This design comes from an exercise in tuning for a short achievable clock period and few clock cycles on the open sky130 flow, not from production work.
At most, simulation tests tie the RTL to the original design; equivalence was not proved.
Some runs may be left out. An edit can pass the tests and still lose a function that they never use.
Function not checked in runs 2 and 3: the RTL went through the layout flow alone.
Power and IR drop assume default switching activity.

==> design.v <==
module mux2(
    input      [31:0] d0, d1,
    input              sel,
    output [31:0] op
);
assign op=sel?d1:d0;
endmodule
module mux4(
    input     [31:0] d0, d1, d2,d3,
    input      [1:0]  sel,
    output reg [31:0] op
);
    always @(*) begin
        case (sel)
            2'b00: op = d0;
            2'b01: op = d1;
            2'b10: op = d2;
            2'b11: op = d3; 
            default: op = 32'h00000000;  
        endcase
    end
	 endmodule
module ff(
    input clk, reset,
    input [31:0] d,
    output reg [31:0] q
);
    always @(posedge clk) begin
        if (reset == 1)
            q <= 0;
        else
            q <= d;
    end
endmodule
module ff_en(
        input clk,en,reset,
        input [31:0] d,
        output reg [31:0] q
    );
    always @(posedge clk) begin
        if (reset)
            q <= 0;
        else if (en) 
            q <= d;
        else 
            q <= q;    
    end
endmodule
module Extend(
    input [31:7] instr,
    input [2:0]ImmSrc,
    output reg  [31:0]immext
);
    always@(*)
    begin
        case(ImmSrc)
        3'b000:   immext = {{20{instr[31]}}, instr[31:20]};
        3'b001:   immext = {{20{instr[31]}}, instr[31:25], instr[11:7]};
        3'b010:   immext = {{20{instr[31]}}, instr[7], instr[30:25], instr[11:8], 1'b0};
        3'b011:   immext = {{12{instr[31]}}, instr[19:12], instr[20], instr[30:21], 1'b0};
        3'b100: immext = {instr[31:12], 12'b0};
        default: immext = 32'bx;  
        endcase
    end
endmodule
module alu(
    input [31:0] SrcA,
    input [31:0] SrcB,
    input [3:0]  ALUControl,  
    output reg [31:0] ALUResult,
    output Zero,
    output Negative,
    output Carry,
    output Overflow
);
    reg carry_temp;   
    always @(*) begin
        carry_temp = 1'b0;
        case (ALUControl)
            4'b0000: begin   
                {carry_temp, ALUResult} = SrcA + SrcB;
            end
            4'b0001: begin   
                {carry_temp, ALUResult} = SrcA + {1'b0, ~SrcB} + 33'd1;
            end
            4'b0010: begin   
                ALUResult = SrcA & SrcB;
                carry_temp = 1'b0;
            end
            4'b0011: begin   
                ALUResult = SrcA | SrcB;
                carry_temp = 1'b0;
            end
            4'b0100: begin   
                ALUResult = SrcA ^ SrcB;
                carry_temp = 1'b0;
            end
            4'b0101: begin   
                {carry_temp, ALUResult} = SrcA + {1'b0, ~SrcB} + 33'd1;   
                if ((SrcA[31] ^ SrcB[31]) == 1'b1) 
                    ALUResult = SrcA[31] ? 32'b1 : 32'b0;   
                else 
                    ALUResult = ALUResult[31] ? 32'b1 : 32'b0;   
            end
            4'b0110: begin   
                if (SrcA < SrcB) 
                    ALUResult = 32'b1;   
                else 
                    ALUResult = 32'b0;   
                carry_temp = 1'b0;
            end
            4'b0111: begin   
                ALUResult = SrcA >> SrcB[4:0];   
                carry_temp = SrcA[0];   
            end
            4'b1000: begin   
                ALUResult = $signed(SrcA) >>> SrcB[4:0];   
                carry_temp = SrcA[0];                     
            end
            4'b1001: begin   
                ALUResult = SrcA << SrcB[4:0];   
                carry_temp = SrcA[31];   
            end
            default: begin
                ALUResult = 32'b0;
                carry_temp = 1'b0;
            end
        endcase
    end
    assign Zero = (ALUResult == 32'b0);
    assign Negative = ALUResult[31];
    assign Carry = carry_temp;
    assign Overflow = (ALUControl == 4'b0000) ? 
                    ((SrcA[31] == SrcB[31]) && (SrcA[31] != ALUResult[31])) :   
                    (ALUControl == 4'b0001) ? 
                    ((SrcA[31] != SrcB[31]) && (SrcA[31] != ALUResult[31])) :   
                    1'b0; 
endmodule
module alu_decoder (
    input            opb5,        
    input [2:0]      funct3,      
    input            funct7b5,    
    input [1:0]      ALUOp,       
    output reg [3:0] ALUControl   
);
always @(*) begin
    case (ALUOp)
        2'b00: begin  
            ALUControl = 4'b0000;  
        end
        2'b01: begin  
            ALUControl = 4'b0001;  
        end
        default: begin  
            case (funct3)
                3'b000: begin  
                    if (funct7b5 & opb5) begin
                        ALUControl = 4'b0001;  
                    end else begin
                        ALUControl = 4'b0000;  
                    end
                end
                3'b001: begin  
                        ALUControl = 4'b1001;  
                end
                3'b010: begin  
                    ALUControl = 4'b0101;  
                end
                3'b011: begin  
                    ALUControl = 4'b0110;  
                end
                3'b100: begin  
                    ALUControl = 4'b0100;  
                end
                3'b101: begin  
                    case ({opb5, funct7b5})
                        2'b00: ALUControl = 4'b0111;  
                        2'b01: ALUControl = 4'b1000;  
                        2'b10: ALUControl = 4'b0111;  
                        2'b11: ALUControl = 4'b1000;  
                        default: ALUControl = 4'bxxxx;  
                    endcase
                end
                3'b110: begin  
                    ALUControl = 4'b0011;  
                end
                3'b111: begin  
                    ALUControl = 4'b0010;  
                end
                default: begin  
                    ALUControl = 4'bxxxx;  
                end
            endcase
        end
    endcase
end
endmodule
module Main_FSM (
    input        clk,
    input        reset,
    input [6:0]  op,
    output reg        MemWrite,
    output reg        RegWrite,
    output reg        IRWrite,
    output reg        AdrSrc,
    output reg        PCUpdate,
    output reg [1:0]  ResultSrc,
    output reg [1:0]  ALUSrcA,
    output reg [1:0]  ALUSrcB,
    output reg        Branch,
    output reg [1:0]  ALUOp,
    output reg [2:0]  ImmSrc    
);
parameter [3:0] 
    S0_fetch     = 4'b0000,
    S1_decode    = 4'b0001,
    S2_MemAdr    = 4'b0010,
    S3_MemRead   = 4'b0011,
    S4_MemWB     = 4'b0100,
    S5_MemWrite  = 4'b0101,
    S6_ExecuteR  = 4'b0110,
    S7_ALUWB     = 4'b0111,
    S8_ExecuteI  = 4'b1000,
    S9_JAL       = 4'b1001,
    S10_BRANCH   = 4'b1010,
    S11_LUI      = 4'b1011,  
    S12_AUIPC    = 4'b1100;  
reg [3:0] present_state, next_state;
always @(*) begin
    case (present_state)
        S0_fetch: begin
            IRWrite    = 1'b1;
            AdrSrc     = 1'b0;
            PCUpdate   = 1'b1;
            ResultSrc  = 2'b10;
            ALUSrcA    = 2'b00;
            ALUSrcB    = 2'b10;
            ALUOp      = 2'b00;
            MemWrite   = 1'b0;
            RegWrite   = 1'b0;
            Branch     = 1'b0;
            ImmSrc     = 3'b010;          
        end
        S1_decode: begin
            ALUSrcA    = 2'b01;
            ALUSrcB    = 2'b01;
            ALUOp      = 2'b00;
            MemWrite   = 1'b0;
            RegWrite   = 1'b0;
            IRWrite    = 1'b0;
            AdrSrc     = 1'b0;
            PCUpdate   = 1'b0;
            Branch     = 1'b0;
            case(op)
                7'b0000011 : ImmSrc = 3'b000;     
                7'b1100011 : ImmSrc = 3'b010;     
                7'b1101111 : ImmSrc = 3'b011;     
                7'b0110111 : ImmSrc = 3'b100;     
                7'b0010111 : ImmSrc = 3'b100;     
                default : ImmSrc = 3'b000;
            endcase
            ResultSrc  = 2'b00;
        end
        S2_MemAdr: begin
            ALUSrcA    = 2'b10;
            ALUSrcB    = 2'b01;
            case(op)
                7'b0000011 : ImmSrc = 3'b000;     
                7'b0100011 : ImmSrc = 3'b001;     
                7'b1100111 : ImmSrc = 3'b000;
                default : ImmSrc = 3'b000;
            endcase
            ALUOp      = 2'b00;
            MemWrite   = 1'b0;
            RegWrite   = 1'b0;
            IRWrite    = 1'b0;
            AdrSrc     = 1'b0;
            PCUpdate   = 1'b0;
            Branch     = 1'b0;
            ResultSrc  = 2'b00;
        end
        S3_MemRead: begin
            AdrSrc     = 1'b1;
            ResultSrc  = 2'b00;
            MemWrite   = 1'b0;
            RegWrite   = 1'b0;
            IRWrite    = 1'b0;
            PCUpdate   = 1'b0;
            ALUOp      = 2'b00;
            ALUSrcA    = 2'b10;
            Branch     = 1'b0;
            ImmSrc     = 3'b000;
            ALUSrcB    = 2'b01;
        end
        S4_MemWB: begin
            ResultSrc  = 2'b01;
            RegWrite   = 1'b1;
            MemWrite   = 1'b0;
            IRWrite    = 1'b0;
            AdrSrc     = 1'b0;
            PCUpdate   = 1'b0;
            ALUOp      = 2'b00;
            ALUSrcA    = 2'b10;
            Branch     = 1'b0;
            ImmSrc     = 3'b000;
            ALUSrcB    = 2'b01;
        end
        S5_MemWrite: begin
            ResultSrc  = 2'b00;
            AdrSrc     = 1'b1;
            MemWrite   = 1'b1;
            RegWrite   = 1'b0;
            IRWrite    = 1'b0;
            PCUpdate   = 1'b0;
            ALUOp      = 2'b00;
            ALUSrcA    = 2'b00;
            Branch     = 1'b0;
            ImmSrc     = 3'b001;
            ALUSrcB    = 2'b00;
        end
        S6_ExecuteR: begin
            ALUSrcA    = 2'b10;
            ALUSrcB    = 2'b00;
            ALUOp      = 2'b10;
            MemWrite   = 1'b0;
            RegWrite   = 1'b0;
            IRWrite    = 1'b0;
            AdrSrc     = 1'b0;
            PCUpdate   = 1'b0;
            Branch     = 1'b0;
            ImmSrc     = 3'b000;
            ResultSrc  = 2'b00;
        end
        S7_ALUWB: begin
            ResultSrc  = 2'b00;
            RegWrite   = 1'b1;
            MemWrite   = 1'b0;
            IRWrite    = 1'b0;
            AdrSrc     = 1'b0;
            PCUpdate   = 1'b0;
            ALUOp      = 2'b00;
            ALUSrcA    = 2'b00;
            Branch     = 1'b0;
            ImmSrc     = 3'b000;
            ALUSrcB    = 2'b00;
        end
        S8_ExecuteI: begin
            ALUSrcA    = 2'b10;
            ALUSrcB    = 2'b01;
            ALUOp      = 2'b10;
            MemWrite   = 1'b0;
            RegWrite   = 1'b0;
            IRWrite    = 1'b0;
            AdrSrc     = 1'b0;
            PCUpdate   = 1'b0;
            Branch     = 1'b0;
            ImmSrc     = 3'b000;
            ResultSrc  = 2'b00;
        end
        S9_JAL: begin
            ALUSrcA    = 2'b01;
            ALUSrcB    = 2'b10;
            ALUOp      = 2'b00;
            ResultSrc  = 2'b00;
            PCUpdate   = 1'b1;
            MemWrite   = 1'b0;
            RegWrite   = 1'b0;
            IRWrite    = 1'b0;
            AdrSrc     = 1'b0;
            Branch     = 1'b0;
            ImmSrc     = 3'b011;
        end
        S10_BRANCH: begin
            ALUSrcA    = 2'b10;
            ALUSrcB    = 2'b00;
            ALUOp      = 2'b01;
            Branch     = 1'b1;
            ResultSrc  = 2'b00;
            MemWrite   = 1'b0;
            RegWrite   = 1'b0;
            IRWrite    = 1'b0;
            AdrSrc     = 1'b0;
            PCUpdate   = 1'b0;
            ImmSrc     = 3'b010;
        end
    S11_LUI: begin
        ALUSrcA    = 2'b11;     
        ALUSrcB    = 2'b01;     
        ALUOp      = 2'b00;     
        MemWrite   = 1'b0;      
        RegWrite   = 1'b1;      
        IRWrite    = 1'b0;      
        AdrSrc     = 1'b0;      
        PCUpdate   = 1'b0;      
        ResultSrc  = 2'b00;     
        Branch     = 1'b0;      
        ImmSrc     = 3'b100;    
    end
    S12_AUIPC: begin
        ALUSrcA=2'b01;
        ALUSrcB=2'b01;  
        ALUOp=2'b00;  
        MemWrite=1'b0;  
        RegWrite=1'b1;  
        IRWrite=1'b0;  
        AdrSrc=1'b0;  
        PCUpdate=1'b0;  
        ResultSrc=2'b00;  
        Branch=1'b0;  
        ImmSrc=3'b100;  
    end
        default: begin
            MemWrite   = 1'b0;
            RegWrite   = 1'b0;
            IRWrite    = 1'b0;
            AdrSrc     = 1'b0;
            PCUpdate   = 1'b0;
            ResultSrc  = 2'b00;
            ALUSrcA    = 2'b00;
            ALUSrcB    = 2'b00;
            ImmSrc     = 3'b000;
            Branch     = 1'b0;
            ALUOp      = 2'b00;
        end
    endcase
end
always @(*) begin
    case (present_state)
        S0_fetch: 
            next_state = S1_decode;
        S1_decode: begin
            case (op)
                7'b0000011, 7'b0100011, 7'b1100111: next_state = S2_MemAdr;     
                7'b0110011: next_state = S6_ExecuteR;   
                7'b1100011: next_state = S10_BRANCH;       
                7'b0010011: next_state = S8_ExecuteI;   
                7'b1101111: next_state = S9_JAL;        
                7'b0110111: next_state = S11_LUI;  
                7'b0010111: next_state = S12_AUIPC;  
                default:    next_state = S1_decode;     
            endcase
        end
        S2_MemAdr: begin
            case (op)
                7'b0000011: next_state = S3_MemRead;    
                7'b0100011: next_state = S5_MemWrite;   
                7'b1100111: next_state = S9_JAL;  
                default:    next_state = S1_decode;     
            endcase
        end
        S3_MemRead:    next_state = S4_MemWB;
        S4_MemWB:      next_state = S0_fetch;
        S5_MemWrite:   next_state = S0_fetch;
        S6_ExecuteR:   next_state = S7_ALUWB;
        S7_ALUWB:      next_state = S0_fetch;
        S8_ExecuteI:   next_state = S7_ALUWB;
        S9_JAL:        next_state = S7_ALUWB;
        S10_BRANCH:    next_state = S0_fetch;
        S11_LUI:       next_state = S7_ALUWB;  
        S12_AUIPC:     next_state = S7_ALUWB;  
        default:       next_state = S0_fetch;    
    endcase
end
always @(posedge clk) begin
    if (reset) begin
        present_state <= S0_fetch;   
    end else begin
        present_state <= next_state;
    end
end
endmodule
module Controller(
    input  [6:0] op,
    input        Zero, clk, reset,
    input        Negative, Carry, Overflow,
    input  [2:0] funct3,
    input        funct7b5,
    output       MemWrite, RegWrite, IRWrite, AdrSrc, PCUpdate,
    output [1:0] ResultSrc, ALUSrcA, ALUSrcB,  
    output [3:0] ALUControl,
    output [2:0] ImmSrc,
    output reg   PCWrite
);
wire [1:0] ALUOp ;
Main_FSM Control_signals_gen(
   .op(op),
   .clk(clk),
   .reset(reset),
   .MemWrite(MemWrite),
   .RegWrite(RegWrite),
   .IRWrite(IRWrite),
   .AdrSrc(AdrSrc),
   .PCUpdate(PCUpdate),
   .ResultSrc(ResultSrc),
   .ALUSrcA(ALUSrcA),
   .ALUSrcB(ALUSrcB),
   .Branch(Branch),
   .ALUOp(ALUOp),
   .ImmSrc(ImmSrc)
);
always @(*) begin
    case(funct3)
        3'b000: PCWrite = (Zero && Branch) || PCUpdate;                      
        3'b001: PCWrite = (!Zero && Branch) || PCUpdate;                     
        3'b100: PCWrite = ((Negative ^ Overflow) && Branch) || PCUpdate;     
        3'b101: PCWrite = (!(Negative ^ Overflow) && Branch) || PCUpdate;    
        3'b110: PCWrite = (!Carry && Branch) || PCUpdate;                    
        3'b111: PCWrite = (Carry && Branch) || PCUpdate;                     
        default: PCWrite = PCUpdate;
    endcase
end
alu_decoder alu_decoder(
   .opb5(op[5]),
   .funct3(funct3),
   .funct7b5(funct7b5),
   .ALUOp(ALUOp),
   .ALUControl(ALUControl)
);
endmodule
module Register(
    input clk,WE3,
    input [4:0] A1,A2,A3,
    input [31:0] WD3,
    output [31:0] RD1,RD2
);
reg [31:0] reg_arr [0:31];
always@(posedge clk)
begin 
    if(WE3)
    reg_arr[A3]<=WD3;
end
assign RD1 = ( A1 != 0 ) ? reg_arr[A1] : 0;
assign RD2 = ( A2 != 0 ) ? reg_arr[A2] : 0;
endmodule
module Datapath (
    input         clk, reset,
    input         RegWrite, IRWrite, AdrSrc, PCWrite,
    input  [1:0]  ResultSrc, ALUSrcA, ALUSrcB, 
    input  [2:0]  ImmSrc,
    input  [3:0]  ALUControl,
    input  [31:0] Mem_RdData,
    output [31:0] PC,
    output        Zero,
    output        Negative,
    output        Carry,
    output        Overflow,
    output        func7b5,
    output [2:0]  func3,
    output [6:0]  op,
    output [31:0] Mem_WrAddr, Mem_WrData, Result
);
wire [31:0] OldPC, Adr;
wire [31:0] InstrReg, Data;  
wire [31:0] RD1, RD2, A, WriteData;
wire [31:0] ImmExt;
wire [31:0] SrcA, SrcB;
wire [31:0] ALUResult, ALUOut;
ff_en pcreg       (.clk(clk), .en(PCWrite), .reset(reset), .d(Result), .q(PC));
ff_en pcnextreg   (.clk(clk), .en(IRWrite), .reset(reset), .d(PC),     .q(OldPC));
mux2 pc_mux       (.d0(PC), .d1(Result), .sel(AdrSrc), .op(Adr));
ff_en instreg     (.clk(clk), .en(IRWrite), .reset(reset), .d(Mem_RdData), .q(InstrReg));
ff    readData    (.clk(clk), .reset(reset), .d(Mem_RdData), .q(Data));
Register regfile (
    .clk(clk), .WE3(RegWrite),
    .A1(InstrReg[19:15]), .A2(InstrReg[24:20]), .A3(InstrReg[11:7]),
    .WD3(Result), .RD1(RD1), .RD2(RD2)
);
Extend ext (
    .instr(InstrReg[31:7]), .ImmSrc(ImmSrc), .immext(ImmExt)
);
ff regfile_A            (.clk(clk), .reset(reset), .d(RD1),      .q(A));
ff regfile_Write_data   (.clk(clk), .reset(reset), .d(RD2),      .q(WriteData));
mux4 ALUSrcA_mux_3      (.d0(PC), .d1(OldPC), .d2(A),         .d3(32'b0), .sel(ALUSrcA), .op(SrcA)); 
mux4 ALUSrcB_mux        (.d0(WriteData), .d1(ImmExt), .d2(32'd4), .d3(32'b11), .sel(ALUSrcB), .op(SrcB));
alu ALU (
    .SrcA(SrcA), .SrcB(SrcB),
    .ALUControl(ALUControl),
    .Zero(Zero), .Negative(Negative),
    .Carry(Carry), .Overflow(Overflow), 
    .ALUResult(ALUResult)
);
ff alu_result           (.clk(clk), .reset(reset), .d(ALUResult), .q(ALUOut));
mux4 ResultSrc_mux      (.d0(ALUOut), .d1(Data), .d2(ALUResult), .d3(32'b0),
                        .sel(ResultSrc), .op(Result));
assign Mem_WrAddr = Adr;
assign Mem_WrData = WriteData;
assign func7b5 = InstrReg[30];
assign func3 = InstrReg[14:12];
assign op = InstrReg[6:0];
endmodule
module CPU_rv32i (
    input         clk, reset,
    input  [31:0] Mem_RdData,
    output [31:0] Result,
    output [31:0] PC,
    output        MemWrite,
    output [31:0] Mem_WrAddr, Mem_WrData
);
wire MW, Zero;
wire Negative, Carry;
wire Overflow;
wire RegWrite, IRWrite, AdrSrc, PCWrite, func7b5;
wire [1:0] ResultSrc, ALUSrcA, ALUSrcB;
wire [2:0] ImmSrc, func3;
wire [3:0] ALUControl;
wire [6:0] op;
Controller Control_unit (
    .op(op),
    .funct3(func3),
    .funct7b5(func7b5),
    .Zero(Zero),
    .Negative(Negative),
    .Carry(Carry), 
    .Overflow(Overflow), 
    .clk(clk),
    .reset(reset),
    .MemWrite(MW),
    .RegWrite(RegWrite),
    .IRWrite(IRWrite),
    .AdrSrc(AdrSrc),
    .PCWrite(PCWrite),
    .ResultSrc(ResultSrc),
    .ALUSrcA(ALUSrcA),
    .ALUSrcB(ALUSrcB),
    .ALUControl(ALUControl),
    .ImmSrc(ImmSrc)
);
Datapath datapath (
    .clk(clk),
    .reset(reset),
    .RegWrite(RegWrite),
    .IRWrite(IRWrite),
    .AdrSrc(AdrSrc),
    .PCWrite(PCWrite),
    .ResultSrc(ResultSrc),
    .ALUSrcA(ALUSrcA),
    .ALUSrcB(ALUSrcB),
    .ImmSrc(ImmSrc),
    .ALUControl(ALUControl),
    .Mem_RdData(Mem_RdData),
    .PC(PC),
    .Zero(Zero),
    .Negative(Negative),
    .Carry(Carry), 
    .Overflow(Overflow), 
    .func7b5(func7b5),
    .func3(func3),
    .op(op),
    .Mem_WrAddr(Mem_WrAddr),
    .Mem_WrData(Mem_WrData),
    .Result(Result)
);
assign MemWrite = MW;
endmodule
module rv32i_mc (
    input         clk,
    input         reset,        
    input  [31:0] mem_rdata,    
    output [31:0] mem_addr,     
    output [31:0] mem_wdata,    
    output        mem_we        
);
    wire [31:0] Result_unused, PC_unused;
    CPU_rv32i core (
        .clk(clk),
        .reset(reset),
        .Mem_RdData(mem_rdata),
        .Result(Result_unused),
        .PC(PC_unused),
        .MemWrite(mem_we),
        .Mem_WrAddr(mem_addr),
        .Mem_WrData(mem_wdata)
    );
endmodule
==> run.sh <==
#!/bin/bash
# synth_recipe.tcl (not shown) runs the flow's synth.tcl, then flattens the netlist and writes it again
# the make line also repeats each setting of config.mk as NAME=value (left out here)
make -C /OpenROAD-flow-scripts/flow DESIGN_CONFIG=/design/flow/config.mk WORK_HOME=/design/flow/orfs CLKGATE_MAP_FILE= SYNTH_SCRIPT=/design/flow/synth_recipe.tcl finish
==> config.mk <==
export PLATFORM = sky130hd
export DESIGN_NAME = rv32i_mc
export DESIGN_NICKNAME = rv32i_mc
export VERILOG_FILES = /design/flow/design.v
export SDC_FILE = /design/flow/constraint.sdc
export NUM_CORES = 4
export LEC_CHECK = 0
export CAP_MARGIN = 20
export CORE_MARGIN = 2
export CORE_UTILIZATION = 40
export SLEW_MARGIN = 20
==> constraint.sdc <==
create_clock -name core_clock -period 11.0 [get_ports {clk}]
set_input_delay 2.2000 -clock core_clock [delete_from_list [all_inputs] [get_ports {clk}]]
set_output_delay 2.2000 -clock core_clock [all_outputs]
set_load 0.01 [all_outputs]
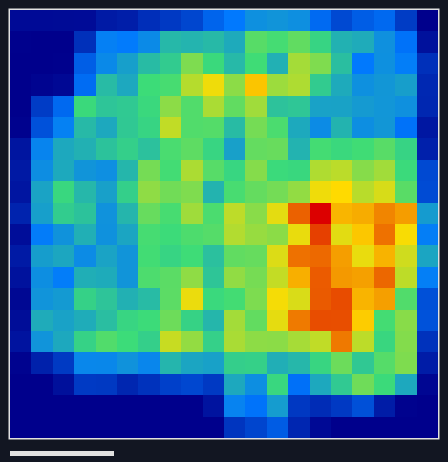
(run_1/metal_density.png)
Scale bar: 100 um. The die is cut into 20 by 20 equal tiles; dark blue is low, red is high, scaled to the fullest tile. Values are wire area over tile area, all layers added.
The emptiest ninth of the die: south-west. 34% of the tiles are over half the peak. The mean over all tiles is 0.28. 11% of the tiles are nearly empty.

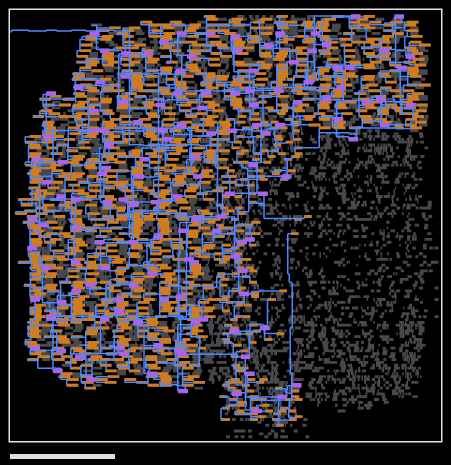
(run_1/clk_routes.png)
Scale bar: 100 um.
Key: flip-flops = orange [count 1252]; clock wires = blue [length 15300 um]; clock drivers = purple [count 138]
There are 139 routed clock nets. Position of the flops: all over the die.

==> results.cfg, run 1 <==
[sta]
fin_crit_sh = 0.978
max_slew_margin = 0.160
finalCriticalPeriod_ns = 10.76
finClkSkew_ns = 0.0811
fmax_mhz = 93.0
setup_ws_ns = 0.245
worstMarginPinSlew_ns = 1.25
drv_slew = 0
tns_ns = 0
setup_viol = 0
hold_violations = 0

[setup_path]
crit_top_cell = buf_4
critPathBufInv = 6
cp-start-kind = register
critPathKind = register to primary output
r2r_end = core.datapath.pcreg.q[16]
crit_family = compound AO/OA/AOI/OAI gates
max_stage_delay_ns = 0.59
arrival_ns = 8.56
worstPathRequired_ns = 8.80
reg2reg_depth = 31
crit_slowest_cell = fa_1
regToRegSetupSlack_ns = 1.68
worstPathMaxFanout = 35

[synthesis]
synth_area_leaders = edfxtp_1, mux4_2, dfxtp_1
ys_types = 119
yosysMostFrequentCell = edfxtp_1
ys_ff_latch = 1252
ys_warn_count = 10
ys.flop_type = edfxtp_1
syn_avg_cell_area_um2 = 13.7
synthArstFlopShare = 0
synth_top_area_frac = 0.466
yosysTopAreaCell = edfxtp_1
synth-adder-area-share = 0.0194
synth_xor_area_frac = 0.00423
seq_area_frac_synth = 0.536
synth_area_mm2 = 0.0659
synth_top_family_by_area = multiplexers
syn_inst = 4796
synthTopCellsByCount = edfxtp_1, mux4_2, nand2_1
synth_edf_count = 1024
synth-simple-area-share = 0.0619
syn-num-nets = 4931
synth_compound_area_frac = 0.125

[pwr]
leakage_nw = 24.3
total_power_mw = 12.0
peakVddDrop_uv = 180
powerDensity_mw_per_mm2 = 160

[routing]
wl_mm = 274
drt_first_iter_violations = 6144
antenna_left = 0
via_per_inst = 6.71
routedWlPerCell_um = 38.3
first_pass_iters = 8
drc_errors = 0
vias = 48100

[final_layout]
layout_common_cells = edfxtp_1, mux4_2, nand2_1
nFillCells = 14300
final_cell_area_mm2 = 0.0751
layout_commonest_cell = edfxtp_1
drive_above_1_share = 0.244
fin_util = 0.460
fin_nets = 5011
area_delta_synth_final_pct = 13.9

[min_path]
hold_end = core.datapath.pcnextreg.q[19]
min_from = core.datapath.pcreg.q[19]
worstHoldPathCells = 2
hold_path_class = register to register

[status]
status = no timing/DRC/antenna violations

[clock_tree]
cts_root_buf = clkbuf_16
cts.sinks = 1252
cts_max_level = 4
clk_path_buf_depth = 3
post-cts-setup-buffers = 0
cts_tree = built
clk_latency_ns = 0.82
cts_hold_buf = 0
cts.reportedPaths.clkPinSlew_ns = 0.07
cts-buffers-inserted = 138

[floorplanning]
chipWidth_um = 410
die_y_um = 410
fp.coreArea_mm2 = 0.163
initial_core_util = 0.404
dieArea_mm2 = 0.168
num_rows = 148
ios = 99

[placement]
port-buffer-count = 98
dp_hpwl_mm = 179
placed_area_mm2 = 0.0704
gp_congestion = 1.11
pre_cts_slack_ns = 1.09

[global_routing]
grt_max_degree = 104
globalRouteOverflowTotal = 0
antenna_found_initial = 14
grt_first_pass_wirelength_mm = 378
first_global_vias = 47100

[flow_run]
drv_cap = 0
Testbench counts for the RTL of run 1, summed over its fixed seeds: cycles 145,946.
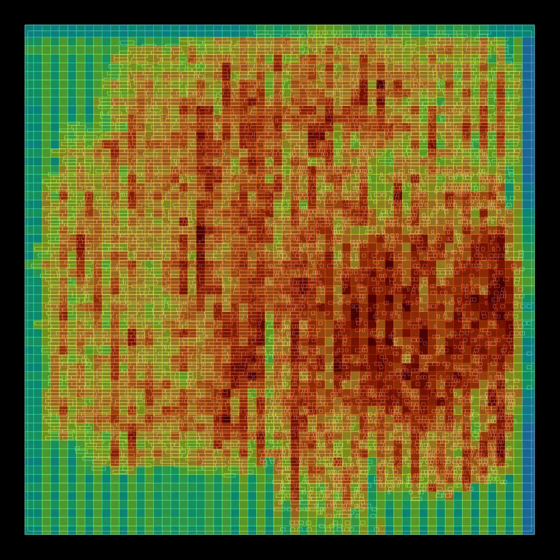
(run_1/congestion.png)
GRT Util Overall: 0.322
met2 Track Usage GR: 0.490
met3 track demand over resource: 0.0744
gr busiest metal: met2
met1 Use GR: 0.419

[run 1: repair_timing]
action | CTS | global route
endpoints found under the setup margin | 0 | 4
gates resized for setup | 0 | 18
hold endpoints to repair | 0 | 0
[run 1: worst max path at each step]
| stage | from | to | slack (ns) | depth (start not counted) |
|---|---|---|---|---|
| 2_1_floorplan | core.datapath.instreg.q[15] | mem_addr[0] | 1.45 | 32 |
| 3_3_place_gp | register | mem_addr[31] | 1.00 | 32 |
| 3_5_place_dp | register | mem_addr[0] | 1.09 | 33 |
| 4_1_cts | register | mem_addr[31] | 0.22 | 32 |
| 5_1_grt | register | mem_addr[0] | -0.02 | 33 |
| 6_report | register | mem_addr[0] | 0.24 | 32 |
[run 1: final cells by class]
| type | count | area, um2 | area share |
|---|---|---|---|
| diodes | 4 | 10.0 | 0.000133 |
| multi-input cells | 3003 | 29000 | 0.386 |
| well taps | 2175 | 2720 | 0.0362 |
| repair buffers | 337 | 2850 | 0.0379 |
| clock buffers | 188 | 3740 | 0.0498 |
| clock inverters | 66 | 912 | 0.0121 |
| inverters | 144 | 542 | 0.00721 |
| flip-flops and latches | 1252 | 35400 | 0.471 |
[run 1: report_power, final]
group | total, mW | switching [mW] | internal (mW)
Clock | 4.72 | 2.02 | 2.70
Sequential | 5.42 | 0.126 | 5.29
Combinational | 1.88 | 1.24 | 0.644
Total | 12.0 | 3.38 | 8.64
[run 1: sequential cells by signal, indices dropped and copies added (netlist names)]
name / flops
core.datapath.regfile.reg_arr: 1024
core.datapath.pcnextreg.q: 32
core.datapath.regfile_Write_data.q: 32
core.datapath.readData.q: 32
core.datapath.instreg.q: 32
core.datapath.regfile_A.q: 32
core.datapath.pcreg.q: 32
core.datapath.alu_result.q: 32
core.Control_unit.Control_signals_gen.present_state: 4
[run 1: per-stage QoR]
stage	instances	hold slack, ns
6_report	7169	0.404
3_5_place_dp	6911	0.443
4_1_cts	7165	0.423
5_1_grt	7165	0.444
3_3_place_gp	6910	0.438
2_1_floorplan	4796	0.432
[run 1: per-layer routing]
metal	wire length, um	track usage	up-vias
met2	123000	0.490	2977
met5	88	0	-
li1	-	-	19400
met3	28000	0.0744	738
met1	104000	0.419	25000
met4	19500	0.200	14
--- run 2 (changed files replaced; the others as in run 1) ---
==> design.v <==
module rv32i_mc (
    input         clk,
    input         reset,        
    input  [31:0] mem_rdata,    
    output [31:0] mem_addr,     
    output [31:0] mem_wdata,    
    output        mem_we        
);
    localparam [6:0] OP_LUI = 7'b0110111, OP_AUIPC = 7'b0010111, OP_JAL = 7'b1101111,
                     OP_JALR = 7'b1100111, OP_BR = 7'b1100011, OP_LD = 7'b0000011,
                     OP_ST = 7'b0100011, OP_IMM = 7'b0010011, OP_OP = 7'b0110011;
    reg [31:0] ma;           
    reg [31:0] wd;           
    reg        we;           
    reg        m_active;     
    reg        m_ld;         
    reg [4:0]  m_rd;
    reg [31:0] resume;       
    assign mem_addr  = ma;
    assign mem_wdata = wd;
    assign mem_we    = we;
    reg [31:0] rf [1:31];
    reg        d_valid;
    reg [31:0] d_ir;
    reg [31:0] d_pc;
    wire [6:0] d_op  = d_ir[6:0];
    wire [4:0] d_rd  = d_ir[11:7];
    wire [2:0] d_f3  = d_ir[14:12];
    wire [4:0] d_rs1 = d_ir[19:15];
    wire [4:0] d_rs2 = d_ir[24:20];
    wire d_lui   = d_op == OP_LUI;
    wire d_auipc = d_op == OP_AUIPC;
    wire d_jal   = d_op == OP_JAL;
    wire d_jalr  = d_op == OP_JALR;
    wire d_br    = d_op == OP_BR;
    wire d_ld    = d_op == OP_LD;
    wire d_st    = d_op == OP_ST;
    wire d_opimm = d_op == OP_IMM;
    wire d_opr   = d_op == OP_OP;
    wire [31:0] imm_i = {{20{d_ir[31]}}, d_ir[31:20]};
    wire [31:0] imm_s = {{20{d_ir[31]}}, d_ir[31:25], d_ir[11:7]};
    wire [31:0] imm_b = {{20{d_ir[31]}}, d_ir[7], d_ir[30:25], d_ir[11:8], 1'b0};
    wire [31:0] imm_j = {{12{d_ir[31]}}, d_ir[19:12], d_ir[20], d_ir[30:21], 1'b0};
    wire [31:0] imm_u = {d_ir[31:12], 12'b0};
    wire [31:0] d_off    = d_jal ? imm_j : (d_auipc ? imm_u : imm_b);
    wire [31:0] d_target = d_pc + d_off;
    wire [31:0] d_pc4    = d_pc + 32'd4;
    wire        d_pred   = d_jal | (d_br & d_ir[31]);    
    reg        x_valid;
    reg [31:0] x_a, x_b, x_imm, x_link, x_alt;
    reg [4:0]  x_rd, x_rs1, x_rs2;
    reg        x_b_rs2;      
    reg        x_wen;        
    reg        x_ldw;        
    reg        x_ld, x_st, x_br, x_jalr, x_pred;
    reg [2:0]  x_f3;
    reg        x_sub, x_sra;
    reg        s_add, s_slt, s_sltu, s_xor, s_or, s_and, s_sll, s_srl, s_link;
    wire x_exec = x_valid & ~m_active;
    wire [31:0] x_bb   = x_sub ? ~x_b : x_b;
    wire [31:0] x_sum  = x_a + x_bb + {31'b0, x_sub};
    wire        x_eq   = x_a == x_b;
    wire        x_lt   = $signed(x_a) < $signed(x_b);
    wire        x_ltu  = x_a < x_b;
    wire [31:0] x_sll  = x_a << x_b[4:0];
    wire [31:0] x_srl  = $signed({x_sra & x_a[31], x_a}) >>> x_b[4:0];
    wire [31:0] x_res  = ({32{s_add}}  & x_sum)
                       | ({32{s_slt}}  & {31'b0, x_lt})
                       | ({32{s_sltu}} & {31'b0, x_ltu})
                       | ({32{s_xor}}  & (x_a ^ x_b))
                       | ({32{s_or}}   & (x_a | x_b))
                       | ({32{s_and}}  & (x_a & x_b))
                       | ({32{s_sll}}  & x_sll)
                       | ({32{s_srl}}  & x_srl)
                       | ({32{s_link}} & x_link);
    reg x_taken;
    always @(*) begin
        case (x_f3)
            3'b000:  x_taken = x_eq;
            3'b001:  x_taken = ~x_eq;
            3'b100:  x_taken = x_lt;
            3'b101:  x_taken = ~x_lt;
            3'b110:  x_taken = x_ltu;
            3'b111:  x_taken = ~x_ltu;
            default: x_taken = 1'b0;
        endcase
    end
    wire [31:0] x_addr    = x_a + x_imm;
    wire        x_mem     = x_exec & (x_ld | x_st);
    wire        x_mispred = x_exec & ((x_br & (x_taken ^ x_pred)) | x_jalr);
    wire [31:0] x_target  = x_jalr ? {x_addr[31:1], 1'b0} : x_alt;
    wire        x_wb      = x_exec & x_wen;
    wire d_redirect = d_valid & d_pred & ~m_active & ~x_mispred;
    wire [31:0] rf_a = (d_rs1 == 5'd0) ? 32'b0 : rf[d_rs1];
    wire [31:0] rf_b = (d_rs2 == 5'd0) ? 32'b0 : rf[d_rs2];
    wire [31:0] d_a  = (x_wb && x_rd == d_rs1) ? x_res : rf_a;
    wire [31:0] d_b  = (x_wb && x_rd == d_rs2) ? x_res : rf_b;
    always @(posedge clk) begin
        if (m_active) begin
            if (m_ld) rf[m_rd] <= mem_rdata;
        end else if (x_wb) begin
            rf[x_rd] <= x_res;
        end
    end
    always @(posedge clk) begin
        if (reset) begin
            ma       <= 32'b0;
            we       <= 1'b0;
            m_active <= 1'b0;
            m_ld     <= 1'b0;
            d_valid  <= 1'b0;
            x_valid  <= 1'b0;
        end else begin
            if (x_mem) begin
                ma       <= x_addr;
                we       <= x_st;
                wd       <= x_b;
                m_active <= 1'b1;
                m_ld     <= x_ldw;
                m_rd     <= x_rd;
                resume   <= d_redirect ? d_target : ma + 32'd4;
            end else if (m_active) begin
                ma       <= resume;
                we       <= 1'b0;
                m_active <= 1'b0;
                m_ld     <= 1'b0;
            end else if (x_mispred) begin
                ma <= x_target;
            end else if (d_redirect) begin
                ma <= d_target;
            end else begin
                ma <= ma + 32'd4;
            end
            if (!m_active) begin
                d_valid <= ~x_mispred & ~d_redirect;
                d_ir    <= mem_rdata;
                d_pc    <= ma;
            end
            if (!m_active) begin
                x_valid <= d_valid & ~x_mispred;
                x_a     <= d_a;
                x_b     <= d_opimm ? imm_i : d_b;
                x_b_rs2 <= ~d_opimm;
                x_imm   <= d_st ? imm_s : imm_i;
                x_link  <= d_lui ? imm_u : (d_auipc ? d_target : d_pc4);
                x_alt   <= d_pred ? d_pc4 : d_target;
                x_rd    <= d_rd;
                x_rs1   <= d_rs1;
                x_rs2   <= d_rs2;
                x_wen   <= (d_rd != 5'd0) & (d_lui | d_auipc | d_jal | d_jalr | d_opimm | d_opr);
                x_ldw   <= (d_rd != 5'd0) & d_ld;
                x_ld    <= d_ld;
                x_st    <= d_st;
                x_br    <= d_br;
                x_jalr  <= d_jalr;
                x_pred  <= d_pred;
                x_f3    <= d_f3;
                x_sub   <= d_opr & (d_f3 == 3'b000) & d_ir[30];
                x_sra   <= d_ir[30];
                s_add   <= (d_opimm | d_opr) & (d_f3 == 3'b000);
                s_sll   <= (d_opimm | d_opr) & (d_f3 == 3'b001);
                s_slt   <= (d_opimm | d_opr) & (d_f3 == 3'b010);
                s_sltu  <= (d_opimm | d_opr) & (d_f3 == 3'b011);
                s_xor   <= (d_opimm | d_opr) & (d_f3 == 3'b100);
                s_srl   <= (d_opimm | d_opr) & (d_f3 == 3'b101);
                s_or    <= (d_opimm | d_opr) & (d_f3 == 3'b110);
                s_and   <= (d_opimm | d_opr) & (d_f3 == 3'b111);
                s_link  <= d_lui | d_auipc | d_jal | d_jalr;
            end else if (m_ld) begin
                if (m_rd == x_rs1) x_a <= mem_rdata;
                if (x_b_rs2 && m_rd == x_rs2) x_b <= mem_rdata;
            end
        end
    end
endmodule
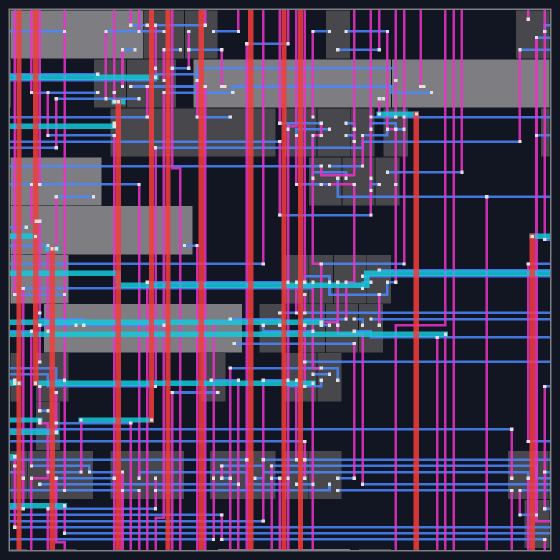
(run_2/detail.png)
Window x 310 to 340, y 310 to 340 um. Cells in grey, sequential cells in the stronger grey; small squares are vias.
Key: metal 2 = magenta; metal 1 = blue; metal 4 = red; metal 3 = cyan
Sequential cells in the window: 5. 40 logic cells have their middle in the window. Most frequent: nand2_1 (12), o21ai_0 (7), edfxtp_1 (5). Netlist names of flops here include x_link (3).

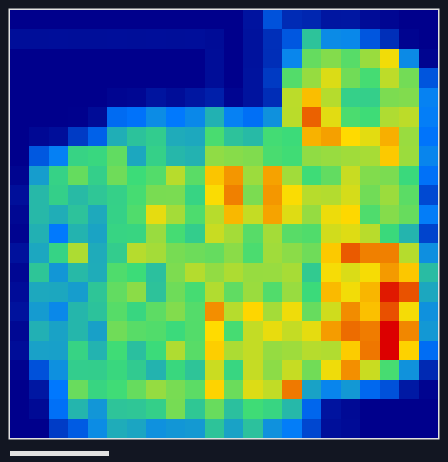
(run_2/metal_density.png)
Scale bar: 100 um. The die is cut into 22 by 22 equal tiles; dark blue is low, red is high, scaled to the fullest tile. Values are wire area over tile area, all layers added.
The fullest tile reaches 0.57. The emptiest ninth of the die: north-west. 43% of the tiles are over half the peak. 16% of the tiles are nearly empty. The mean over all tiles is 0.23.

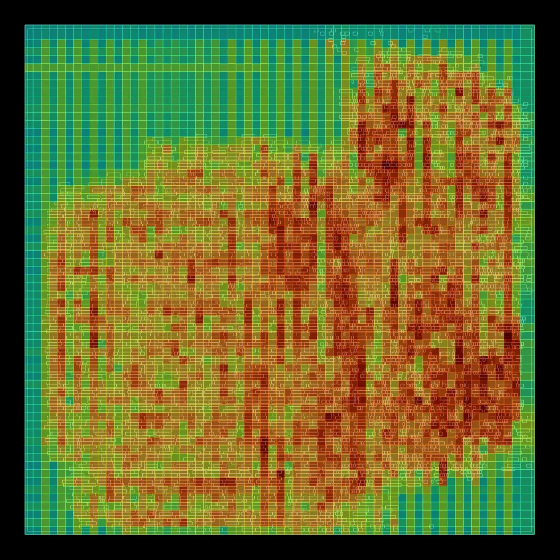
(run_2/congestion.png)
post-layout util: 0.453
met2 Track Usage GR: 0.425
GRT Util Overall: 0.269
met1 Use GR: 0.353

==> run 2 against run 1 <==
Compared with the run above:
- still clean on timing, DRC and antenna
- cell count grew 7.7%
- area after synthesis rose by 12%
- worst hold slack better by 0.082 ns
- first-iteration DRC count rose by 2.2%
- cell area grew 10%
- sequential power increased by 13%
- utilization shrank 0.77 points
- critical path type is now register to register
- critical endpoint is now ma[29]
- largest power group unchanged
==> results.cfg, run 2 <==
[status]
status = no timing/DRC/antenna violations

[synthesis]
ys.flop_type = edfxtp_1
seq_area_frac_synth = 0.543
synthTopCellsByCount = edfxtp_1, mux4_2, nor2_1
syn_inst = 5068
yosysMostFrequentCell = edfxtp_1
yosysTopAreaCell = edfxtp_1
synth_top_area_frac = 0.531
synth_edf_count = 1301
ys_warn_count = 1
syn_avg_cell_area_um2 = 14.5
synth_area_mm2 = 0.0736
ys_ff_latch = 1348
synth_area_leaders = edfxtp_1, mux4_2, ha_1
ys_types = 98
synthArstFlopShare = 0
syn-num-nets = 5295

[setup_path]
crit_slowest_cell = and3_1
worstPathRequired_ns = 11.66
setup.worst_path.end_class = register
path_cells = nor3_1, and3_1, nand2b_1, nand2_1, o21ai_0, ha_1, fa_1, a211oi_1, o21bai_1, a21o_1, a211o_2, a2111o_1, and4_2, nor3_2, or3_4, o211ai_2, a31o_1
worstPathMaxFanout = 19
crit_family = simple AND/OR/NAND/NOR gates
max_stage_delay_ns = 0.70
cp-start-kind = register
arrival_ns = 6.48
critPathBufInv = 0
critPathKind = register to register

[clock_tree]
cts_resized = 0
cts.reportedPaths.clkPinSlew_ns = 0.06
cts_max_level = 4
cts_hold_buf = 0
clk_latency_ns = 0.80
cts-buffers-inserted = 149
cts_root_buf = clkbuf_16
post-cts-setup-buffers = 0
cts.sinks = 1348
cts_tree = built
clk_path_buf_depth = 3

[global_routing]
grt_use_met3 = 0.0488
grt_max_degree = 130
first_global_vias = 48200
grt_first_pass_wirelength_mm = 359
top_usage_layer = met2
antenna_found_initial = 19
globalRouteOverflowTotal = 0

[placement]
pre_cts_slack_ns = 5.22
gp_congestion = 0.972
port-buffer-count = 98
dp_hpwl_mm = 160

[final_layout]
layout_commonest_cell = edfxtp_1
largest_register_ffs = 992
drive_above_1_share = 0.219
area_delta_synth_final_pct = 12.4
register_area_mm2 = 0.0400
nFillCells = 15900
layout_common_cells = edfxtp_1, mux4_2, nor2_1
fin_nets = 5359
largest-register = rf
multi_input_area_mm2 = 0.0322

[sta]
tns_ns = 0
drv_slew = 0
fmax_mhz = 172
worstMarginPinSlew_ns = 1.18
finClkSkew_ns = 0.0754
hold_violations = 0
setup_ws_ns = 5.18
finalCriticalPeriod_ns = 5.82
max_slew_margin = 0.209
setup_viol = 0
rsz0062_at_grt = no
fin_crit_sh = 0.529

[routing]
top_layer_used = met5
wl_mm = 255
wl_met2_mm = 119
first_pass_iters = 6
routedWlPerCell_um = 33.0
antenna_left = 0
drc_errors = 0
vias = 49500
routedLengthMet1_mm = 97.9
wl_met3_mm = 22.8
via_per_inst = 6.41
drt_first_iter_violations = 6277

[floorplanning]
dieArea_mm2 = 0.187
die_y_um = 433
num_rows = 157
chipWidth_um = 433
initial_core_util = 0.403
fp.coreArea_mm2 = 0.183
ios = 99

[flow_run]
drv_cap = 0

[pwr]
leakage_nw = 27.9
peakVddDrop_uv = 119
powerDensity_mw_per_mm2 = 171

[min_path]
hold_path_class = register to register
## run 2: cell families (layout without fill, tap and decap cells)
| family | Yosys count | in the layout | share of synthesized area |
|---|---|---|---|
| and+or+nand+nor | 973 | 973 | 0.0601 |
| DFF | 1348 | 1348 | 0.543 |
| xor gates and xnor gates | 186 | 186 | 0.0221 |
| AOI/OAI and AO/OA | 1034 | 1034 | 0.0911 |
| buffers and inverters | 464 | 647 | 0.0251 |
| adders and majority gates | 193 | 193 | 0.0331 |
| muxes | 870 | 870 | 0.225 |
| other | 0 | 9 | 0 |
## run 2: stage by stage
stage,hold slack (ns),instances,util,power [mW],instance area (um2)
after CTS,0.485,7714,0.452,14.1,82700
after detailed placement,0.468,7444,0.426,9.25,78000
after floorplan,0.424,5068,-,8.11,73600
final,0.486,7724,0.453,14.1,82800
after global routing,0.517,7718,0.453,14.6,82800
after global placement,0.468,7442,0.426,9.24,77900
## run 2: path summary, 6_finish.rpt
| check | startpoint | to | slack (ns) | cells past startpoint |
|---|---|---|---|---|
| setup / recovery | d_ir[3] | ma[29] | 5.18 | 17 |
| hold / removal | x_ldw | m_ld | 0.49 | 2 |
| setup reg to reg | d_ir[3] | ma[29] | 5.18 | 17 |
| hold reg to reg | x_ldw | m_ld | 0.49 | 2 |
## run 2: where the power goes
part	total [mW]	leakage [nW]	switching [mW]	internal [mW]
clock network	4.93	2.32	2.13	2.80
registers	6.14	12.3	0.282	5.86
logic	3.07	13.2	1.86	1.21
total	14.1	27.9	4.28	9.87
## run 2: area by class of cell
| class | count | area share |
|---|---|---|
| clock inverters | 84 | 0.0102 |
| diodes | 9 | 0.000272 |
| multi-input cells | 3256 | 0.389 |
| clock buffers | 186 | 0.0472 |
| flip-flops and latches | 1348 | 0.484 |
| repair buffers | 259 | 0.0272 |
| inverters | 118 | 0.00535 |
| well taps | 2464 | 0.0372 |
## run 2: worst register-to-register path, stage by stage, from the launching register on
cell	delay [ns]
edfxtp_1	0.46
nor3_1	0.32
and3_1	0.70
nand2b_1	0.63
nand2_1	0.20
o21ai_0	0.11
ha_1	0.27
fa_1	0.46
a211oi_1	0.32
o21bai_1	0.13
a21o_1	0.26
a211o_2	0.37
a2111o_1	0.47
and4_2	0.25
nor3_2	0.25
or3_4	0.18
o211ai_2	0.08
a31o_1	0.25
==> run 3, diff against run 2 <==
--- a/config.mk
+++ b/config.mk
@@ -6,6 +6,8 @@
 export NUM_CORES = 4
 export LEC_CHECK = 0
+export ABC_CLOCK_PERIOD_IN_PS = 2500
 export CAP_MARGIN = 20
 export CORE_MARGIN = 2
 export CORE_UTILIZATION = 40
+export SETUP_SLACK_MARGIN = 5
 export SLEW_MARGIN = 20
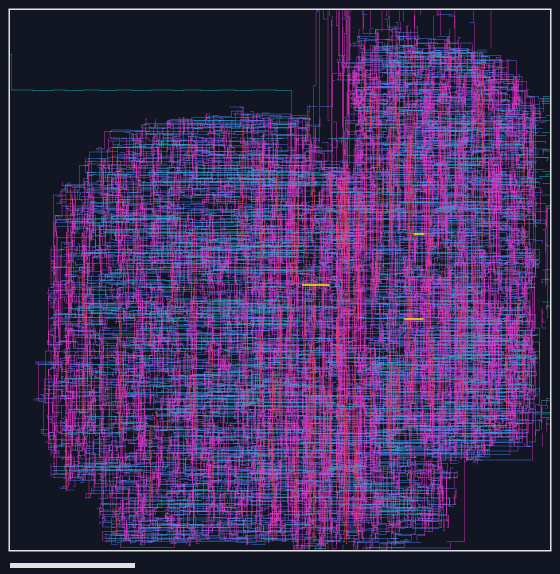
(run_3/wires.png)
Scale bar: 100 um.
Key: metal 1 = blue [wire length 99.3 mm]; metal 3 = cyan [wire length 23.4 mm]; metal 5 = yellow [wire length 41.4 um]; metal 4 = red [wire length 14500 um]; metal 2 = magenta [wire length 116 mm]
Wirelength per Cell: 32.8 um
Vias: 49600
GRT Util Overall: 0.267
final WL: 253 mm

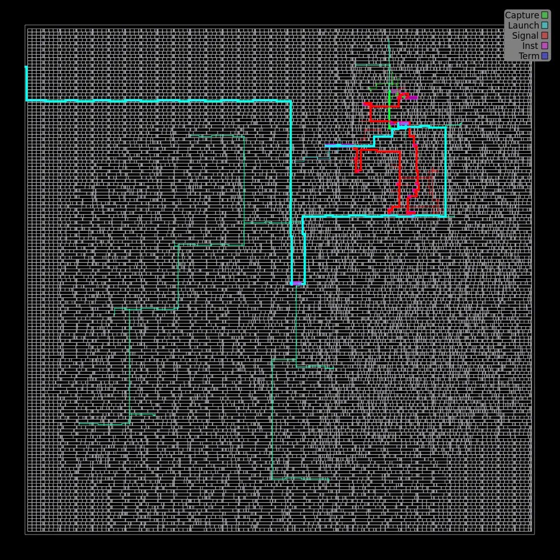
(run_3/worst_path.png)
post-route insts no fill: 7709
setup_tns: 0 ns

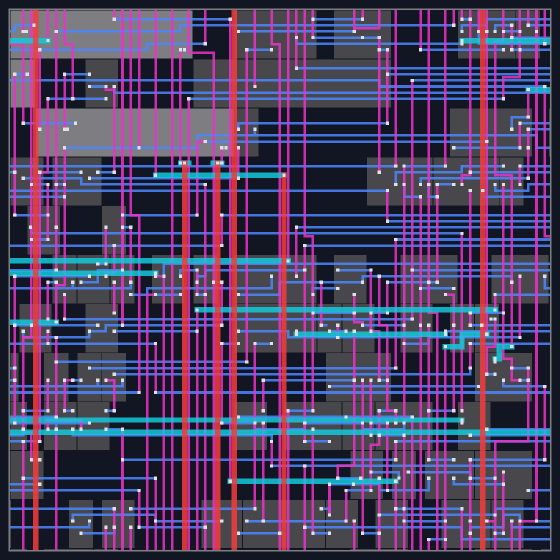
(run_3/detail.png)
Window x 310 to 340, y 310 to 340 um. Cells in grey, sequential cells in the stronger grey; small squares are vias.
Key: metal 2 = magenta; metal 1 = blue; metal 4 = red; metal 3 = cyan
Most frequent: nand2_1 (10), o21ai_0 (10), a21oi_1 (8). Sequential cells in the window: 2. Netlist names of flops here include x_link (2). 61 logic cells have their middle in the window.

==> run 3 against run 2 <==
Compared with the run above:
- sequential share of layout area barely moved
- non-clock buffer count fell by 13
- clock-buffer cell count fell by 12
- critical path depth did not move
- worst setup slack improved by 0.29 ns
- clock skew fell by 0.0085 ns
- register-to-register slack improved by 0.29 ns
- largest cell class unchanged
- largest power group unchanged
==> results.cfg, run 3 <==
[synthesis]
syn-num-nets = 5295
synth_edf_count = 1301
synth_mux_area_frac = 0.225
synth-simple-area-share = 0.0601
syn_inst = 5068
synth_area_leaders = edfxtp_1, mux4_2, ha_1
yosysTopAreaCell = edfxtp_1
synthArstFlopShare = 0
synth_top_area_frac = 0.531
synth_xor_area_frac = 0.0221
synth_compound_area_frac = 0.0911
synthTopCellsByCount = edfxtp_1, mux4_2, nor2_1
synth_area_mm2 = 0.0736
ys_ff_latch = 1348
seq_area_frac_synth = 0.543
ys_warn_count = 1

[final_layout]
layout_common_cells = edfxtp_1, mux4_2, nor2_1
drive_above_1_share = 0.216
layout_commonest_cell = edfxtp_1
largest-register = rf
fin_util = 0.453
area_delta_synth_final_pct = 12.5
multi_input_area_mm2 = 0.0322
register_area_mm2 = 0.0400
largest_register_ffs = 992
fin_nets = 5346

[min_path]
min_from = x_ldw
hold_end = m_ld
hold_path_class = register to register
worstHoldPathCells = 2

[status]
status = no timing/DRC/antenna violations

[setup_path]
reg2reg_depth = 17
r2r_end = x_link[29]
worst-path-stages = 17
worstPathMaxFanout = 19
timing.rr.start = d_ir[3]
regToRegSetupSlack_ns = 5.47
worstPathRequired_ns = 11.52
crit_slowest_cell = nand2b_1
arrival_ns = 6.05
cp-start-kind = register
crit_family = simple AND/OR/NAND/NOR gates
path_cells = nor3_1, and3_2, nand2b_1, nand2_1, o21ai_0, ha_1, fa_1, a211oi_1, o21bai_1, a21o_1, a211o_2, a2111o_1, and4_2, nor3_2, nor2_1, a211oi_1, a21oi_1
critPathBufInv = 0
setup.worst_path.end_class = register

[routing]
via_per_inst = 6.43
antenna_left = 0
drt_first_iter_violations = 6586
drc_errors = 0
first_pass_iters = 6

[sta]
worstMarginPinSlew_ns = 1.26
max_slew_margin = 0.151
finClkSkew_ns = 0.0670
drv_slew = 0
hold_violations = 0
fmax_mhz = 181
rsz0062_at_grt = no
finalCriticalPeriod_ns = 5.53

[global_routing]
globalRouteOverflowTotal = 0
grt_max_degree = 140
antenna_found_initial = 17

[clock_tree]
cts_resized = 0
clk_latency_ns = 0.84
cts.sinks = 1348
cts_root_buf = clkbuf_16
clk_path_buf_depth = 3
cts_tree = built
cts_max_level = 4

[placement]
dp_hpwl_mm = 159
gp_congestion = 0.975

[pwr]
peakVddDrop_uv = 185
powerDensity_mw_per_mm2 = 171

[floorplanning]
initial_core_util = 0.403
fp.coreArea_mm2 = 0.183
die_y_um = 433
chipWidth_um = 433
ios = 99
run 3: kinds of logic after synthesis:
logic type      after synthesis
buf+inv                     464
xor+xnor                    186
mux                         870
flops                      1348
simple gates                973
compound gates             1034
fa+ha+maj                   193
run 3: routing by layer:
layer / GRT usage / vias to the layer above / part of all wire
li1: - / 20500 / -
met1: 0.361 / 25600 / 0.39
met2: 0.411 / 2838 / 0.46
met3: 0.0507 / 563 / 0.093
met4: 0.140 / 6 / 0.057
met5: 0 / - / 0.00016
run 3: worst max path at each step:
stage                             to  slack (ns)     from
after detailed placement  x_link[29]        5.23  d_ir[3]
final                     x_link[29]        5.47  d_ir[3]
after global routing      x_link[29]        5.11  d_ir[3]
after CTS                 x_link[29]        5.24  d_ir[3]
after global placement    x_link[29]        5.22  d_ir[3]
after floorplan               ma[29]        5.08    reset
run 3: final cells by class:
type,instances,share of cell area
inverters,118,0.00535
well taps,2464,0.0372
clock buffers,174,0.0463
multi-input cells,3256,0.389
clock inverters,95,0.0119
repair buffers,246,0.0262
diodes,8,0.000242
flip-flops and latches,1348,0.484
run 3: through the flow:
| stage | hold WS [ns] | power (mW) | cell area (um2) | worst slack [ns] |
|---|---|---|---|---|
| floorplan | 0.424 | 8.11 | 73600 | 5.08 |
| global placement | 0.459 | 9.23 | 77900 | 5.22 |
| detailed placement | 0.473 | 9.24 | 77900 | 5.23 |
| CTS | 0.486 | 14.2 | 82700 | 5.24 |
| global route | 0.520 | 14.6 | 82800 | 5.11 |
| finish | 0.483 | 14.2 | 82800 | 5.47 |
run 3: worst register-to-register path: cells and delay by family (launching register included):
| kind | cells | cell delay, ns |
|---|---|---|
| DFF | 1 | 0.45 |
| AOI/OAI and AO/OA | 8 | 1.92 |
| and+or+nand+nor | 7 | 2.17 |
| adders and majority gates | 2 | 0.73 |
run 3: power breakdown:
group | internal [mW] | total (mW) | switching, mW
clock | 2.76 | 4.98 | 2.21
sequential | 5.86 | 6.17 | 0.309
combinational | 1.20 | 3.04 | 1.83
--- run 4 (changed files replaced; the others as in run 3) ---
removed: run.sh
==> design.v <==
module rv32i_mc (
    input         clk,
    input         reset,        
    input  [31:0] mem_rdata,    
    output [31:0] mem_addr,     
    output [31:0] mem_wdata,    
    output        mem_we        
);
    localparam [6:0] OP_LUI = 7'b0110111, OP_AUIPC = 7'b0010111, OP_JAL = 7'b1101111,
                     OP_JALR = 7'b1100111, OP_BR = 7'b1100011, OP_LD = 7'b0000011,
                     OP_ST = 7'b0100011, OP_IMM = 7'b0010011, OP_OP = 7'b0110011;
    function [31:0] add32;
        input [31:0] a, b;
        input        cin;
        reg   [31:0] g, p, t;
        integer i, d;
        begin
            g = a & b;
            p = a ^ b;
            t = p;
            g[0] = g[0] | (p[0] & cin);
            for (d = 1; d < 32; d = d * 2)
                for (i = 31; i >= d; i = i - 1) begin
                    g[i] = g[i] | (p[i] & g[i-d]);
                    p[i] = p[i] & p[i-d];
                end
            add32 = t ^ {g[30:0], cin};
        end
    endfunction
    function [31:0] inc4;
        input [31:0] a;
        reg   [31:0] c;
        integer i, d;
        begin
            c = a;
            for (d = 1; d < 32; d = d * 2)
                for (i = 31; i >= d + 2; i = i - 1)
                    c[i] = c[i] & c[i-d];
            inc4 = {a[31:3] ^ c[30:2], ~a[2], a[1:0]};
        end
    endfunction
    function ltu32;
        input [31:0] a, b;
        reg   [31:0] l, e;
        integer i, d;
        begin
            l = ~a & b;
            e = ~(a ^ b);
            for (d = 1; d < 32; d = d * 2)
                for (i = 31; i >= d; i = i - 1) begin
                    l[i] = l[i] | (e[i] & l[i-d]);
                    e[i] = e[i] & e[i-d];
                end
            ltu32 = l[31];
        end
    endfunction
    function sum_eq;
        input [31:0] a, b, c;
        reg   [31:0] s, k;
        begin
            s = a ^ b ^ c;
            k = (a & b) | ((a | b) & ~c);
            sum_eq = (s[31:2] == k[30:1]) && (s[1] == (a[0] & b[0]));
        end
    endfunction
    reg [31:0] ma;           
    reg [31:0] wd;           
    reg        we;           
    reg [31:0] fpc;          
    reg        m_active;     
    reg        m_ld;         
    reg [4:0]  m_rd;
    reg        rst;          
    assign mem_addr  = ma;
    assign mem_wdata = wd;
    assign mem_we    = we;
    reg [31:0] rf [1:31];
    reg        bt_v   [0:31];
    reg [4:0]  bt_tag [0:31];
    reg [9:0]  bt_tgt [0:31];
    wire [4:0]  f_idx   = fpc[6:2];
    wire        f_low   = fpc[31:12] == 20'b0;
    wire        f_bhit  = f_low & bt_v[f_idx] & (bt_tag[f_idx] == fpc[11:7]);
    wire [31:0] f_btgt  = {20'b0, bt_tgt[f_idx], 2'b00};
    wire [31:0] f_pc4   = inc4(fpc);
    wire [31:0] f_next  = f_bhit ? f_btgt : f_pc4;
    wire [31:0] fi    = mem_rdata;
    wire [6:0]  f_op  = fi[6:0];
    wire [2:0]  f_f3  = fi[14:12];
    wire f_lui   = f_op == OP_LUI;
    wire f_auipc = f_op == OP_AUIPC;
    wire f_jal   = f_op == OP_JAL;
    wire f_jalr  = f_op == OP_JALR;
    wire f_br    = f_op == OP_BR;
    wire f_ld    = f_op == OP_LD;
    wire f_st    = f_op == OP_ST;
    wire f_opimm = f_op == OP_IMM;
    wire f_opr   = f_op == OP_OP;
    wire f_alu   = f_opimm | f_opr;
    wire f_rd0   = fi[11:7] == 5'd0;
    wire [31:0] f_imm_i = {{20{fi[31]}}, fi[31:20]};
    wire [31:0] f_imm_s = {{20{fi[31]}}, fi[31:25], fi[11:7]};
    wire [31:0] f_imm_b = {{20{fi[31]}}, fi[7], fi[30:25], fi[11:8], 1'b0};
    wire [31:0] f_imm_j = {{12{fi[31]}}, fi[19:12], fi[20], fi[30:21], 1'b0};
    wire [31:0] f_imm_u = {fi[31:12], 12'b0};
    reg        d_valid;
    reg [31:0] d_pc;
    reg        d_bp;         
    reg [31:0] d_btgt;       
    reg [4:0]  d_rd, d_rs1, d_rs2;
    reg [2:0]  d_f3;
    reg [31:0] d_immi;       
    reg [31:0] d_imma;       
    reg [31:0] d_off;        
    reg [31:0] d_immu;
    reg        d_lui, d_auipc, d_jal, d_jalr, d_br, d_ld, d_st, d_opimm;
    reg        d_spred;      
    reg        d_cti;        
    reg        d_wen, d_ldw, d_sub, d_sra;
    reg        d_sadd, d_sslt, d_ssltu, d_sxor, d_sor, d_sand, d_ssll, d_ssrl, d_slink;
    wire [31:0] d_target = add32(d_pc, d_off, 1'b0);
    wire [31:0] d_pc4    = inc4(d_pc);
    wire        d_stat   = d_spred & ~d_bp;
    wire        d_unbp   = d_bp & ~d_cti;
    wire [31:0] d_rtgt   = d_unbp ? d_pc4 : d_target;
    wire        d_pred   = d_bp ? d_cti : d_spred;
    reg        x_valid;
    reg [31:0] x_a, x_b, x_imm, x_link, x_pc, x_tgt, x_pc4, x_btgt;
    reg [4:0]  x_rd, x_rs1, x_rs2;
    reg        x_b_rs2;      
    reg        x_wen;        
    reg        x_ldw;        
    reg        x_ld, x_st, x_br, x_jal, x_jalr, x_pred, x_bp, x_tgt_ok;
    reg [2:0]  x_f3;
    reg        x_sub, x_sra;
    reg        s_add, s_slt, s_sltu, s_xor, s_or, s_and, s_sll, s_srl, s_link;
    reg        w_wen;
    reg [4:0]  w_rd;
    reg [31:0] w_res;
    wire x_exec = x_valid & ~m_active;
    wire [31:0] x_sum  = add32(x_a, x_sub ? ~x_b : x_b, x_sub);
    wire        x_eq   = x_a == x_b;
    wire        x_ltu  = ltu32(x_a, x_b);
    wire        x_lt   = (x_a[31] ^ x_b[31]) ? x_a[31] : x_ltu;
    wire [31:0] x_sll  = x_a << x_b[4:0];
    wire [31:0] x_srl  = $signed({x_sra & x_a[31], x_a}) >>> x_b[4:0];
    wire [31:0] x_res  = ({32{s_add}}  & x_sum)
                       | ({32{s_slt}}  & {31'b0, x_lt})
                       | ({32{s_sltu}} & {31'b0, x_ltu})
                       | ({32{s_xor}}  & (x_a ^ x_b))
                       | ({32{s_or}}   & (x_a | x_b))
                       | ({32{s_and}}  & (x_a & x_b))
                       | ({32{s_sll}}  & x_sll)
                       | ({32{s_srl}}  & x_srl)
                       | ({32{s_link}} & x_link);
    reg x_cond;
    always @(*) begin
        case (x_f3)
            3'b000:  x_cond = x_eq;
            3'b001:  x_cond = ~x_eq;
            3'b100:  x_cond = x_lt;
            3'b101:  x_cond = ~x_lt;
            3'b110:  x_cond = x_ltu;
            3'b111:  x_cond = ~x_ltu;
            default: x_cond = 1'b0;
        endcase
    end
    wire [31:0] x_addr    = add32(x_a, x_imm, 1'b0);
    wire [31:0] x_jtgt    = {x_addr[31:1], 1'b0};
    wire        x_jr_ok   = x_bp & sum_eq(x_a, x_imm, x_btgt);
    wire        x_taken   = x_jal | x_jalr | (x_br & x_cond);
    wire        x_mem     = x_exec & (x_ld | x_st);
    wire        x_bad     = x_jalr ? ~x_jr_ok
                          : x_jal  ? ~x_tgt_ok
                          : x_br & (x_pred ? (~x_cond | ~x_tgt_ok) : x_cond);
    wire        x_mispred = x_exec & x_bad;
    wire [31:0] x_target  = x_jalr ? x_jtgt : (x_taken ? x_tgt : x_pc4);
    wire        x_wb      = x_exec & x_wen;
    wire [31:0] x_ntgt    = x_jalr ? x_jtgt : x_tgt;
    wire        bt_set    = x_exec & x_taken & (x_pc[31:12] == 20'b0) & (x_ntgt[31:12] == 20'b0)
                          & (x_ntgt[1:0] == 2'b00);
    wire        bt_clr    = x_exec & x_br & ~x_cond & x_bp;
    wire d_redirect = d_valid & (d_stat | d_unbp) & ~m_active & ~x_mispred;
    wire [31:0] fetch_next = m_active   ? fpc
                           : x_mispred  ? x_target
                           : d_redirect ? d_rtgt
                           : f_next;
    wire [31:0] rf_a = (d_rs1 == 5'd0) ? 32'b0 : rf[d_rs1];
    wire [31:0] rf_b = (d_rs2 == 5'd0) ? 32'b0 : rf[d_rs2];
    wire [31:0] w_a  = (w_wen && w_rd == d_rs1) ? w_res : rf_a;
    wire [31:0] w_b  = (w_wen && w_rd == d_rs2) ? w_res : rf_b;
    wire [31:0] d_a  = (x_wb && x_rd == d_rs1) ? x_res : w_a;
    wire [31:0] d_b  = (x_wb && x_rd == d_rs2) ? x_res : w_b;
    always @(posedge clk) begin
        if (w_wen) rf[w_rd] <= w_res;
    end
    reg        bu_set, bu_clr;
    reg [4:0]  bu_idx, bu_tag;
    reg [9:0]  bu_tgt;
    integer bi;
    always @(posedge clk) begin
        bu_idx <= x_pc[6:2];
        bu_tag <= x_pc[11:7];
        bu_tgt <= x_ntgt[11:2];
        if (rst) begin
            bu_set <= 1'b0;
            bu_clr <= 1'b0;
            for (bi = 0; bi < 32; bi = bi + 1) bt_v[bi] <= 1'b0;
        end else begin
            bu_set <= bt_set;
            bu_clr <= bt_clr;
            if (bu_set) begin
                bt_v[bu_idx]   <= 1'b1;
                bt_tag[bu_idx] <= bu_tag;
                bt_tgt[bu_idx] <= bu_tgt;
            end else if (bu_clr) begin
                bt_v[bu_idx]   <= 1'b0;
            end
        end
    end
    always @(posedge clk) rst <= reset;
    always @(posedge clk) begin
        if (rst) begin
            ma       <= 32'b0;
            fpc      <= 32'b0;
            we       <= 1'b0;
            m_active <= 1'b0;
            m_ld     <= 1'b0;
            d_valid  <= 1'b0;
            x_valid  <= 1'b0;
            w_wen    <= 1'b0;
        end else begin
            fpc      <= fetch_next;
            ma       <= x_mem ? x_addr : fetch_next;
            we       <= x_mem & x_st;
            m_active <= x_mem;
            m_ld     <= x_mem & x_ldw;
            if (x_mem) begin
                wd       <= x_b;
                m_rd     <= x_rd;
            end
            if (m_active) begin
                w_wen <= m_ld;
                w_rd  <= m_rd;
                w_res <= mem_rdata;
            end else begin
                w_wen <= x_wb;
                w_rd  <= x_rd;
                w_res <= x_res;
            end
            if (!m_active) begin
                d_valid <= ~x_mispred & ~d_redirect;
                d_pc    <= fpc;
                d_bp    <= f_bhit;
                d_btgt  <= f_btgt;
                d_rd    <= fi[11:7];
                d_rs1   <= fi[19:15];
                d_rs2   <= fi[24:20];
                d_f3    <= f_f3;
                d_immi  <= f_imm_i;
                d_imma  <= f_st ? f_imm_s : f_imm_i;
                d_off   <= f_jal ? f_imm_j : (f_auipc ? f_imm_u : f_imm_b);
                d_immu  <= f_imm_u;
                d_lui   <= f_lui;
                d_auipc <= f_auipc;
                d_jal   <= f_jal;
                d_jalr  <= f_jalr;
                d_br    <= f_br;
                d_ld    <= f_ld;
                d_st    <= f_st;
                d_opimm <= f_opimm;
                d_spred <= f_jal | (f_br & fi[31]);
                d_cti   <= f_jal | f_jalr | f_br;
                d_wen   <= ~f_rd0 & (f_lui | f_auipc | f_jal | f_jalr | f_alu);
                d_ldw   <= ~f_rd0 & f_ld;
                d_sub   <= f_opr & (f_f3 == 3'b000) & fi[30];
                d_sra   <= fi[30];
                d_sadd  <= f_alu & (f_f3 == 3'b000);
                d_ssll  <= f_alu & (f_f3 == 3'b001);
                d_sslt  <= f_alu & (f_f3 == 3'b010);
                d_ssltu <= f_alu & (f_f3 == 3'b011);
                d_sxor  <= f_alu & (f_f3 == 3'b100);
                d_ssrl  <= f_alu & (f_f3 == 3'b101);
                d_sor   <= f_alu & (f_f3 == 3'b110);
                d_sand  <= f_alu & (f_f3 == 3'b111);
                d_slink <= f_lui | f_auipc | f_jal | f_jalr;
            end
            if (!m_active) begin
                x_valid  <= d_valid & ~x_mispred;
                x_a      <= d_a;
                x_b      <= d_opimm ? d_immi : d_b;
                x_b_rs2  <= ~d_opimm;
                x_imm    <= d_imma;
                x_link   <= d_lui ? d_immu : (d_auipc ? d_target : d_pc4);
                x_pc     <= d_pc;
                x_tgt    <= d_target;
                x_pc4    <= d_pc4;
                x_btgt   <= d_btgt;
                x_bp     <= d_bp;
                x_pred   <= d_pred;
                x_tgt_ok <= ~d_bp | (d_btgt == d_target);
                x_rd     <= d_rd;
                x_rs1    <= d_rs1;
                x_rs2    <= d_rs2;
                x_wen    <= d_wen;
                x_ldw    <= d_ldw;
                x_ld     <= d_ld;
                x_st     <= d_st;
                x_br     <= d_br;
                x_jal    <= d_jal;
                x_jalr   <= d_jalr;
                x_f3     <= d_f3;
                x_sub    <= d_sub;
                x_sra    <= d_sra;
                s_add    <= d_sadd;
                s_sll    <= d_ssll;
                s_slt    <= d_sslt;
                s_sltu   <= d_ssltu;
                s_xor    <= d_sxor;
                s_srl    <= d_ssrl;
                s_or     <= d_sor;
                s_and    <= d_sand;
                s_link   <= d_slink;
            end else if (m_ld) begin
                if (m_rd == x_rs1) x_a <= mem_rdata;
                if (x_b_rs2 && m_rd == x_rs2) x_b <= mem_rdata;
            end
        end
    end
endmodule
==> flow/run.sh <==
#!/bin/bash
# The standard layout (standard.sh: the standard synthesis and ORFS
# steps), with a larger setup repair margin so that repair_timing keeps
# shortening paths below the 11 ns period. The SDC is the standard flow's, unchanged.
set -euo pipefail
sed -i '/^export SETUP_SLACK_MARGIN/d' config.mk
echo "export SETUP_SLACK_MARGIN = 7.5" >> config.mk
bash standard.sh > standard.log 2>&1
==> standard.sh <==
#!/bin/bash
# synth_recipe.tcl (not shown) runs the flow's synth.tcl, then flattens the netlist and writes it again
# the make line also repeats each setting of config.mk as NAME=value (left out here)
make -C /OpenROAD-flow-scripts/flow DESIGN_CONFIG=/design/flow/config.mk WORK_HOME=/design/flow/orfs CLKGATE_MAP_FILE= SYNTH_SCRIPT=/design/flow/synth_recipe.tcl "${@:-finish}"
==> config.mk <==
export PLATFORM = sky130hd
export DESIGN_NAME = rv32i_mc
export DESIGN_NICKNAME = rv32i_mc
export VERILOG_FILES = /design/flow/design.v
export SDC_FILE = /design/flow/constraint.sdc
export NUM_CORES = 4
export LEC_CHECK = 0
export ABC_CLOCK_PERIOD_IN_PS = 2500
export CAP_MARGIN = 20
export CORE_MARGIN = 2
export CORE_UTILIZATION = 40
export SLEW_MARGIN = 20
export SETUP_SLACK_MARGIN = 7.5
==> run 4 against run 3 <==
Compared with the run above:
- highest routed layer unchanged
- critical path depth unchanged
- wire length rose by 45%
- sequential cell count rose by 708
- non-clock buffer count grew 461
- sequential share of layout area rose by 1.0 points
- fmax is 34% higher
- first-iteration DRC count rose by 39%
- worst setup slack better by 1.4 ns
- utilization up 3.2 points
- clock skew is 0.017 ns lower
==> results.cfg, run 4 <==
[status]
status = no timing/DRC/antenna violations

[setup_path]
timing.rr.start = x_sub
r2r_end = x_b[27]
path_cells = buf_6, buf_16, buf_12, xor2_2, ha_4, nand4_1, or2_4, a211o_4, a21oi_4, o41ai_4, buf_4, nor3b_2, o21ai_2, buf_6, nand2_4, o211ai_1, a21oi_2
regToRegSetupSlack_ns = 6.89
cp-start-kind = register
arrival_ns = 4.74
setup.worst_path.end_class = register
reg2reg_depth = 17
setup.worst_path.start = x_sub
worstPathMaxFanout = 7

[synthesis]
synth_area_leaders = edfxtp_1, mux4_2, ha_1
synth_xor_area_frac = 0.0196
synth_area_mm2 = 0.102
synth-simple-area-share = 0.0597
synth_compound_area_frac = 0.0828
syn-num-nets = 7026
yosysTopAreaCell = edfxtp_1
ys_warn_count = 1
synthTopCellsByCount = edfxtp_1, mux4_2, nor2_1
syn_inst = 6759
synth_top_area_frac = 0.574
synth_edf_count = 1953
synthArstFlopShare = 0
seq_area_frac_synth = 0.594

[clock_tree]
clk_path_buf_depth = 3
cts_tree = built
cts_root_buf = clkbuf_16
cts_max_level = 4

[final_layout]
fin_nets = 7508
drive_above_1_share = 0.332
final_cell_area_mm2 = 0.123
register_area_mm2 = 0.0608
largest_register_ffs = 992
fin_util = 0.485
largest-register = rf
fin_cells = 10800
layout_common_cells = edfxtp_1, mux4_2, nor2_1
layout_commonest_cell = edfxtp_1

[global_routing]
grt_max_degree = 118
globalRouteOverflowTotal = 0
antenna_found_initial = 24

[sta]
setup_ws_ns = 6.89
fmax_mhz = 243
tns_ns = 0
finalCriticalPeriod_ns = 4.11
hold_violations = 0
worstMarginPinSlew_ns = 1.20

[placement]
pre_cts_slack_ns = 5.69
dp_hpwl_mm = 224
gp_congestion = 0.972
placed_area_mm2 = 0.108

[floorplanning]
initial_core_util = 0.402
die_y_um = 509
fp.coreArea_mm2 = 0.254
ios = 99

[min_path]
hold_path_class = register to register

[routing]
drt_first_iter_violations = 9144
antenna_left = 0
first_pass_iters = 6
drc_errors = 0

[pwr]
powerDensity_mw_per_mm2 = 186
Testbench counts for the RTL of run 4, summed over its fixed seeds: cycles 47,989.
run 4: per-layer routing:
metal	global-route usage	vias up	share of wire
met3	0.0485	818	0.094
met1	0.374	36000	0.39
met4	0.128	2	0.054
li1	-	28000	-
met5	0	-	0.000035
met2	0.435	3968	0.47
run 4: timing repair:
action                                   CTS  global route
buffers inserted                         251           112
cloned                                    21             8
endpoints found under the setup margin   423           278
resized for setup                       1066           343
pin swaps                                234           219
run 4: how the worst min path moves through the flow:
stage	slack [ns]	start	cells past startpoint	endpoint
after global placement	0.33	x_pc[3]	0	bu_idx[1]
after floorplan	0.32	x_pc[2]	0	bu_idx[0]
after detailed placement	0.33	x_pc[8]	0	bu_tag[1]
after CTS	0.35	x_pc[5]	0	bu_idx[3]
final	0.34	x_pc[5]	0	bu_idx[3]
after global routing	0.36	x_pc[5]	0	bu_idx[3]
run 4: cells by family after synthesis:
kind of cell | after synthesis
xor gates and xnor gates | 228
AOI/OAI and AO/OA | 1277
muxes | 1020
and+or+nand+nor | 1326
DFF | 2056
buffers and inverters | 619
adders and majority gates | 233
run 4: power breakdown:
| part | switching (mW) | internal [mW] | total (mW) |
|---|---|---|---|
| registers | 0.561 | 9.20 | 9.77 |
| clock network | 3.14 | 3.91 | 7.05 |
| logic | 3.53 | 2.60 | 6.14 |
run 4: worst max-delay path, delay by kind of cell, from the launching register on:
family                   cells  cell delay (ns)
AO/OA/AOI/OAI                6             1.27
buffers and inverters        5             0.78
XOR/XNOR                     1             0.18
adder cells (fa/ha/maj)      1             0.31
flip-flops                   1             0.46
AND/OR/NAND/NOR              4             0.84
run 4: cell type report:
| type | instances | area share |
|---|---|---|
| Sequential cell | 2056 | 0.494 |
| Timing Repair inverter | 2 | 0.000102 |
| Clock inverter | 110 | 0.00851 |
| Clock buffer | 271 | 0.0455 |
| Timing Repair Buffer | 707 | 0.0596 |
| Tap cell | 3366 | 0.0342 |
| Inverter | 175 | 0.00590 |
| Antenna cell | 15 | 0.000305 |
| Multi-Input combinational cell | 4092 | 0.352 |
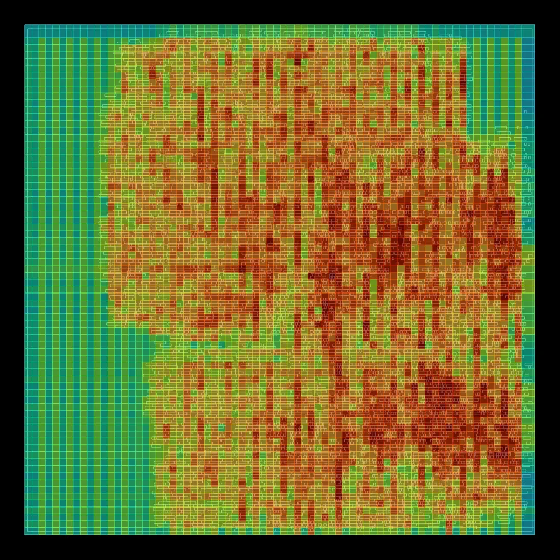
(run_4/congestion.png)
met1 Use GR: 0.374
Wirelength per Cell: 34.1 um
GRT Util Overall: 0.276

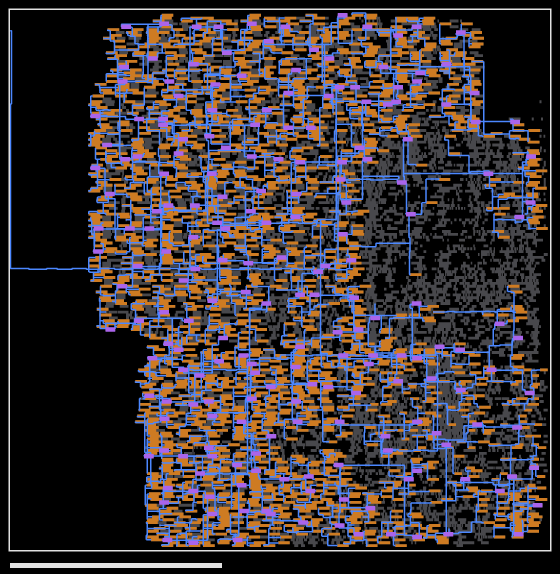
(run_4/clk_routes.png)
Scale bar: 200 um.
Key: flip-flops = orange [count 2056]; clock drivers = purple [count 207]; clock wires = blue [length 25.6 mm]
There are 208 routed clock nets.
clk latency of the worst-skew pair: 0.90 ns
final clock skew: 0.0504 ns
power share of the clock group: 0.307
P_clk: 7.05 mW

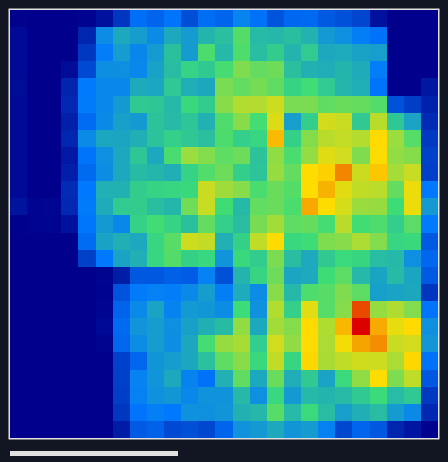
(run_4/metal_density.png)
Scale bar: 200 um. The die is cut into 25 by 25 equal tiles; dark blue is low, red is high, scaled to the fullest tile. Values are wire area over tile area, all layers added.
final WL: 368 mm
Vias: 68800

--- run 5 (changed files replaced; the others as in run 4) ---
==> design.v <==
module rv32i_mc (
    input         clk,
    input         reset,        
    input  [31:0] mem_rdata,    
    output [31:0] mem_addr,     
    output [31:0] mem_wdata,    
    output        mem_we        
);
    localparam [6:0] OP_LUI = 7'b0110111, OP_AUIPC = 7'b0010111, OP_JAL = 7'b1101111,
                     OP_JALR = 7'b1100111, OP_BR = 7'b1100011, OP_LD = 7'b0000011,
                     OP_ST = 7'b0100011, OP_IMM = 7'b0010011, OP_OP = 7'b0110011;
    function [31:0] add32;
        input [31:0] a, b;
        input        cin;
        reg   [31:0] g, p, t;
        integer i, d;
        begin
            g = a & b;
            p = a ^ b;
            t = p;
            g[0] = g[0] | (p[0] & cin);
            for (d = 1; d < 32; d = d * 2)
                for (i = 31; i >= d; i = i - 1) begin
                    g[i] = g[i] | (p[i] & g[i-d]);
                    p[i] = p[i] & p[i-d];
                end
            add32 = t ^ {g[30:0], cin};
        end
    endfunction
    function [31:0] inc4;
        input [31:0] a;
        reg   [31:0] c;
        integer i, d;
        begin
            c = a;
            for (d = 1; d < 32; d = d * 2)
                for (i = 31; i >= d + 2; i = i - 1)
                    c[i] = c[i] & c[i-d];
            inc4 = {a[31:3] ^ c[30:2], ~a[2], a[1:0]};
        end
    endfunction
    function ltu32;
        input [31:0] a, b;
        reg   [31:0] l, e;
        integer i, d;
        begin
            l = ~a & b;
            e = ~(a ^ b);
            for (d = 1; d < 32; d = d * 2)
                for (i = 31; i >= d; i = i - 1) begin
                    l[i] = l[i] | (e[i] & l[i-d]);
                    e[i] = e[i] & e[i-d];
                end
            ltu32 = l[31];
        end
    endfunction
    function sum_eq;
        input [31:0] a, b, c;
        reg   [31:0] s, k;
        begin
            s = a ^ b ^ c;
            k = (a & b) | ((a | b) & ~c);
            sum_eq = (s[31:2] == k[30:1]) && (s[1] == (a[0] & b[0]));
        end
    endfunction
    reg [31:0] ma;           
    reg [31:0] wd;           
    reg        we;           
    reg [31:0] fpc;          
    reg        m_active;     
    reg        m_ld;         
    reg [4:0]  m_rd;
    reg        rst;          
    reg        stall;        
    assign mem_addr  = ma;
    assign mem_wdata = wd;
    assign mem_we    = we;
    reg [31:0] rf [1:31];
    reg        bt_v   [0:31];
    reg [4:0]  bt_tag [0:31];
    reg [9:0]  bt_tgt [0:31];
    wire [4:0]  f_idx   = fpc[6:2];
    wire        f_low   = fpc[31:12] == 20'b0;
    wire        f_bhit  = f_low & bt_v[f_idx] & (bt_tag[f_idx] == fpc[11:7]);
    wire [31:0] f_btgt  = {20'b0, bt_tgt[f_idx], 2'b00};
    wire [31:0] f_pc4   = inc4(fpc);
    wire [31:0] f_next  = f_bhit ? f_btgt : f_pc4;
    reg        ic_v   [0:31];
    reg [4:0]  ic_tag [0:31];
    reg [31:0] ic_d   [0:31];
    wire        c_hit   = f_low & ic_v[f_idx] & (ic_tag[f_idx] == fpc[11:7]);
    wire        f_avail = ~m_active | c_hit;     
    wire [31:0] fi    = m_active ? ic_d[f_idx] : mem_rdata;
    wire [6:0]  f_op  = fi[6:0];
    wire [2:0]  f_f3  = fi[14:12];
    wire f_lui   = f_op == OP_LUI;
    wire f_auipc = f_op == OP_AUIPC;
    wire f_jal   = f_op == OP_JAL;
    wire f_jalr  = f_op == OP_JALR;
    wire f_br    = f_op == OP_BR;
    wire f_ld    = f_op == OP_LD;
    wire f_st    = f_op == OP_ST;
    wire f_opimm = f_op == OP_IMM;
    wire f_opr   = f_op == OP_OP;
    wire f_alu   = f_opimm | f_opr;
    wire f_rd0   = fi[11:7] == 5'd0;
    wire [31:0] f_imm_i = {{20{fi[31]}}, fi[31:20]};
    wire [31:0] f_imm_s = {{20{fi[31]}}, fi[31:25], fi[11:7]};
    wire [31:0] f_imm_b = {{20{fi[31]}}, fi[7], fi[30:25], fi[11:8], 1'b0};
    wire [31:0] f_imm_j = {{12{fi[31]}}, fi[19:12], fi[20], fi[30:21], 1'b0};
    wire [31:0] f_imm_u = {fi[31:12], 12'b0};
    localparam DW = 6*32 + 18 + 26;
    wire [DW-1:0] d_in = {
        fpc, f_btgt,
        f_imm_i, (f_st ? f_imm_s : f_imm_i),
        (f_jal ? f_imm_j : (f_auipc ? f_imm_u : f_imm_b)), f_imm_u,
        fi[11:7], fi[19:15], fi[24:20], f_f3,
        f_bhit, f_lui, f_auipc, f_jal, f_jalr, f_br, f_ld, f_st, f_opimm,
        f_jal | (f_br & fi[31]),                                   
        f_jal | f_jalr | f_br,                                     
        ~f_rd0 & (f_lui | f_auipc | f_jal | f_jalr | f_alu),       
        ~f_rd0 & f_ld,                                             
        f_opr & (f_f3 == 3'b000) & fi[30],                         
        fi[30],                                                    
        f_alu & (f_f3 == 3'b000), f_alu & (f_f3 == 3'b010), f_alu & (f_f3 == 3'b011),
        f_alu & (f_f3 == 3'b100), f_alu & (f_f3 == 3'b110), f_alu & (f_f3 == 3'b111),
        f_alu & (f_f3 == 3'b001), f_alu & (f_f3 == 3'b101),
        f_lui | f_auipc | f_jal | f_jalr,
        f_jalr | f_br | f_ld | f_st | f_alu,                       
        f_br | f_st | f_opr                                        
    };
    reg [DW-1:0] dq, dh;
    reg          d_valid;
    wire [31:0] d_pc, d_btgt, d_immi, d_imma, d_off, d_immu;
    wire [4:0]  d_rd, d_rs1, d_rs2;
    wire [2:0]  d_f3;
    wire        d_bp, d_lui, d_auipc, d_jal, d_jalr, d_br, d_ld, d_st, d_opimm;
    wire        d_spred, d_cti, d_wen, d_ldw, d_sub, d_sra;
    wire        d_sadd, d_sslt, d_ssltu, d_sxor, d_sor, d_sand, d_ssll, d_ssrl, d_slink;
    wire        d_use1, d_use2;
    assign {d_pc, d_btgt, d_immi, d_imma, d_off, d_immu,
            d_rd, d_rs1, d_rs2, d_f3,
            d_bp, d_lui, d_auipc, d_jal, d_jalr, d_br, d_ld, d_st, d_opimm,
            d_spred, d_cti, d_wen, d_ldw, d_sub, d_sra,
            d_sadd, d_sslt, d_ssltu, d_sxor, d_sor, d_sand, d_ssll, d_ssrl, d_slink,
            d_use1, d_use2} = dq;
    wire [31:0] d_target = add32(d_pc, d_off, 1'b0);
    wire [31:0] d_pc4    = inc4(d_pc);
    wire        d_stat   = d_spred & ~d_bp;
    wire        d_unbp   = d_bp & ~d_cti;
    wire [31:0] d_rtgt   = d_unbp ? d_pc4 : d_target;
    wire        d_pred   = d_bp ? d_cti : d_spred;
    localparam XW = 8*32 + 18 + 22;
    reg [XW-1:0] xq, xh;
    reg          x_valid;
    wire [31:0] x_a, x_b, x_imm, x_link, x_pc, x_tgt, x_pc4, x_btgt;
    wire [4:0]  x_rd, x_rs1, x_rs2;
    wire [2:0]  x_f3;
    wire        x_b_rs2, x_wen, x_ldw, x_ld, x_st, x_br, x_jal, x_jalr, x_pred, x_bp, x_tgt_ok;
    wire        x_sub, x_sra;
    wire        s_add, s_slt, s_sltu, s_xor, s_or, s_and, s_sll, s_srl, s_link;
    assign {x_a, x_b, x_imm, x_link, x_pc, x_tgt, x_pc4, x_btgt,
            x_rd, x_rs1, x_rs2, x_f3,
            x_b_rs2, x_wen, x_ldw, x_ld, x_st, x_br, x_jal, x_jalr, x_pred, x_bp, x_tgt_ok,
            x_sub, x_sra,
            s_add, s_slt, s_sltu, s_xor, s_or, s_and, s_sll, s_srl, s_link} = xq;
    reg        w_wen;
    reg [4:0]  w_rd;
    reg [31:0] w_res;
    reg        l_wen;
    reg [4:0]  l_rd;
    reg [31:0] l_res;
    wire adv    = ~stall;                
    wire x_exec = x_valid & adv;
    wire [31:0] x_sum  = add32(x_a, x_sub ? ~x_b : x_b, x_sub);
    wire        x_eq   = x_a == x_b;
    wire        x_ltu  = ltu32(x_a, x_b);
    wire        x_lt   = (x_a[31] ^ x_b[31]) ? x_a[31] : x_ltu;
    wire [31:0] x_sll  = x_a << x_b[4:0];
    wire [31:0] x_srl  = $signed({x_sra & x_a[31], x_a}) >>> x_b[4:0];
    wire [31:0] x_res  = ({32{s_add}}  & x_sum)
                       | ({32{s_slt}}  & {31'b0, x_lt})
                       | ({32{s_sltu}} & {31'b0, x_ltu})
                       | ({32{s_xor}}  & (x_a ^ x_b))
                       | ({32{s_or}}   & (x_a | x_b))
                       | ({32{s_and}}  & (x_a & x_b))
                       | ({32{s_sll}}  & x_sll)
                       | ({32{s_srl}}  & x_srl)
                       | ({32{s_link}} & x_link);
    reg x_cond;
    always @(*) begin
        case (x_f3)
            3'b000:  x_cond = x_eq;
            3'b001:  x_cond = ~x_eq;
            3'b100:  x_cond = x_lt;
            3'b101:  x_cond = ~x_lt;
            3'b110:  x_cond = x_ltu;
            3'b111:  x_cond = ~x_ltu;
            default: x_cond = 1'b0;
        endcase
    end
    wire [31:0] x_addr    = add32(x_a, x_imm, 1'b0);
    wire [31:0] x_jtgt    = {x_addr[31:1], 1'b0};
    wire        x_jr_ok   = x_bp & sum_eq(x_a, x_imm, x_btgt);
    wire        x_taken   = x_jal | x_jalr | (x_br & x_cond);
    wire        x_mem     = x_exec & (x_ld | x_st);
    wire        x_wb      = x_exec & x_wen;
    wire        mis_t = x_exec & ((x_br & x_cond & (~x_pred | ~x_tgt_ok)) | (x_jal & ~x_tgt_ok));
    wire        mis_4 = x_exec & x_br & ~x_cond & x_pred;
    wire        mis_j = x_exec & x_jalr & ~x_jr_ok;
    wire        x_mispred = mis_t | mis_4 | mis_j;
    wire [31:0] x_ntgt    = x_jalr ? x_jtgt : x_tgt;
    wire        bt_set    = x_exec & x_taken & (x_pc[31:12] == 20'b0) & (x_ntgt[31:12] == 20'b0)
                          & (x_ntgt[1:0] == 2'b00);
    wire        bt_clr    = x_exec & x_br & ~x_cond & x_bp;
    wire d_redirect = d_valid & (d_stat | d_unbp) & adv;
    wire [31:0] fetch_ok   = ~adv       ? fpc
                           : d_redirect ? d_rtgt
                           : f_avail    ? f_next
                           : fpc;
    wire [31:0] fetch_next = ({32{mis_t}} & x_tgt)
                           | ({32{mis_4}} & x_pc4)
                           | ({32{mis_j}} & x_jtgt)
                           | ({32{~x_mispred}} & fetch_ok);
    wire [31:0] rf_a = (d_rs1 == 5'd0) ? 32'b0 : rf[d_rs1];
    wire [31:0] rf_b = (d_rs2 == 5'd0) ? 32'b0 : rf[d_rs2];
    wire [31:0] l_a  = (l_wen && l_rd == d_rs1) ? l_res : rf_a;
    wire [31:0] l_b  = (l_wen && l_rd == d_rs2) ? l_res : rf_b;
    wire [31:0] ww_a = (w_wen && w_rd == d_rs1) ? w_res : l_a;
    wire [31:0] ww_b = (w_wen && w_rd == d_rs2) ? w_res : l_b;
    wire [31:0] w_a  = (m_ld && m_rd == d_rs1) ? mem_rdata : ww_a;
    wire [31:0] w_b  = (m_ld && m_rd == d_rs2) ? mem_rdata : ww_b;
    wire        xb_a = x_wb && x_rd == d_rs1;
    wire        xb_b = x_wb && x_rd == d_rs2;
    wire        fix_a = m_ld && m_rd == x_rs1;
    wire        fix_b = m_ld && x_b_rs2 && m_rd == x_rs2;
    wire [31:0] h_a   = fix_a ? mem_rdata : xh[XW-1 -: 32];
    wire [31:0] h_b   = fix_b ? mem_rdata : xh[XW-33 -: 32];
    wire [31:0] n_a_o = stall ? h_a : w_a;
    wire [31:0] n_b_o = stall ? h_b : (d_opimm ? d_immi : w_b);
    wire [31:0] n_a   = xb_a ? x_res : n_a_o;
    wire [31:0] n_b   = (xb_b && !d_opimm) ? x_res : n_b_o;
    wire [XW-65:0] x_in_rest = {
        d_imma, (d_lui ? d_immu : (d_auipc ? d_target : d_pc4)),
        d_pc, d_target, d_pc4, d_btgt,
        d_rd, d_rs1, d_rs2, d_f3,
        ~d_opimm, d_wen, d_ldw, d_ld, d_st, d_br, d_jal, d_jalr, d_pred, d_bp,
        (~d_bp | (d_btgt == d_target)),
        d_sub, d_sra,
        d_sadd, d_sslt, d_ssltu, d_sxor, d_sor, d_sand, d_ssll, d_ssrl, d_slink
    };
    always @(posedge clk) begin
        if (l_wen) rf[l_rd] <= l_res;
        if (w_wen) rf[w_rd] <= w_res;
    end
    reg        ic_inv;
    reg [4:0]  ic_inv_idx;
    integer ci;
    always @(posedge clk) begin
        ic_inv_idx <= ma[6:2];
        if (rst) begin
            ic_inv <= 1'b0;
            for (ci = 0; ci < 32; ci = ci + 1) ic_v[ci] <= 1'b0;
        end else begin
            ic_inv <= we && ma[31:12] == 20'b0 && ic_tag[ma[6:2]] == ma[11:7];
            if (ic_inv) ic_v[ic_inv_idx] <= 1'b0;
            if (!m_active) begin
                ic_v[f_idx]   <= f_low;
                ic_tag[f_idx] <= fpc[11:7];
                ic_d[f_idx]   <= mem_rdata;
            end
        end
    end
    reg        bu_set, bu_clr;
    reg [4:0]  bu_idx, bu_tag;
    reg [9:0]  bu_tgt;
    integer bi;
    always @(posedge clk) begin
        bu_idx <= x_pc[6:2];
        bu_tag <= x_pc[11:7];
        bu_tgt <= x_ntgt[11:2];
        if (rst) begin
            bu_set <= 1'b0;
            bu_clr <= 1'b0;
            for (bi = 0; bi < 32; bi = bi + 1) bt_v[bi] <= 1'b0;
        end else begin
            bu_set <= bt_set;
            bu_clr <= bt_clr;
            if (bu_set) begin
                bt_v[bu_idx]   <= 1'b1;
                bt_tag[bu_idx] <= bu_tag;
                bt_tgt[bu_idx] <= bu_tgt;
            end else if (bu_clr) begin
                bt_v[bu_idx]   <= 1'b0;
            end
        end
    end
    always @(posedge clk) rst <= reset;
    always @(posedge clk) begin
        ma <= rst ? 32'b0 : (x_mem ? x_addr : fetch_next);
        we <= ~rst & x_mem & x_st;
        wd <= x_b;
        if (adv) dh <= d_in;
        dq <= adv ? d_in : dh;
        if (adv) xh <= {n_a, n_b, x_in_rest};
        xq <= adv ? {n_a, n_b, x_in_rest} : {h_a, h_b, xh[XW-65:0]};
        w_rd  <= x_rd;
        w_res <= x_res;
        l_rd  <= m_rd;
        l_res <= mem_rdata;
        m_rd <= x_rd;
        if (rst) begin
            fpc      <= 32'b0;
            m_active <= 1'b0;
            m_ld     <= 1'b0;
            stall    <= 1'b0;
            d_valid  <= 1'b0;
            x_valid  <= 1'b0;
            w_wen    <= 1'b0;
            l_wen    <= 1'b0;
        end else begin
            fpc      <= fetch_next;
            m_active <= x_mem;
            m_ld     <= x_mem & x_ldw;
            stall    <= x_mem & x_ldw & d_valid & ~x_mispred
                        & ((d_use1 & (d_rs1 == x_rd)) | (d_use2 & (d_rs2 == x_rd)));
            w_wen    <= x_wb;
            l_wen    <= m_ld;
            if (adv) begin
                d_valid <= f_avail & ~x_mispred & ~d_redirect;
                x_valid <= d_valid & ~x_mispred;
            end
        end
    end
endmodule
==> run 5 against run 4 <==
Compared with the run above:
- still clean on timing, DRC and antenna
- die area is 68% higher
- sequential power is 69% higher
- global-route usage is 1.1 points higher
- area after synthesis is 68% higher
- via count is 68% higher
- non-clock buffer count is 399 higher
- first-iteration DRC count is 86% higher
- critical path type unchanged
==> results.cfg, run 5 <==
[clock_tree]
cts_hold_buf = 0
cts-buffers-inserted = 382
clk_latency_ns = 1.00
clk_path_buf_depth = 4
cts_max_level = 5
cts_root_buf = clkbuf_16
cts.sinks = 3564
cts_tree = built

[global_routing]
top_usage_layer = met2
globalRouteOverflowTotal = 0
antenna_found_initial = 36
first_global_vias = 111000
grt_use_met3 = 0.0699
grt_util_met1 = 0.385
grt_max_degree = 173
grt_use_met2 = 0.442
grt_first_pass_wirelength_mm = 886

[synthesis]
syn_avg_cell_area_um2 = 15.3
syn_inst = 11200
ys.flop_type = edfxtp_1
ys_warn_count = 1
synth_top_area_frac = 0.541
synthTopCellsByCount = edfxtp_1, mux2_2, mux4_2
synth_area_leaders = edfxtp_1, mux4_2, mux2_2
synth_edf_count = 3097
seq_area_frac_synth = 0.595
ys_types = 95
syn-num-nets = 11500
yosysTopAreaCell = edfxtp_1
synth_area_mm2 = 0.172
synthArstFlopShare = 0
yosysMostFrequentCell = edfxtp_1
ys_ff_latch = 3564

[sta]
rsz0062_at_grt = yes
finalCriticalPeriod_ns = 4.07
hold_violations = 0
setup_ws_ns = 6.93
setup_viol = 0
tns_ns = 0
fin_hold_ws_ns = 0.324
finClkSkew_ns = 0.137
max_slew_margin = 0.204
fmax_mhz = 246
drv_slew = 0
worstMarginPinSlew_ns = 1.19

[final_layout]
fin_nets = 12000
drive_above_1_share = 0.401
layout_commonest_cell = edfxtp_1
final_cell_area_mm2 = 0.206
largest_register_ffs = 1024
layout_common_cells = edfxtp_1, mux2_2, mux4_2
largest-register = ic_d
reg.largest.list = ic_d: 1024 flops, rf: 992 flops, bt_tgt: 320 flops

[status]
status = no timing/DRC/antenna violations

[pwr]
total_power_mw = 40.8
leakage_nw = 70.2
peakVddDrop_uv = 156
powerDensity_mw_per_mm2 = 198

[placement]
port-buffer-count = 98
dp_hpwl_mm = 369
gp_congestion = 0.950
pre_cts_slack_ns = 5.31
placed_area_mm2 = 0.180

[routing]
vias = 115000
routedWlPerCell_um = 36.3
drt_first_iter_violations = 17100
first_pass_iters = 8
drc_errors = 0
antenna_left = 0
via_per_inst = 6.48

[setup_path]
setup.worst_path.end_class = register
path_cells = buf_12, buf_12, buf_4, buf_16, buf_8, mux2i_2, o22ai_1, nor4_1, nand2_1, xnor2_1, a41oi_2, buf_12, nor3_4, buf_4, a311o_1, a2111oi_4, o21ai_1, a21oi_1
critPathKind = register to register
cp-start-kind = register
worstPathRequired_ns = 11.90
crit_top_cell = buf_12
arrival_ns = 4.97
worstPathMaxFanout = 8
crit_slowest_cell = a41oi_2

[floorplanning]
num_rows = 240
die_y_um = 660
ios = 99
chipWidth_um = 660
fp.coreArea_mm2 = 0.428
initial_core_util = 0.402
dieArea_mm2 = 0.435

[flow_run]
drv_cap = 0

[min_path]
hold_path_class = register to register
Testbench counts for the RTL of run 5, summed over its fixed seeds: cycles 42,110.
## run 5: cell types whose count changed after synthesis, sizes merged, moves of 64 or more
cell,change
mux2i,+241
nor2,+111
nand2,+95
clkbuf,+387
dfxtp,+364
mux2,+1119
mux4,+263
a21oi,+64
buf,+128
o22ai,+86
a22oi,+69
edfxtp,+1144
## run 5: area by class of cell
type / count / area, um2
Fill cell: 35800 / 221000
Inverter: 200 / 841
Timing Repair inverter: 1 / 7.51
Timing Repair Buffer: 1106 / 12300
Sequential cell: 3564 / 103000
Clock inverter: 209 / 2060
Antenna cell: 19 / 47.5
Clock buffer: 501 / 10500
Multi-Input combinational cell: 6522 / 70700
Tap cell: 5687 / 7120
## run 5: routing by layer
metal / share of wire / vias up / wire length, um
met5: 0.00021 / - / 138
met4: 0.056 / 18 / 36000
met3: 0.11 / 1624 / 73000
met2: 0.45 / 7808 / 291000
met1: 0.38 / 60000 / 247000
li1: - / 45900 / -
## run 5: worst paths after layout
path / start / endpoint / slack (ns) / cells after the start
worst max-delay path: fpc[2] / ma[28] / 6.93 / 18
worst max register to register: fpc[2] / ma[28] / 6.93 / 18
worst min register to register: xq[142] / bu_idx[4] / 0.32 / 0
worst min-delay path: xq[142] / bu_idx[4] / 0.32 / 0
## run 5: cell families after synthesis
family          count (synthesis)  share of synthesized area
flops                        3564                      0.595
mux                          2643                      0.235
compound gates               1746                     0.0687
simple gates                 1667                     0.0449
buf+inv                      1159                     0.0272
fa+ha+maj                     236                     0.0177
xor+xnor                      220                     0.0112
## run 5: timing repair
item	CTS	global route
cloned	63	11
buffers inserted	347	212
resized for setup	1362	476
endpoints found under the setup margin	1564	517
pin swaps	197	225
## run 5: where the power goes
part	switching [mW]	internal (mW)	total [mW]
Combinational	6.33	4.94	11.3
Clock	5.65	7.35	13.0
Sequential	0.764	15.7	16.5
Total	12.7	28.0	40.8
## run 5: critical path: cells and delay by family, from the launching register on
kind                   cells  cell delay (ns)
buffers and inverters      7             1.07
flip-flops                 1             0.39
AND/OR/NAND/NOR            3             0.45
XOR/XNOR                   1             0.15
AO/OA/AOI/OAI              6             1.56
multiplexers               1             0.31
## run 5: through the flow
step / utilization / instances
floorplan: - / 11200
global placement: 0.421 / 16400
detailed placement: 0.421 / 16400
CTS: 0.472 / 17600
global route: 0.482 / 17800
finish: 0.482 / 17800
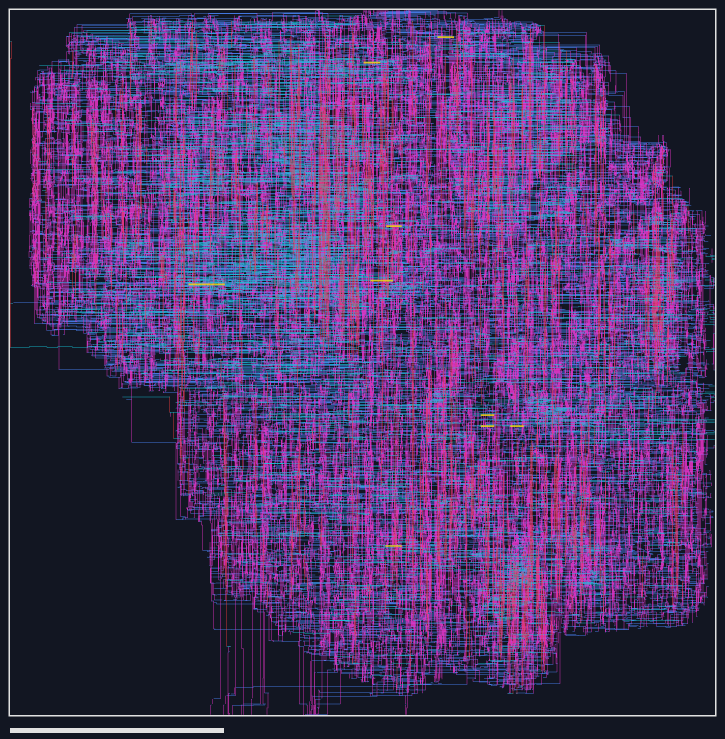
(run_5/wires.png)
Scale bar: 200 um.
Key: metal 1 = blue [wire length 247 mm]; metal 3 = cyan [wire length 73.0 mm]; metal 2 = magenta [wire length 291 mm]; metal 4 = red [wire length 36.0 mm]; metal 5 = yellow [wire length 139 um]
GRT Util Overall: 0.287
final WL: 647 mm

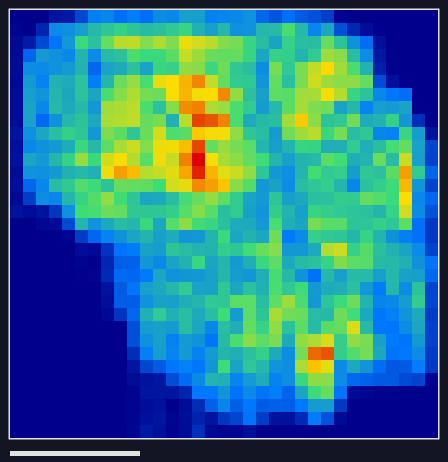
(run_5/metal_density.png)
Scale bar: 200 um. The die is cut into 33 by 33 equal tiles; dark blue is low, red is high, scaled to the fullest tile. Values are wire area over tile area, all layers added.
The emptiest ninth of the die: south-west. The mean over all tiles is 0.26. 20% of the tiles are nearly empty. The fullest tile reaches 0.79. 23% of the tiles are over half the peak. The densest ninth of the die: north.

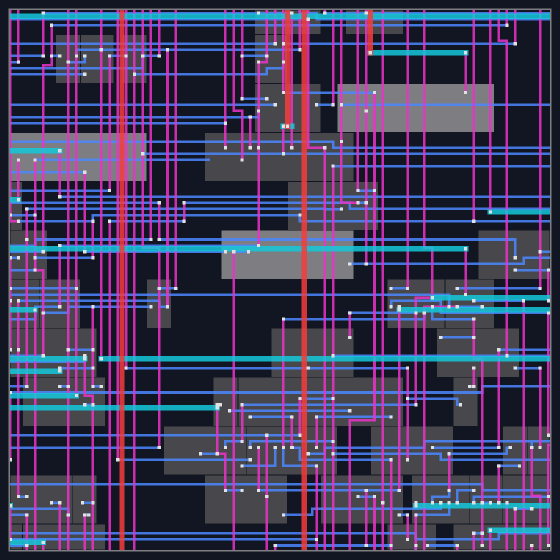
(run_5/detail.png)
Window x 480 to 510, y 480 to 510 um. Cells in grey, sequential cells in the stronger grey; small squares are vias.
Key: metal 2 = magenta; metal 1 = blue; metal 4 = red; metal 3 = cyan
Most frequent: ha_1 (10), inv_1 (4), o21ai_0 (3). Sequential cells in the window: 3. 40 logic cells have their middle in the window. Netlist names of flops here include xq (2), wd (1).

==> run_5/congestion.png <==
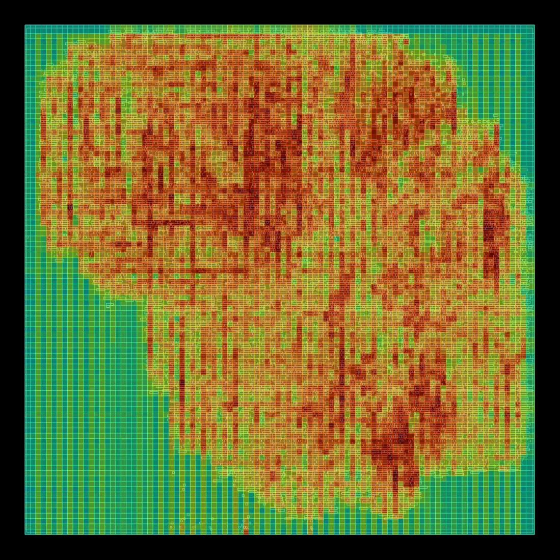

==> run 6, diff against run 5 <==
--- a/design.v
+++ b/design.v
@@ -73,4 +73,8 @@
     reg        rst;          
     reg        stall;        
+    reg        pf_q;         
+    reg [9:0]  pfw;          
+    reg [9:0]  pfa;          
+    reg [31:0] sa;           
     assign mem_addr  = ma;
     assign mem_wdata = wd;
@@ -82,5 +86,10 @@
     wire [4:0]  f_idx   = fpc[6:2];
     wire        f_low   = fpc[31:12] == 20'b0;
-    wire        f_bhit  = f_low & bt_v[f_idx] & (bt_tag[f_idx] == fpc[11:7]);
+    reg  [31:0] bt_m;
+    integer bk;
+    always @(*)
+        for (bk = 0; bk < 32; bk = bk + 1)
+            bt_m[bk] = bt_v[bk] & (bt_tag[bk] == fpc[11:7]);
+    wire        f_bhit  = f_low & bt_m[f_idx];
     wire [31:0] f_btgt  = {20'b0, bt_tgt[f_idx], 2'b00};
     wire [31:0] f_pc4   = inc4(fpc);
@@ -89,7 +98,18 @@
     reg [4:0]  ic_tag [0:31];
     reg [31:0] ic_d   [0:31];
-    wire        c_hit   = f_low & ic_v[f_idx] & (ic_tag[f_idx] == fpc[11:7]);
-    wire        f_avail = ~m_active | c_hit;     
-    wire [31:0] fi    = m_active ? ic_d[f_idx] : mem_rdata;
+    reg  [31:0] ic_m;
+    integer ck;
+    always @(*)
+        for (ck = 0; ck < 32; ck = ck + 1)
+            ic_m[ck] = ic_v[ck] & (ic_tag[ck] == fpc[11:7]);
+    wire        c_hit   = f_low & ic_m[f_idx];
+    wire        from_c  = m_active | pf_q;       
+    wire        f_avail = ~from_c | c_hit;       
+    wire [31:0] ic_mn   = {1'b0, ic_m[31:1]};
+    wire        n_hit   = f_low & ic_mn[f_idx];
+    wire [9:0]  pf_dist = pfw - fpc[11:2];
+    wire        pf_near = f_low & (pf_dist != 10'd0) & (pf_dist <= 10'd16);
+    wire        pf_behind = ~f_low | (pf_dist == 10'd0) | pf_dist[9];
+    wire [31:0] fi    = from_c ? ic_d[f_idx] : mem_rdata;
     wire [6:0]  f_op  = fi[6:0];
     wire [2:0]  f_f3  = fi[14:12];
@@ -211,6 +231,5 @@
     wire        x_mispred = mis_t | mis_4 | mis_j;
     wire [31:0] x_ntgt    = x_jalr ? x_jtgt : x_tgt;
-    wire        bt_set    = x_exec & x_taken & (x_pc[31:12] == 20'b0) & (x_ntgt[31:12] == 20'b0)
-                          & (x_ntgt[1:0] == 2'b00);
+    wire        bt_set    = x_exec & x_taken;
     wire        bt_clr    = x_exec & x_br & ~x_cond & x_bp;
     wire d_redirect = d_valid & (d_stat | d_unbp) & adv;
@@ -223,4 +242,7 @@
                            | ({32{mis_j}} & x_jtgt)
                            | ({32{~x_mispred}} & fetch_ok);
+    wire        can_pf   = adv & ~d_redirect & f_avail & ~f_bhit & n_hit & pf_near;
+    wire        bus_own  = x_mem | can_pf;
+    wire [31:0] bus_own_a = x_mem ? x_addr : {20'b0, pfw, 2'b00};
     wire [31:0] rf_a = (d_rs1 == 5'd0) ? 32'b0 : rf[d_rs1];
     wire [31:0] rf_b = (d_rs2 == 5'd0) ? 32'b0 : rf[d_rs2];
@@ -258,12 +280,16 @@
     integer ci;
     always @(posedge clk) begin
-        ic_inv_idx <= ma[6:2];
+        ic_inv_idx <= sa[6:2];
         if (rst) begin
             ic_inv <= 1'b0;
             for (ci = 0; ci < 32; ci = ci + 1) ic_v[ci] <= 1'b0;
         end else begin
-            ic_inv <= we && ma[31:12] == 20'b0 && ic_tag[ma[6:2]] == ma[11:7];
+            ic_inv <= we && sa[31:12] == 20'b0 && ic_tag[sa[6:2]] == sa[11:7];
             if (ic_inv) ic_v[ic_inv_idx] <= 1'b0;
-            if (!m_active) begin
+            if (pf_q) begin
+                ic_v[pfa[4:0]]   <= 1'b1;
+                ic_tag[pfa[4:0]] <= pfa[9:5];
+                ic_d[pfa[4:0]]   <= mem_rdata;
+            end else if (!m_active) begin
                 ic_v[f_idx]   <= f_low;
                 ic_tag[f_idx] <= fpc[11:7];
@@ -273,11 +299,11 @@
     end
     reg        bu_set, bu_clr;
-    reg [4:0]  bu_idx, bu_tag;
-    reg [9:0]  bu_tgt;
+    reg [31:0] bu_pc, bu_ntgt;
+    wire [4:0] bu_idx = bu_pc[6:2];
+    wire       bu_ok  = (bu_pc[31:12] == 20'b0) & (bu_ntgt[31:12] == 20'b0) & (bu_ntgt[1:0] == 2'b00);
     integer bi;
     always @(posedge clk) begin
-        bu_idx <= x_pc[6:2];
-        bu_tag <= x_pc[11:7];
-        bu_tgt <= x_ntgt[11:2];
+        bu_pc   <= x_pc;
+        bu_ntgt <= x_ntgt;
         if (rst) begin
             bu_set <= 1'b0;
@@ -287,8 +313,8 @@
             bu_set <= bt_set;
             bu_clr <= bt_clr;
-            if (bu_set) begin
+            if (bu_set & bu_ok) begin
                 bt_v[bu_idx]   <= 1'b1;
-                bt_tag[bu_idx] <= bu_tag;
-                bt_tgt[bu_idx] <= bu_tgt;
+                bt_tag[bu_idx] <= bu_pc[11:7];
+                bt_tgt[bu_idx] <= bu_ntgt[11:2];
             end else if (bu_clr) begin
                 bt_v[bu_idx]   <= 1'b0;
@@ -298,5 +324,7 @@
     always @(posedge clk) rst <= reset;
     always @(posedge clk) begin
-        ma <= rst ? 32'b0 : (x_mem ? x_addr : fetch_next);
+        ma <= rst ? 32'b0 : (bus_own ? bus_own_a : fetch_next);
+        if (x_mem) sa <= x_addr;
+        pfa <= pfw;
         we <= ~rst & x_mem & x_st;
         wd <= x_b;
@@ -315,4 +343,6 @@
             m_ld     <= 1'b0;
             stall    <= 1'b0;
+            pf_q     <= 1'b0;
+            pfw      <= 10'd0;
             d_valid  <= 1'b0;
             x_valid  <= 1'b0;
@@ -327,4 +357,9 @@
             w_wen    <= x_wb;
             l_wen    <= m_ld;
+            pf_q     <= ~x_mem & can_pf;
+            if (pf_behind)
+                pfw <= fpc[11:2] + 10'd1;
+            else if (~x_mem & can_pf)
+                pfw <= pfw + 10'd1;
             if (adv) begin
                 d_valid <= f_avail & ~x_mispred & ~d_redirect;
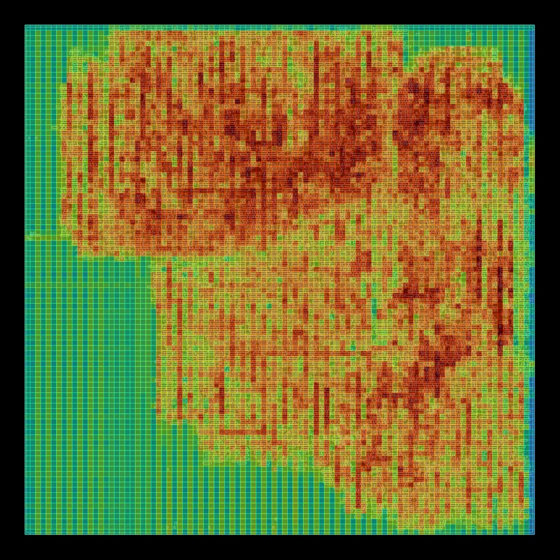
(run_6/congestion.png)
met2 Track Usage GR: 0.439
GRT Util Overall: 0.286
met1 Use GR: 0.374
Wirelength per Cell: 36.0 um

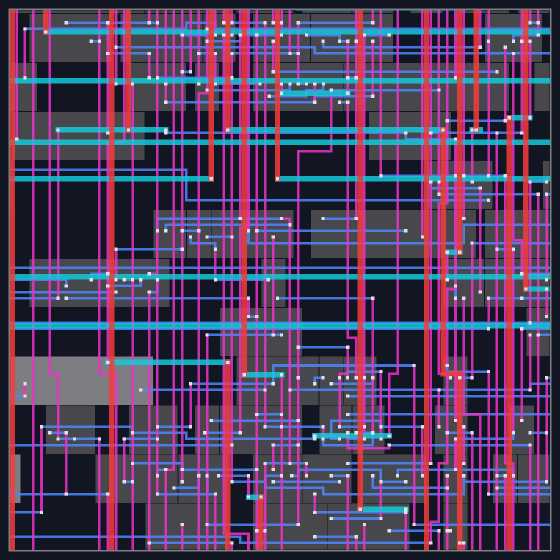
(run_6/detail.png)
Window x 487 to 517, y 487 to 517 um. Cells in grey, sequential cells in the stronger grey; small squares are vias.
Key: metal 3 = cyan; metal 4 = red; metal 2 = magenta; metal 1 = blue
Sequential cells in the window: 1. Netlist names of flops here include xq (1). Most frequent: ha_1 (12), inv_1 (5), o21ai_0 (5). 49 logic cells have their middle in the window.

==> run 6 against run 5 <==
Compared with the run above:
- still clean on timing, DRC and antenna
- global-route usage is 0.15 points lower
- area after synthesis is 3.0% higher
- first-iteration DRC count is 3.0% higher
- worst setup slack worse by 0.19 ns
- largest cell class unchanged
- highest routed layer unchanged
==> results.cfg, run 6 <==
[min_path]
hold_path_class = register to register

[synthesis]
seq_area_frac_synth = 0.591
ys_types = 97
synth_area_leaders = edfxtp_1, mux4_2, mux2_2
synthTopCellsByCount = edfxtp_1, mux2_2, mux4_2
synth_top_area_frac = 0.530
synthArstFlopShare = 0
syn_inst = 11800
synth_area_mm2 = 0.177
yosysTopAreaCell = edfxtp_1
yosysMostFrequentCell = edfxtp_1
ys_warn_count = 1
synth_edf_count = 3127
syn-num-nets = 12000
ys_ff_latch = 3662
syn_avg_cell_area_um2 = 15.0
ys.flop_type = edfxtp_1

[setup_path]
max_stage_delay_ns = 0.61
setup.worst_path.end_class = register
crit_slowest_cell = a2111o_1
cp-start-kind = register
critPathBufInv = 2
critPathKind = register to register
worstPathMaxFanout = 5
arrival_ns = 5.09
path_cells = buf_12, xor2_4, ha_4, inv_1, o21bai_1, a21o_1, a211oi_4, a2111o_1, a211o_4, a21o_1, a21bo_2, a2111o_1, nand3_2, o21ai_2, a22oi_2
worstPathRequired_ns = 11.84
crit_family = compound AO/OA/AOI/OAI gates

[floorplanning]
dieArea_mm2 = 0.448
chipWidth_um = 669
num_rows = 244
initial_core_util = 0.401
die_y_um = 669
fp.coreArea_mm2 = 0.441
ios = 99

[sta]
setup_viol = 0
worstMarginPinSlew_ns = 1.29
fin_crit_sh = 0.387
hold_violations = 0
finalCriticalPeriod_ns = 4.25
drv_slew = 0
max_slew_margin = 0.129
tns_ns = 0
fmax_mhz = 235
rsz0062_at_grt = yes
finClkSkew_ns = 0.0985
fin_hold_ws_ns = 0.326
setup_ws_ns = 6.75

[pwr]
switching_share = 0.322
intPower_mw = 29.7
powerDensity_mw_per_mm2 = 206
peakVddDrop_uv = 210
seqPwrFrac = 0.396
p_sw_mw = 14.1
total_power_mw = 43.8
leakage_nw = 72.4
power.share.clock = 0.301
combPwrFrac = 0.303

[placement]
placed_area_mm2 = 0.185
pre_cts_slack_ns = 5.23
port-buffer-count = 98
gp_congestion = 0.930
dp_hpwl_mm = 380
place_inst = 17200

[final_layout]
fin_util = 0.482
nFillCells = 37100
layout_common_cells = edfxtp_1, mux2_2, mux4_2
reg.largest.list = ic_d: 1024 flops, rf: 992 flops, bt_tgt: 320 flops
largest_register_ffs = 1024
layout_commonest_cell = edfxtp_1
fin_nets = 12600
final_cell_area_mm2 = 0.213
drive_above_1_share = 0.396
fin_cells = 18600
largest-register = ic_d

[routing]
wl_mm = 670
drt_first_iter_violations = 17600
first_pass_iters = 9
via_per_inst = 6.37
antenna_left = 0
vias = 119000
drc_errors = 0

[status]
status = no timing/DRC/antenna violations

[clock_tree]
cts_root_buf = clkbuf_16
cts_hold_buf = 0
clk_path_buf_depth = 4
cts_tree = built
clk_latency_ns = 1.02
cts.sinks = 3662
cts.reportedPaths.clkPinSlew_ns = 0.06
cts_max_level = 5
cts-buffers-inserted = 389

[flow_run]
drv_cap = 0

[global_routing]
first_global_vias = 115000
globalRouteOverflowTotal = 0
grt_max_degree = 155
antenna_found_initial = 66
grt_first_pass_wirelength_mm = 909
Testbench counts for the RTL of run 6, summed over its fixed seeds: cycles 40,793.
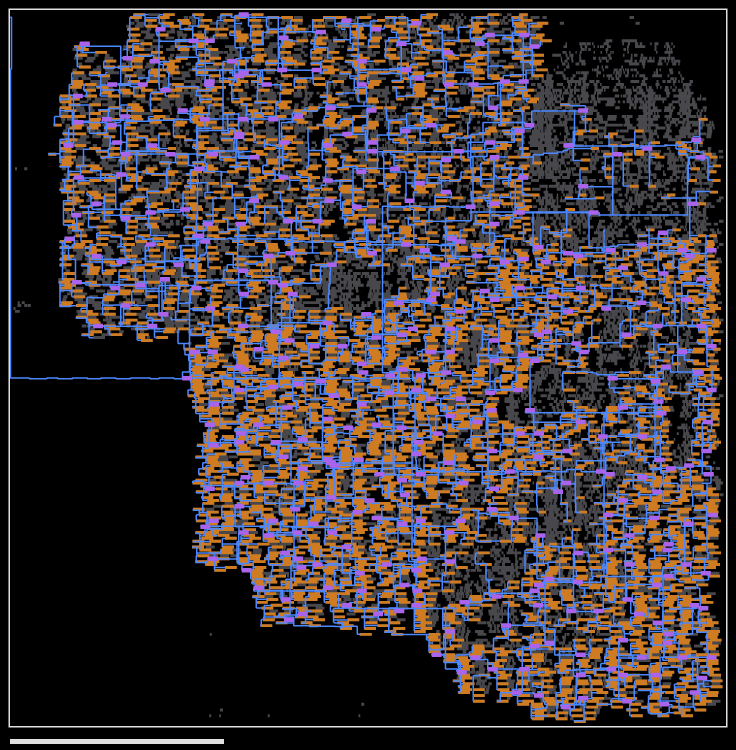
(run_6/clk_routes.png)
Scale bar: 200 um.
Key: flip-flops = orange [count 3662]; clock wires = blue [length 45.4 mm]; clock drivers = purple [count 389]
Position of the flops: all over the die. There are 390 routed clock nets.

-- run 6: changes by cell type after synthesis, moves of 68 or more --
| cell | before | now |
|---|---|---|
| o21ai_0 | 285 | 385 |
| dfxtp_1 | 467 | 535 |
| xor2_1 | 108 | 252 |
| xnor2_1 | 112 | 294 |
| nand2_1 | 440 | 677 |
| o22ai_1 | 118 | 29 |
| mux2i_1 | 456 | 269 |
| a22oi_1 | 112 | 29 |
-- run 6: cell type report --
type | instances | area, um2 | share of cell area
clock inverter | 213 | 2030 | 0.00957
sequential | 3662 | 105000 | 0.494
inverter | 237 | 1010 | 0.00476
timing repair buffer | 1117 | 12900 | 0.0608
multi-input combinational | 6910 | 73300 | 0.345
timing repair inverter | 3 | 25.0 | 0.000118
clock buffer | 510 | 10700 | 0.0501
tap | 5904 | 7390 | 0.0348
antenna | 36 | 90.1 | 0.000424
-- run 6: per-layer routing --
metal  track usage  vias up  wire [um]
met3        0.0770     1885      81100
met4         0.140       34      41800
met1         0.374    61000     247000
li1              -    47300          -
met5       0.00436        -        449
met2         0.439     8243     300000
-- run 6: cells by family after synthesis --
kind of cell,after synthesis,synth area share
AO/OA/AOI/OAI,1649,0.0610
XOR/XNOR,547,0.0271
adder cells (fa/ha/maj),243,0.0177
buffers and inverters,1205,0.0283
flip-flops,3662,0.591
multiplexers,2514,0.225
AND/OR/NAND/NOR,1949,0.0505
-- run 6: worst paths after layout --
| path | start | end | slack, ns | cells past startpoint |
|---|---|---|---|---|
| worst max-delay path | xq[10] | xq[261] | 6.75 | 15 |
| worst min-delay path | xq[145] | bu_pc[9] | 0.33 | 0 |
| worst max register to register | xq[10] | xq[261] | 6.75 | 15 |
| worst min register to register | xq[145] | bu_pc[9] | 0.33 | 0 |
-- run 6: power groups by stage --
stage	Combinational, mW	Clock, mW	Sequential (mW)
6_report	13.3	13.2	17.4
5_1_grt	13.8	13.8	17.4
3_5_place_dp	9.62	0	17.9
3_3_place_gp	9.54	0	17.8
4_1_cts	12.1	13.3	17.3
2_1_floorplan	6.81	0	17.0
-- run 6: what timing repair did --
action / CTS / global route
endpoints found under the setup margin: 2112 / 1070
setup buffers: 385 / 193
cloned: 62 / 19
pin swaps: 228 / 241
gates resized for setup: 1396 / 590

==> layout pictures side by side <==
Worst path highlighted.
shot_01.png
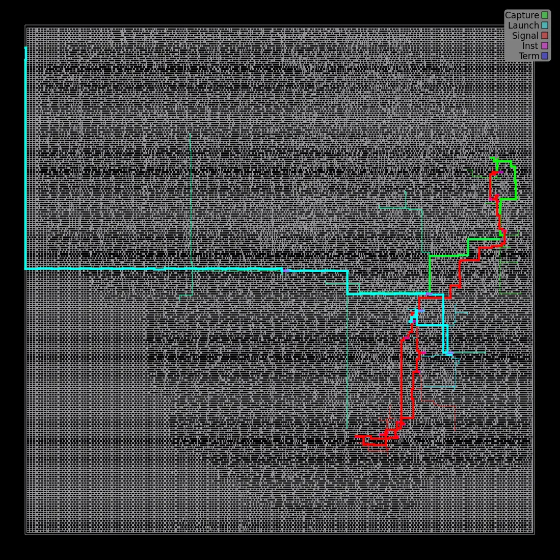
shot_02.png
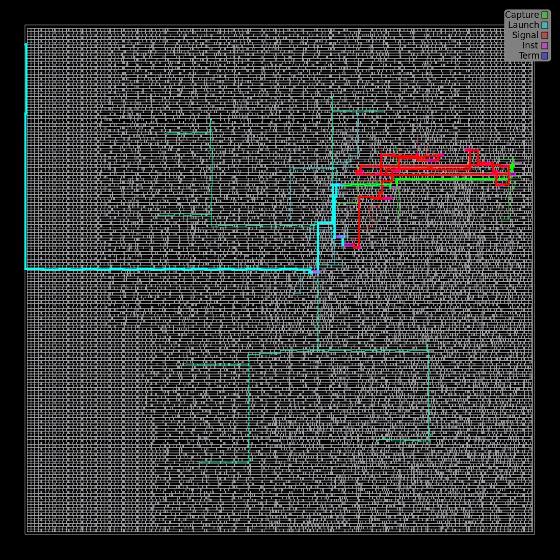
shot_03.png
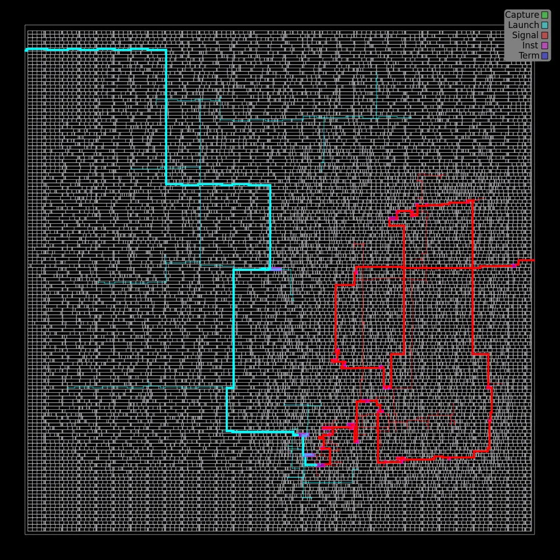
shot_02.png is run 4.
shot_03.png is run 1.
shot_01.png is run 5.


==> notes/layouts.md <==
Pictures saved along the way, in no particular order.

Wiring by layer.
picture 1
Scale bar: 100 um.
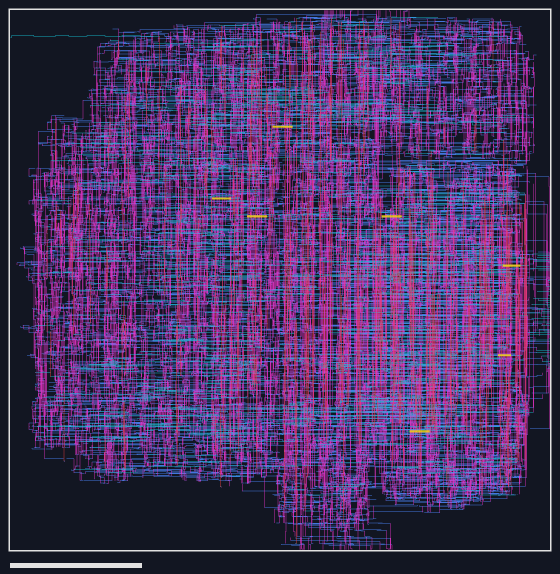
picture 2
Scale bar: 200 um.
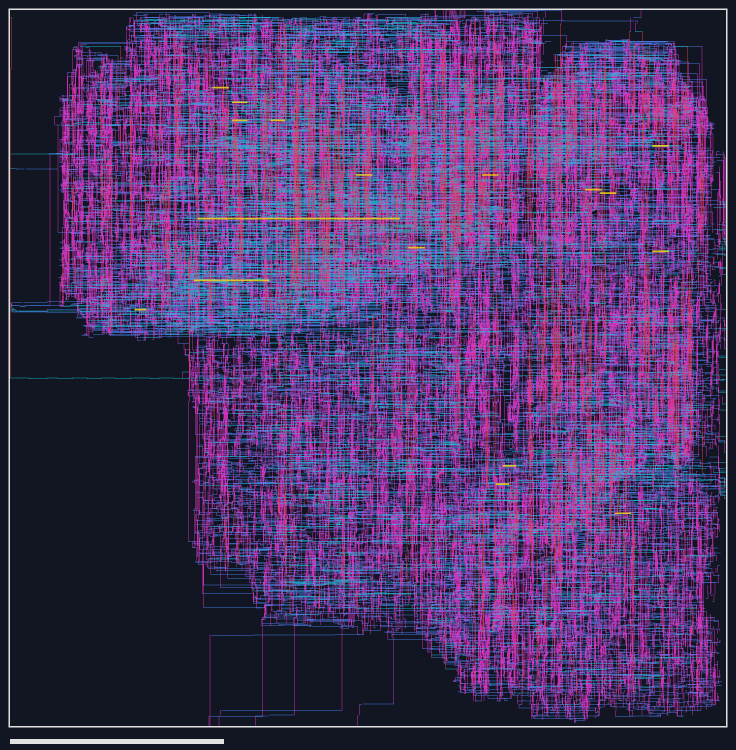
picture 3
Scale bar: 100 um.
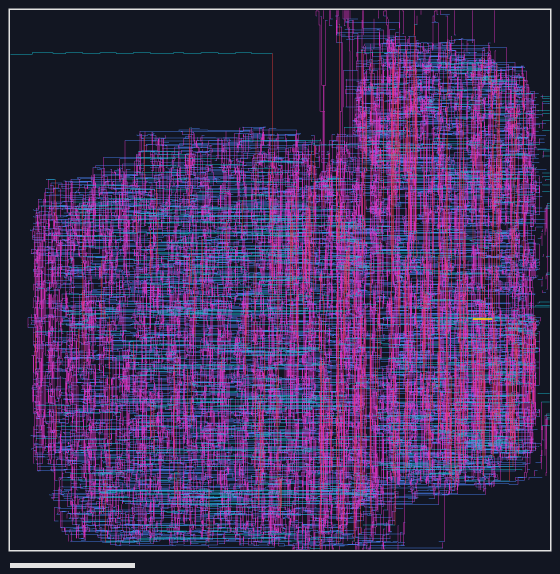
Run 2 is picture 3.
Run 1 is picture 1.
Run 6 is picture 2.
Of these, largest die: picture 2
Of these, most wire: picture 2

Key to picture 3:
Key: metal 2 = magenta [wire length 119 mm]; metal 5 = yellow [wire length 13.8 um]; metal 4 = red [wire length 15300 um]; metal 1 = blue [wire length 97.9 mm]; metal 3 = cyan [wire length 22.8 mm]

-- separate check: timing with driven ports --
No port has a modelled driver above. Below, the same layouts with a new extraction and two added sets of constraints. Step 1 assumes that a clkbuf_16 drives the clock port and a buf_2 every other input. Step 2 moves the port delays by t, midway between the first and last clock arrival at a register: inputs arrive t later, outputs are due t later. That takes back most of the time a late clock gives input paths. Slacks: ideal ports / drivers / drivers and shift; pairs: ideal ports / drivers.
run	t, ns	slack for setup (ns)	slew at the worst register clock pin (ns)
run 1	0.865	0.245 / 0.158 / 1.024	0.08 / 0.08
run 2	0.849	5.181 / 5.181 / 5.181	0.06 / 0.06
run 3	0.893	5.471 / 5.471 / 5.471	0.07 / 0.07
run 4	0.967	6.888 / 6.888 / 6.471	0.07 / 0.07
run 5	1.051	6.934 / 6.934 / 6.168	0.08 / 0.08
run 6	1.081	6.746 / 6.746 / 6.614	0.07 / 0.07
After both steps setup and hold are still met in every run listed. The setup slack of run 5, which loses most, moves by 0.000 ns with the drivers and by -0.766 ns with both steps.
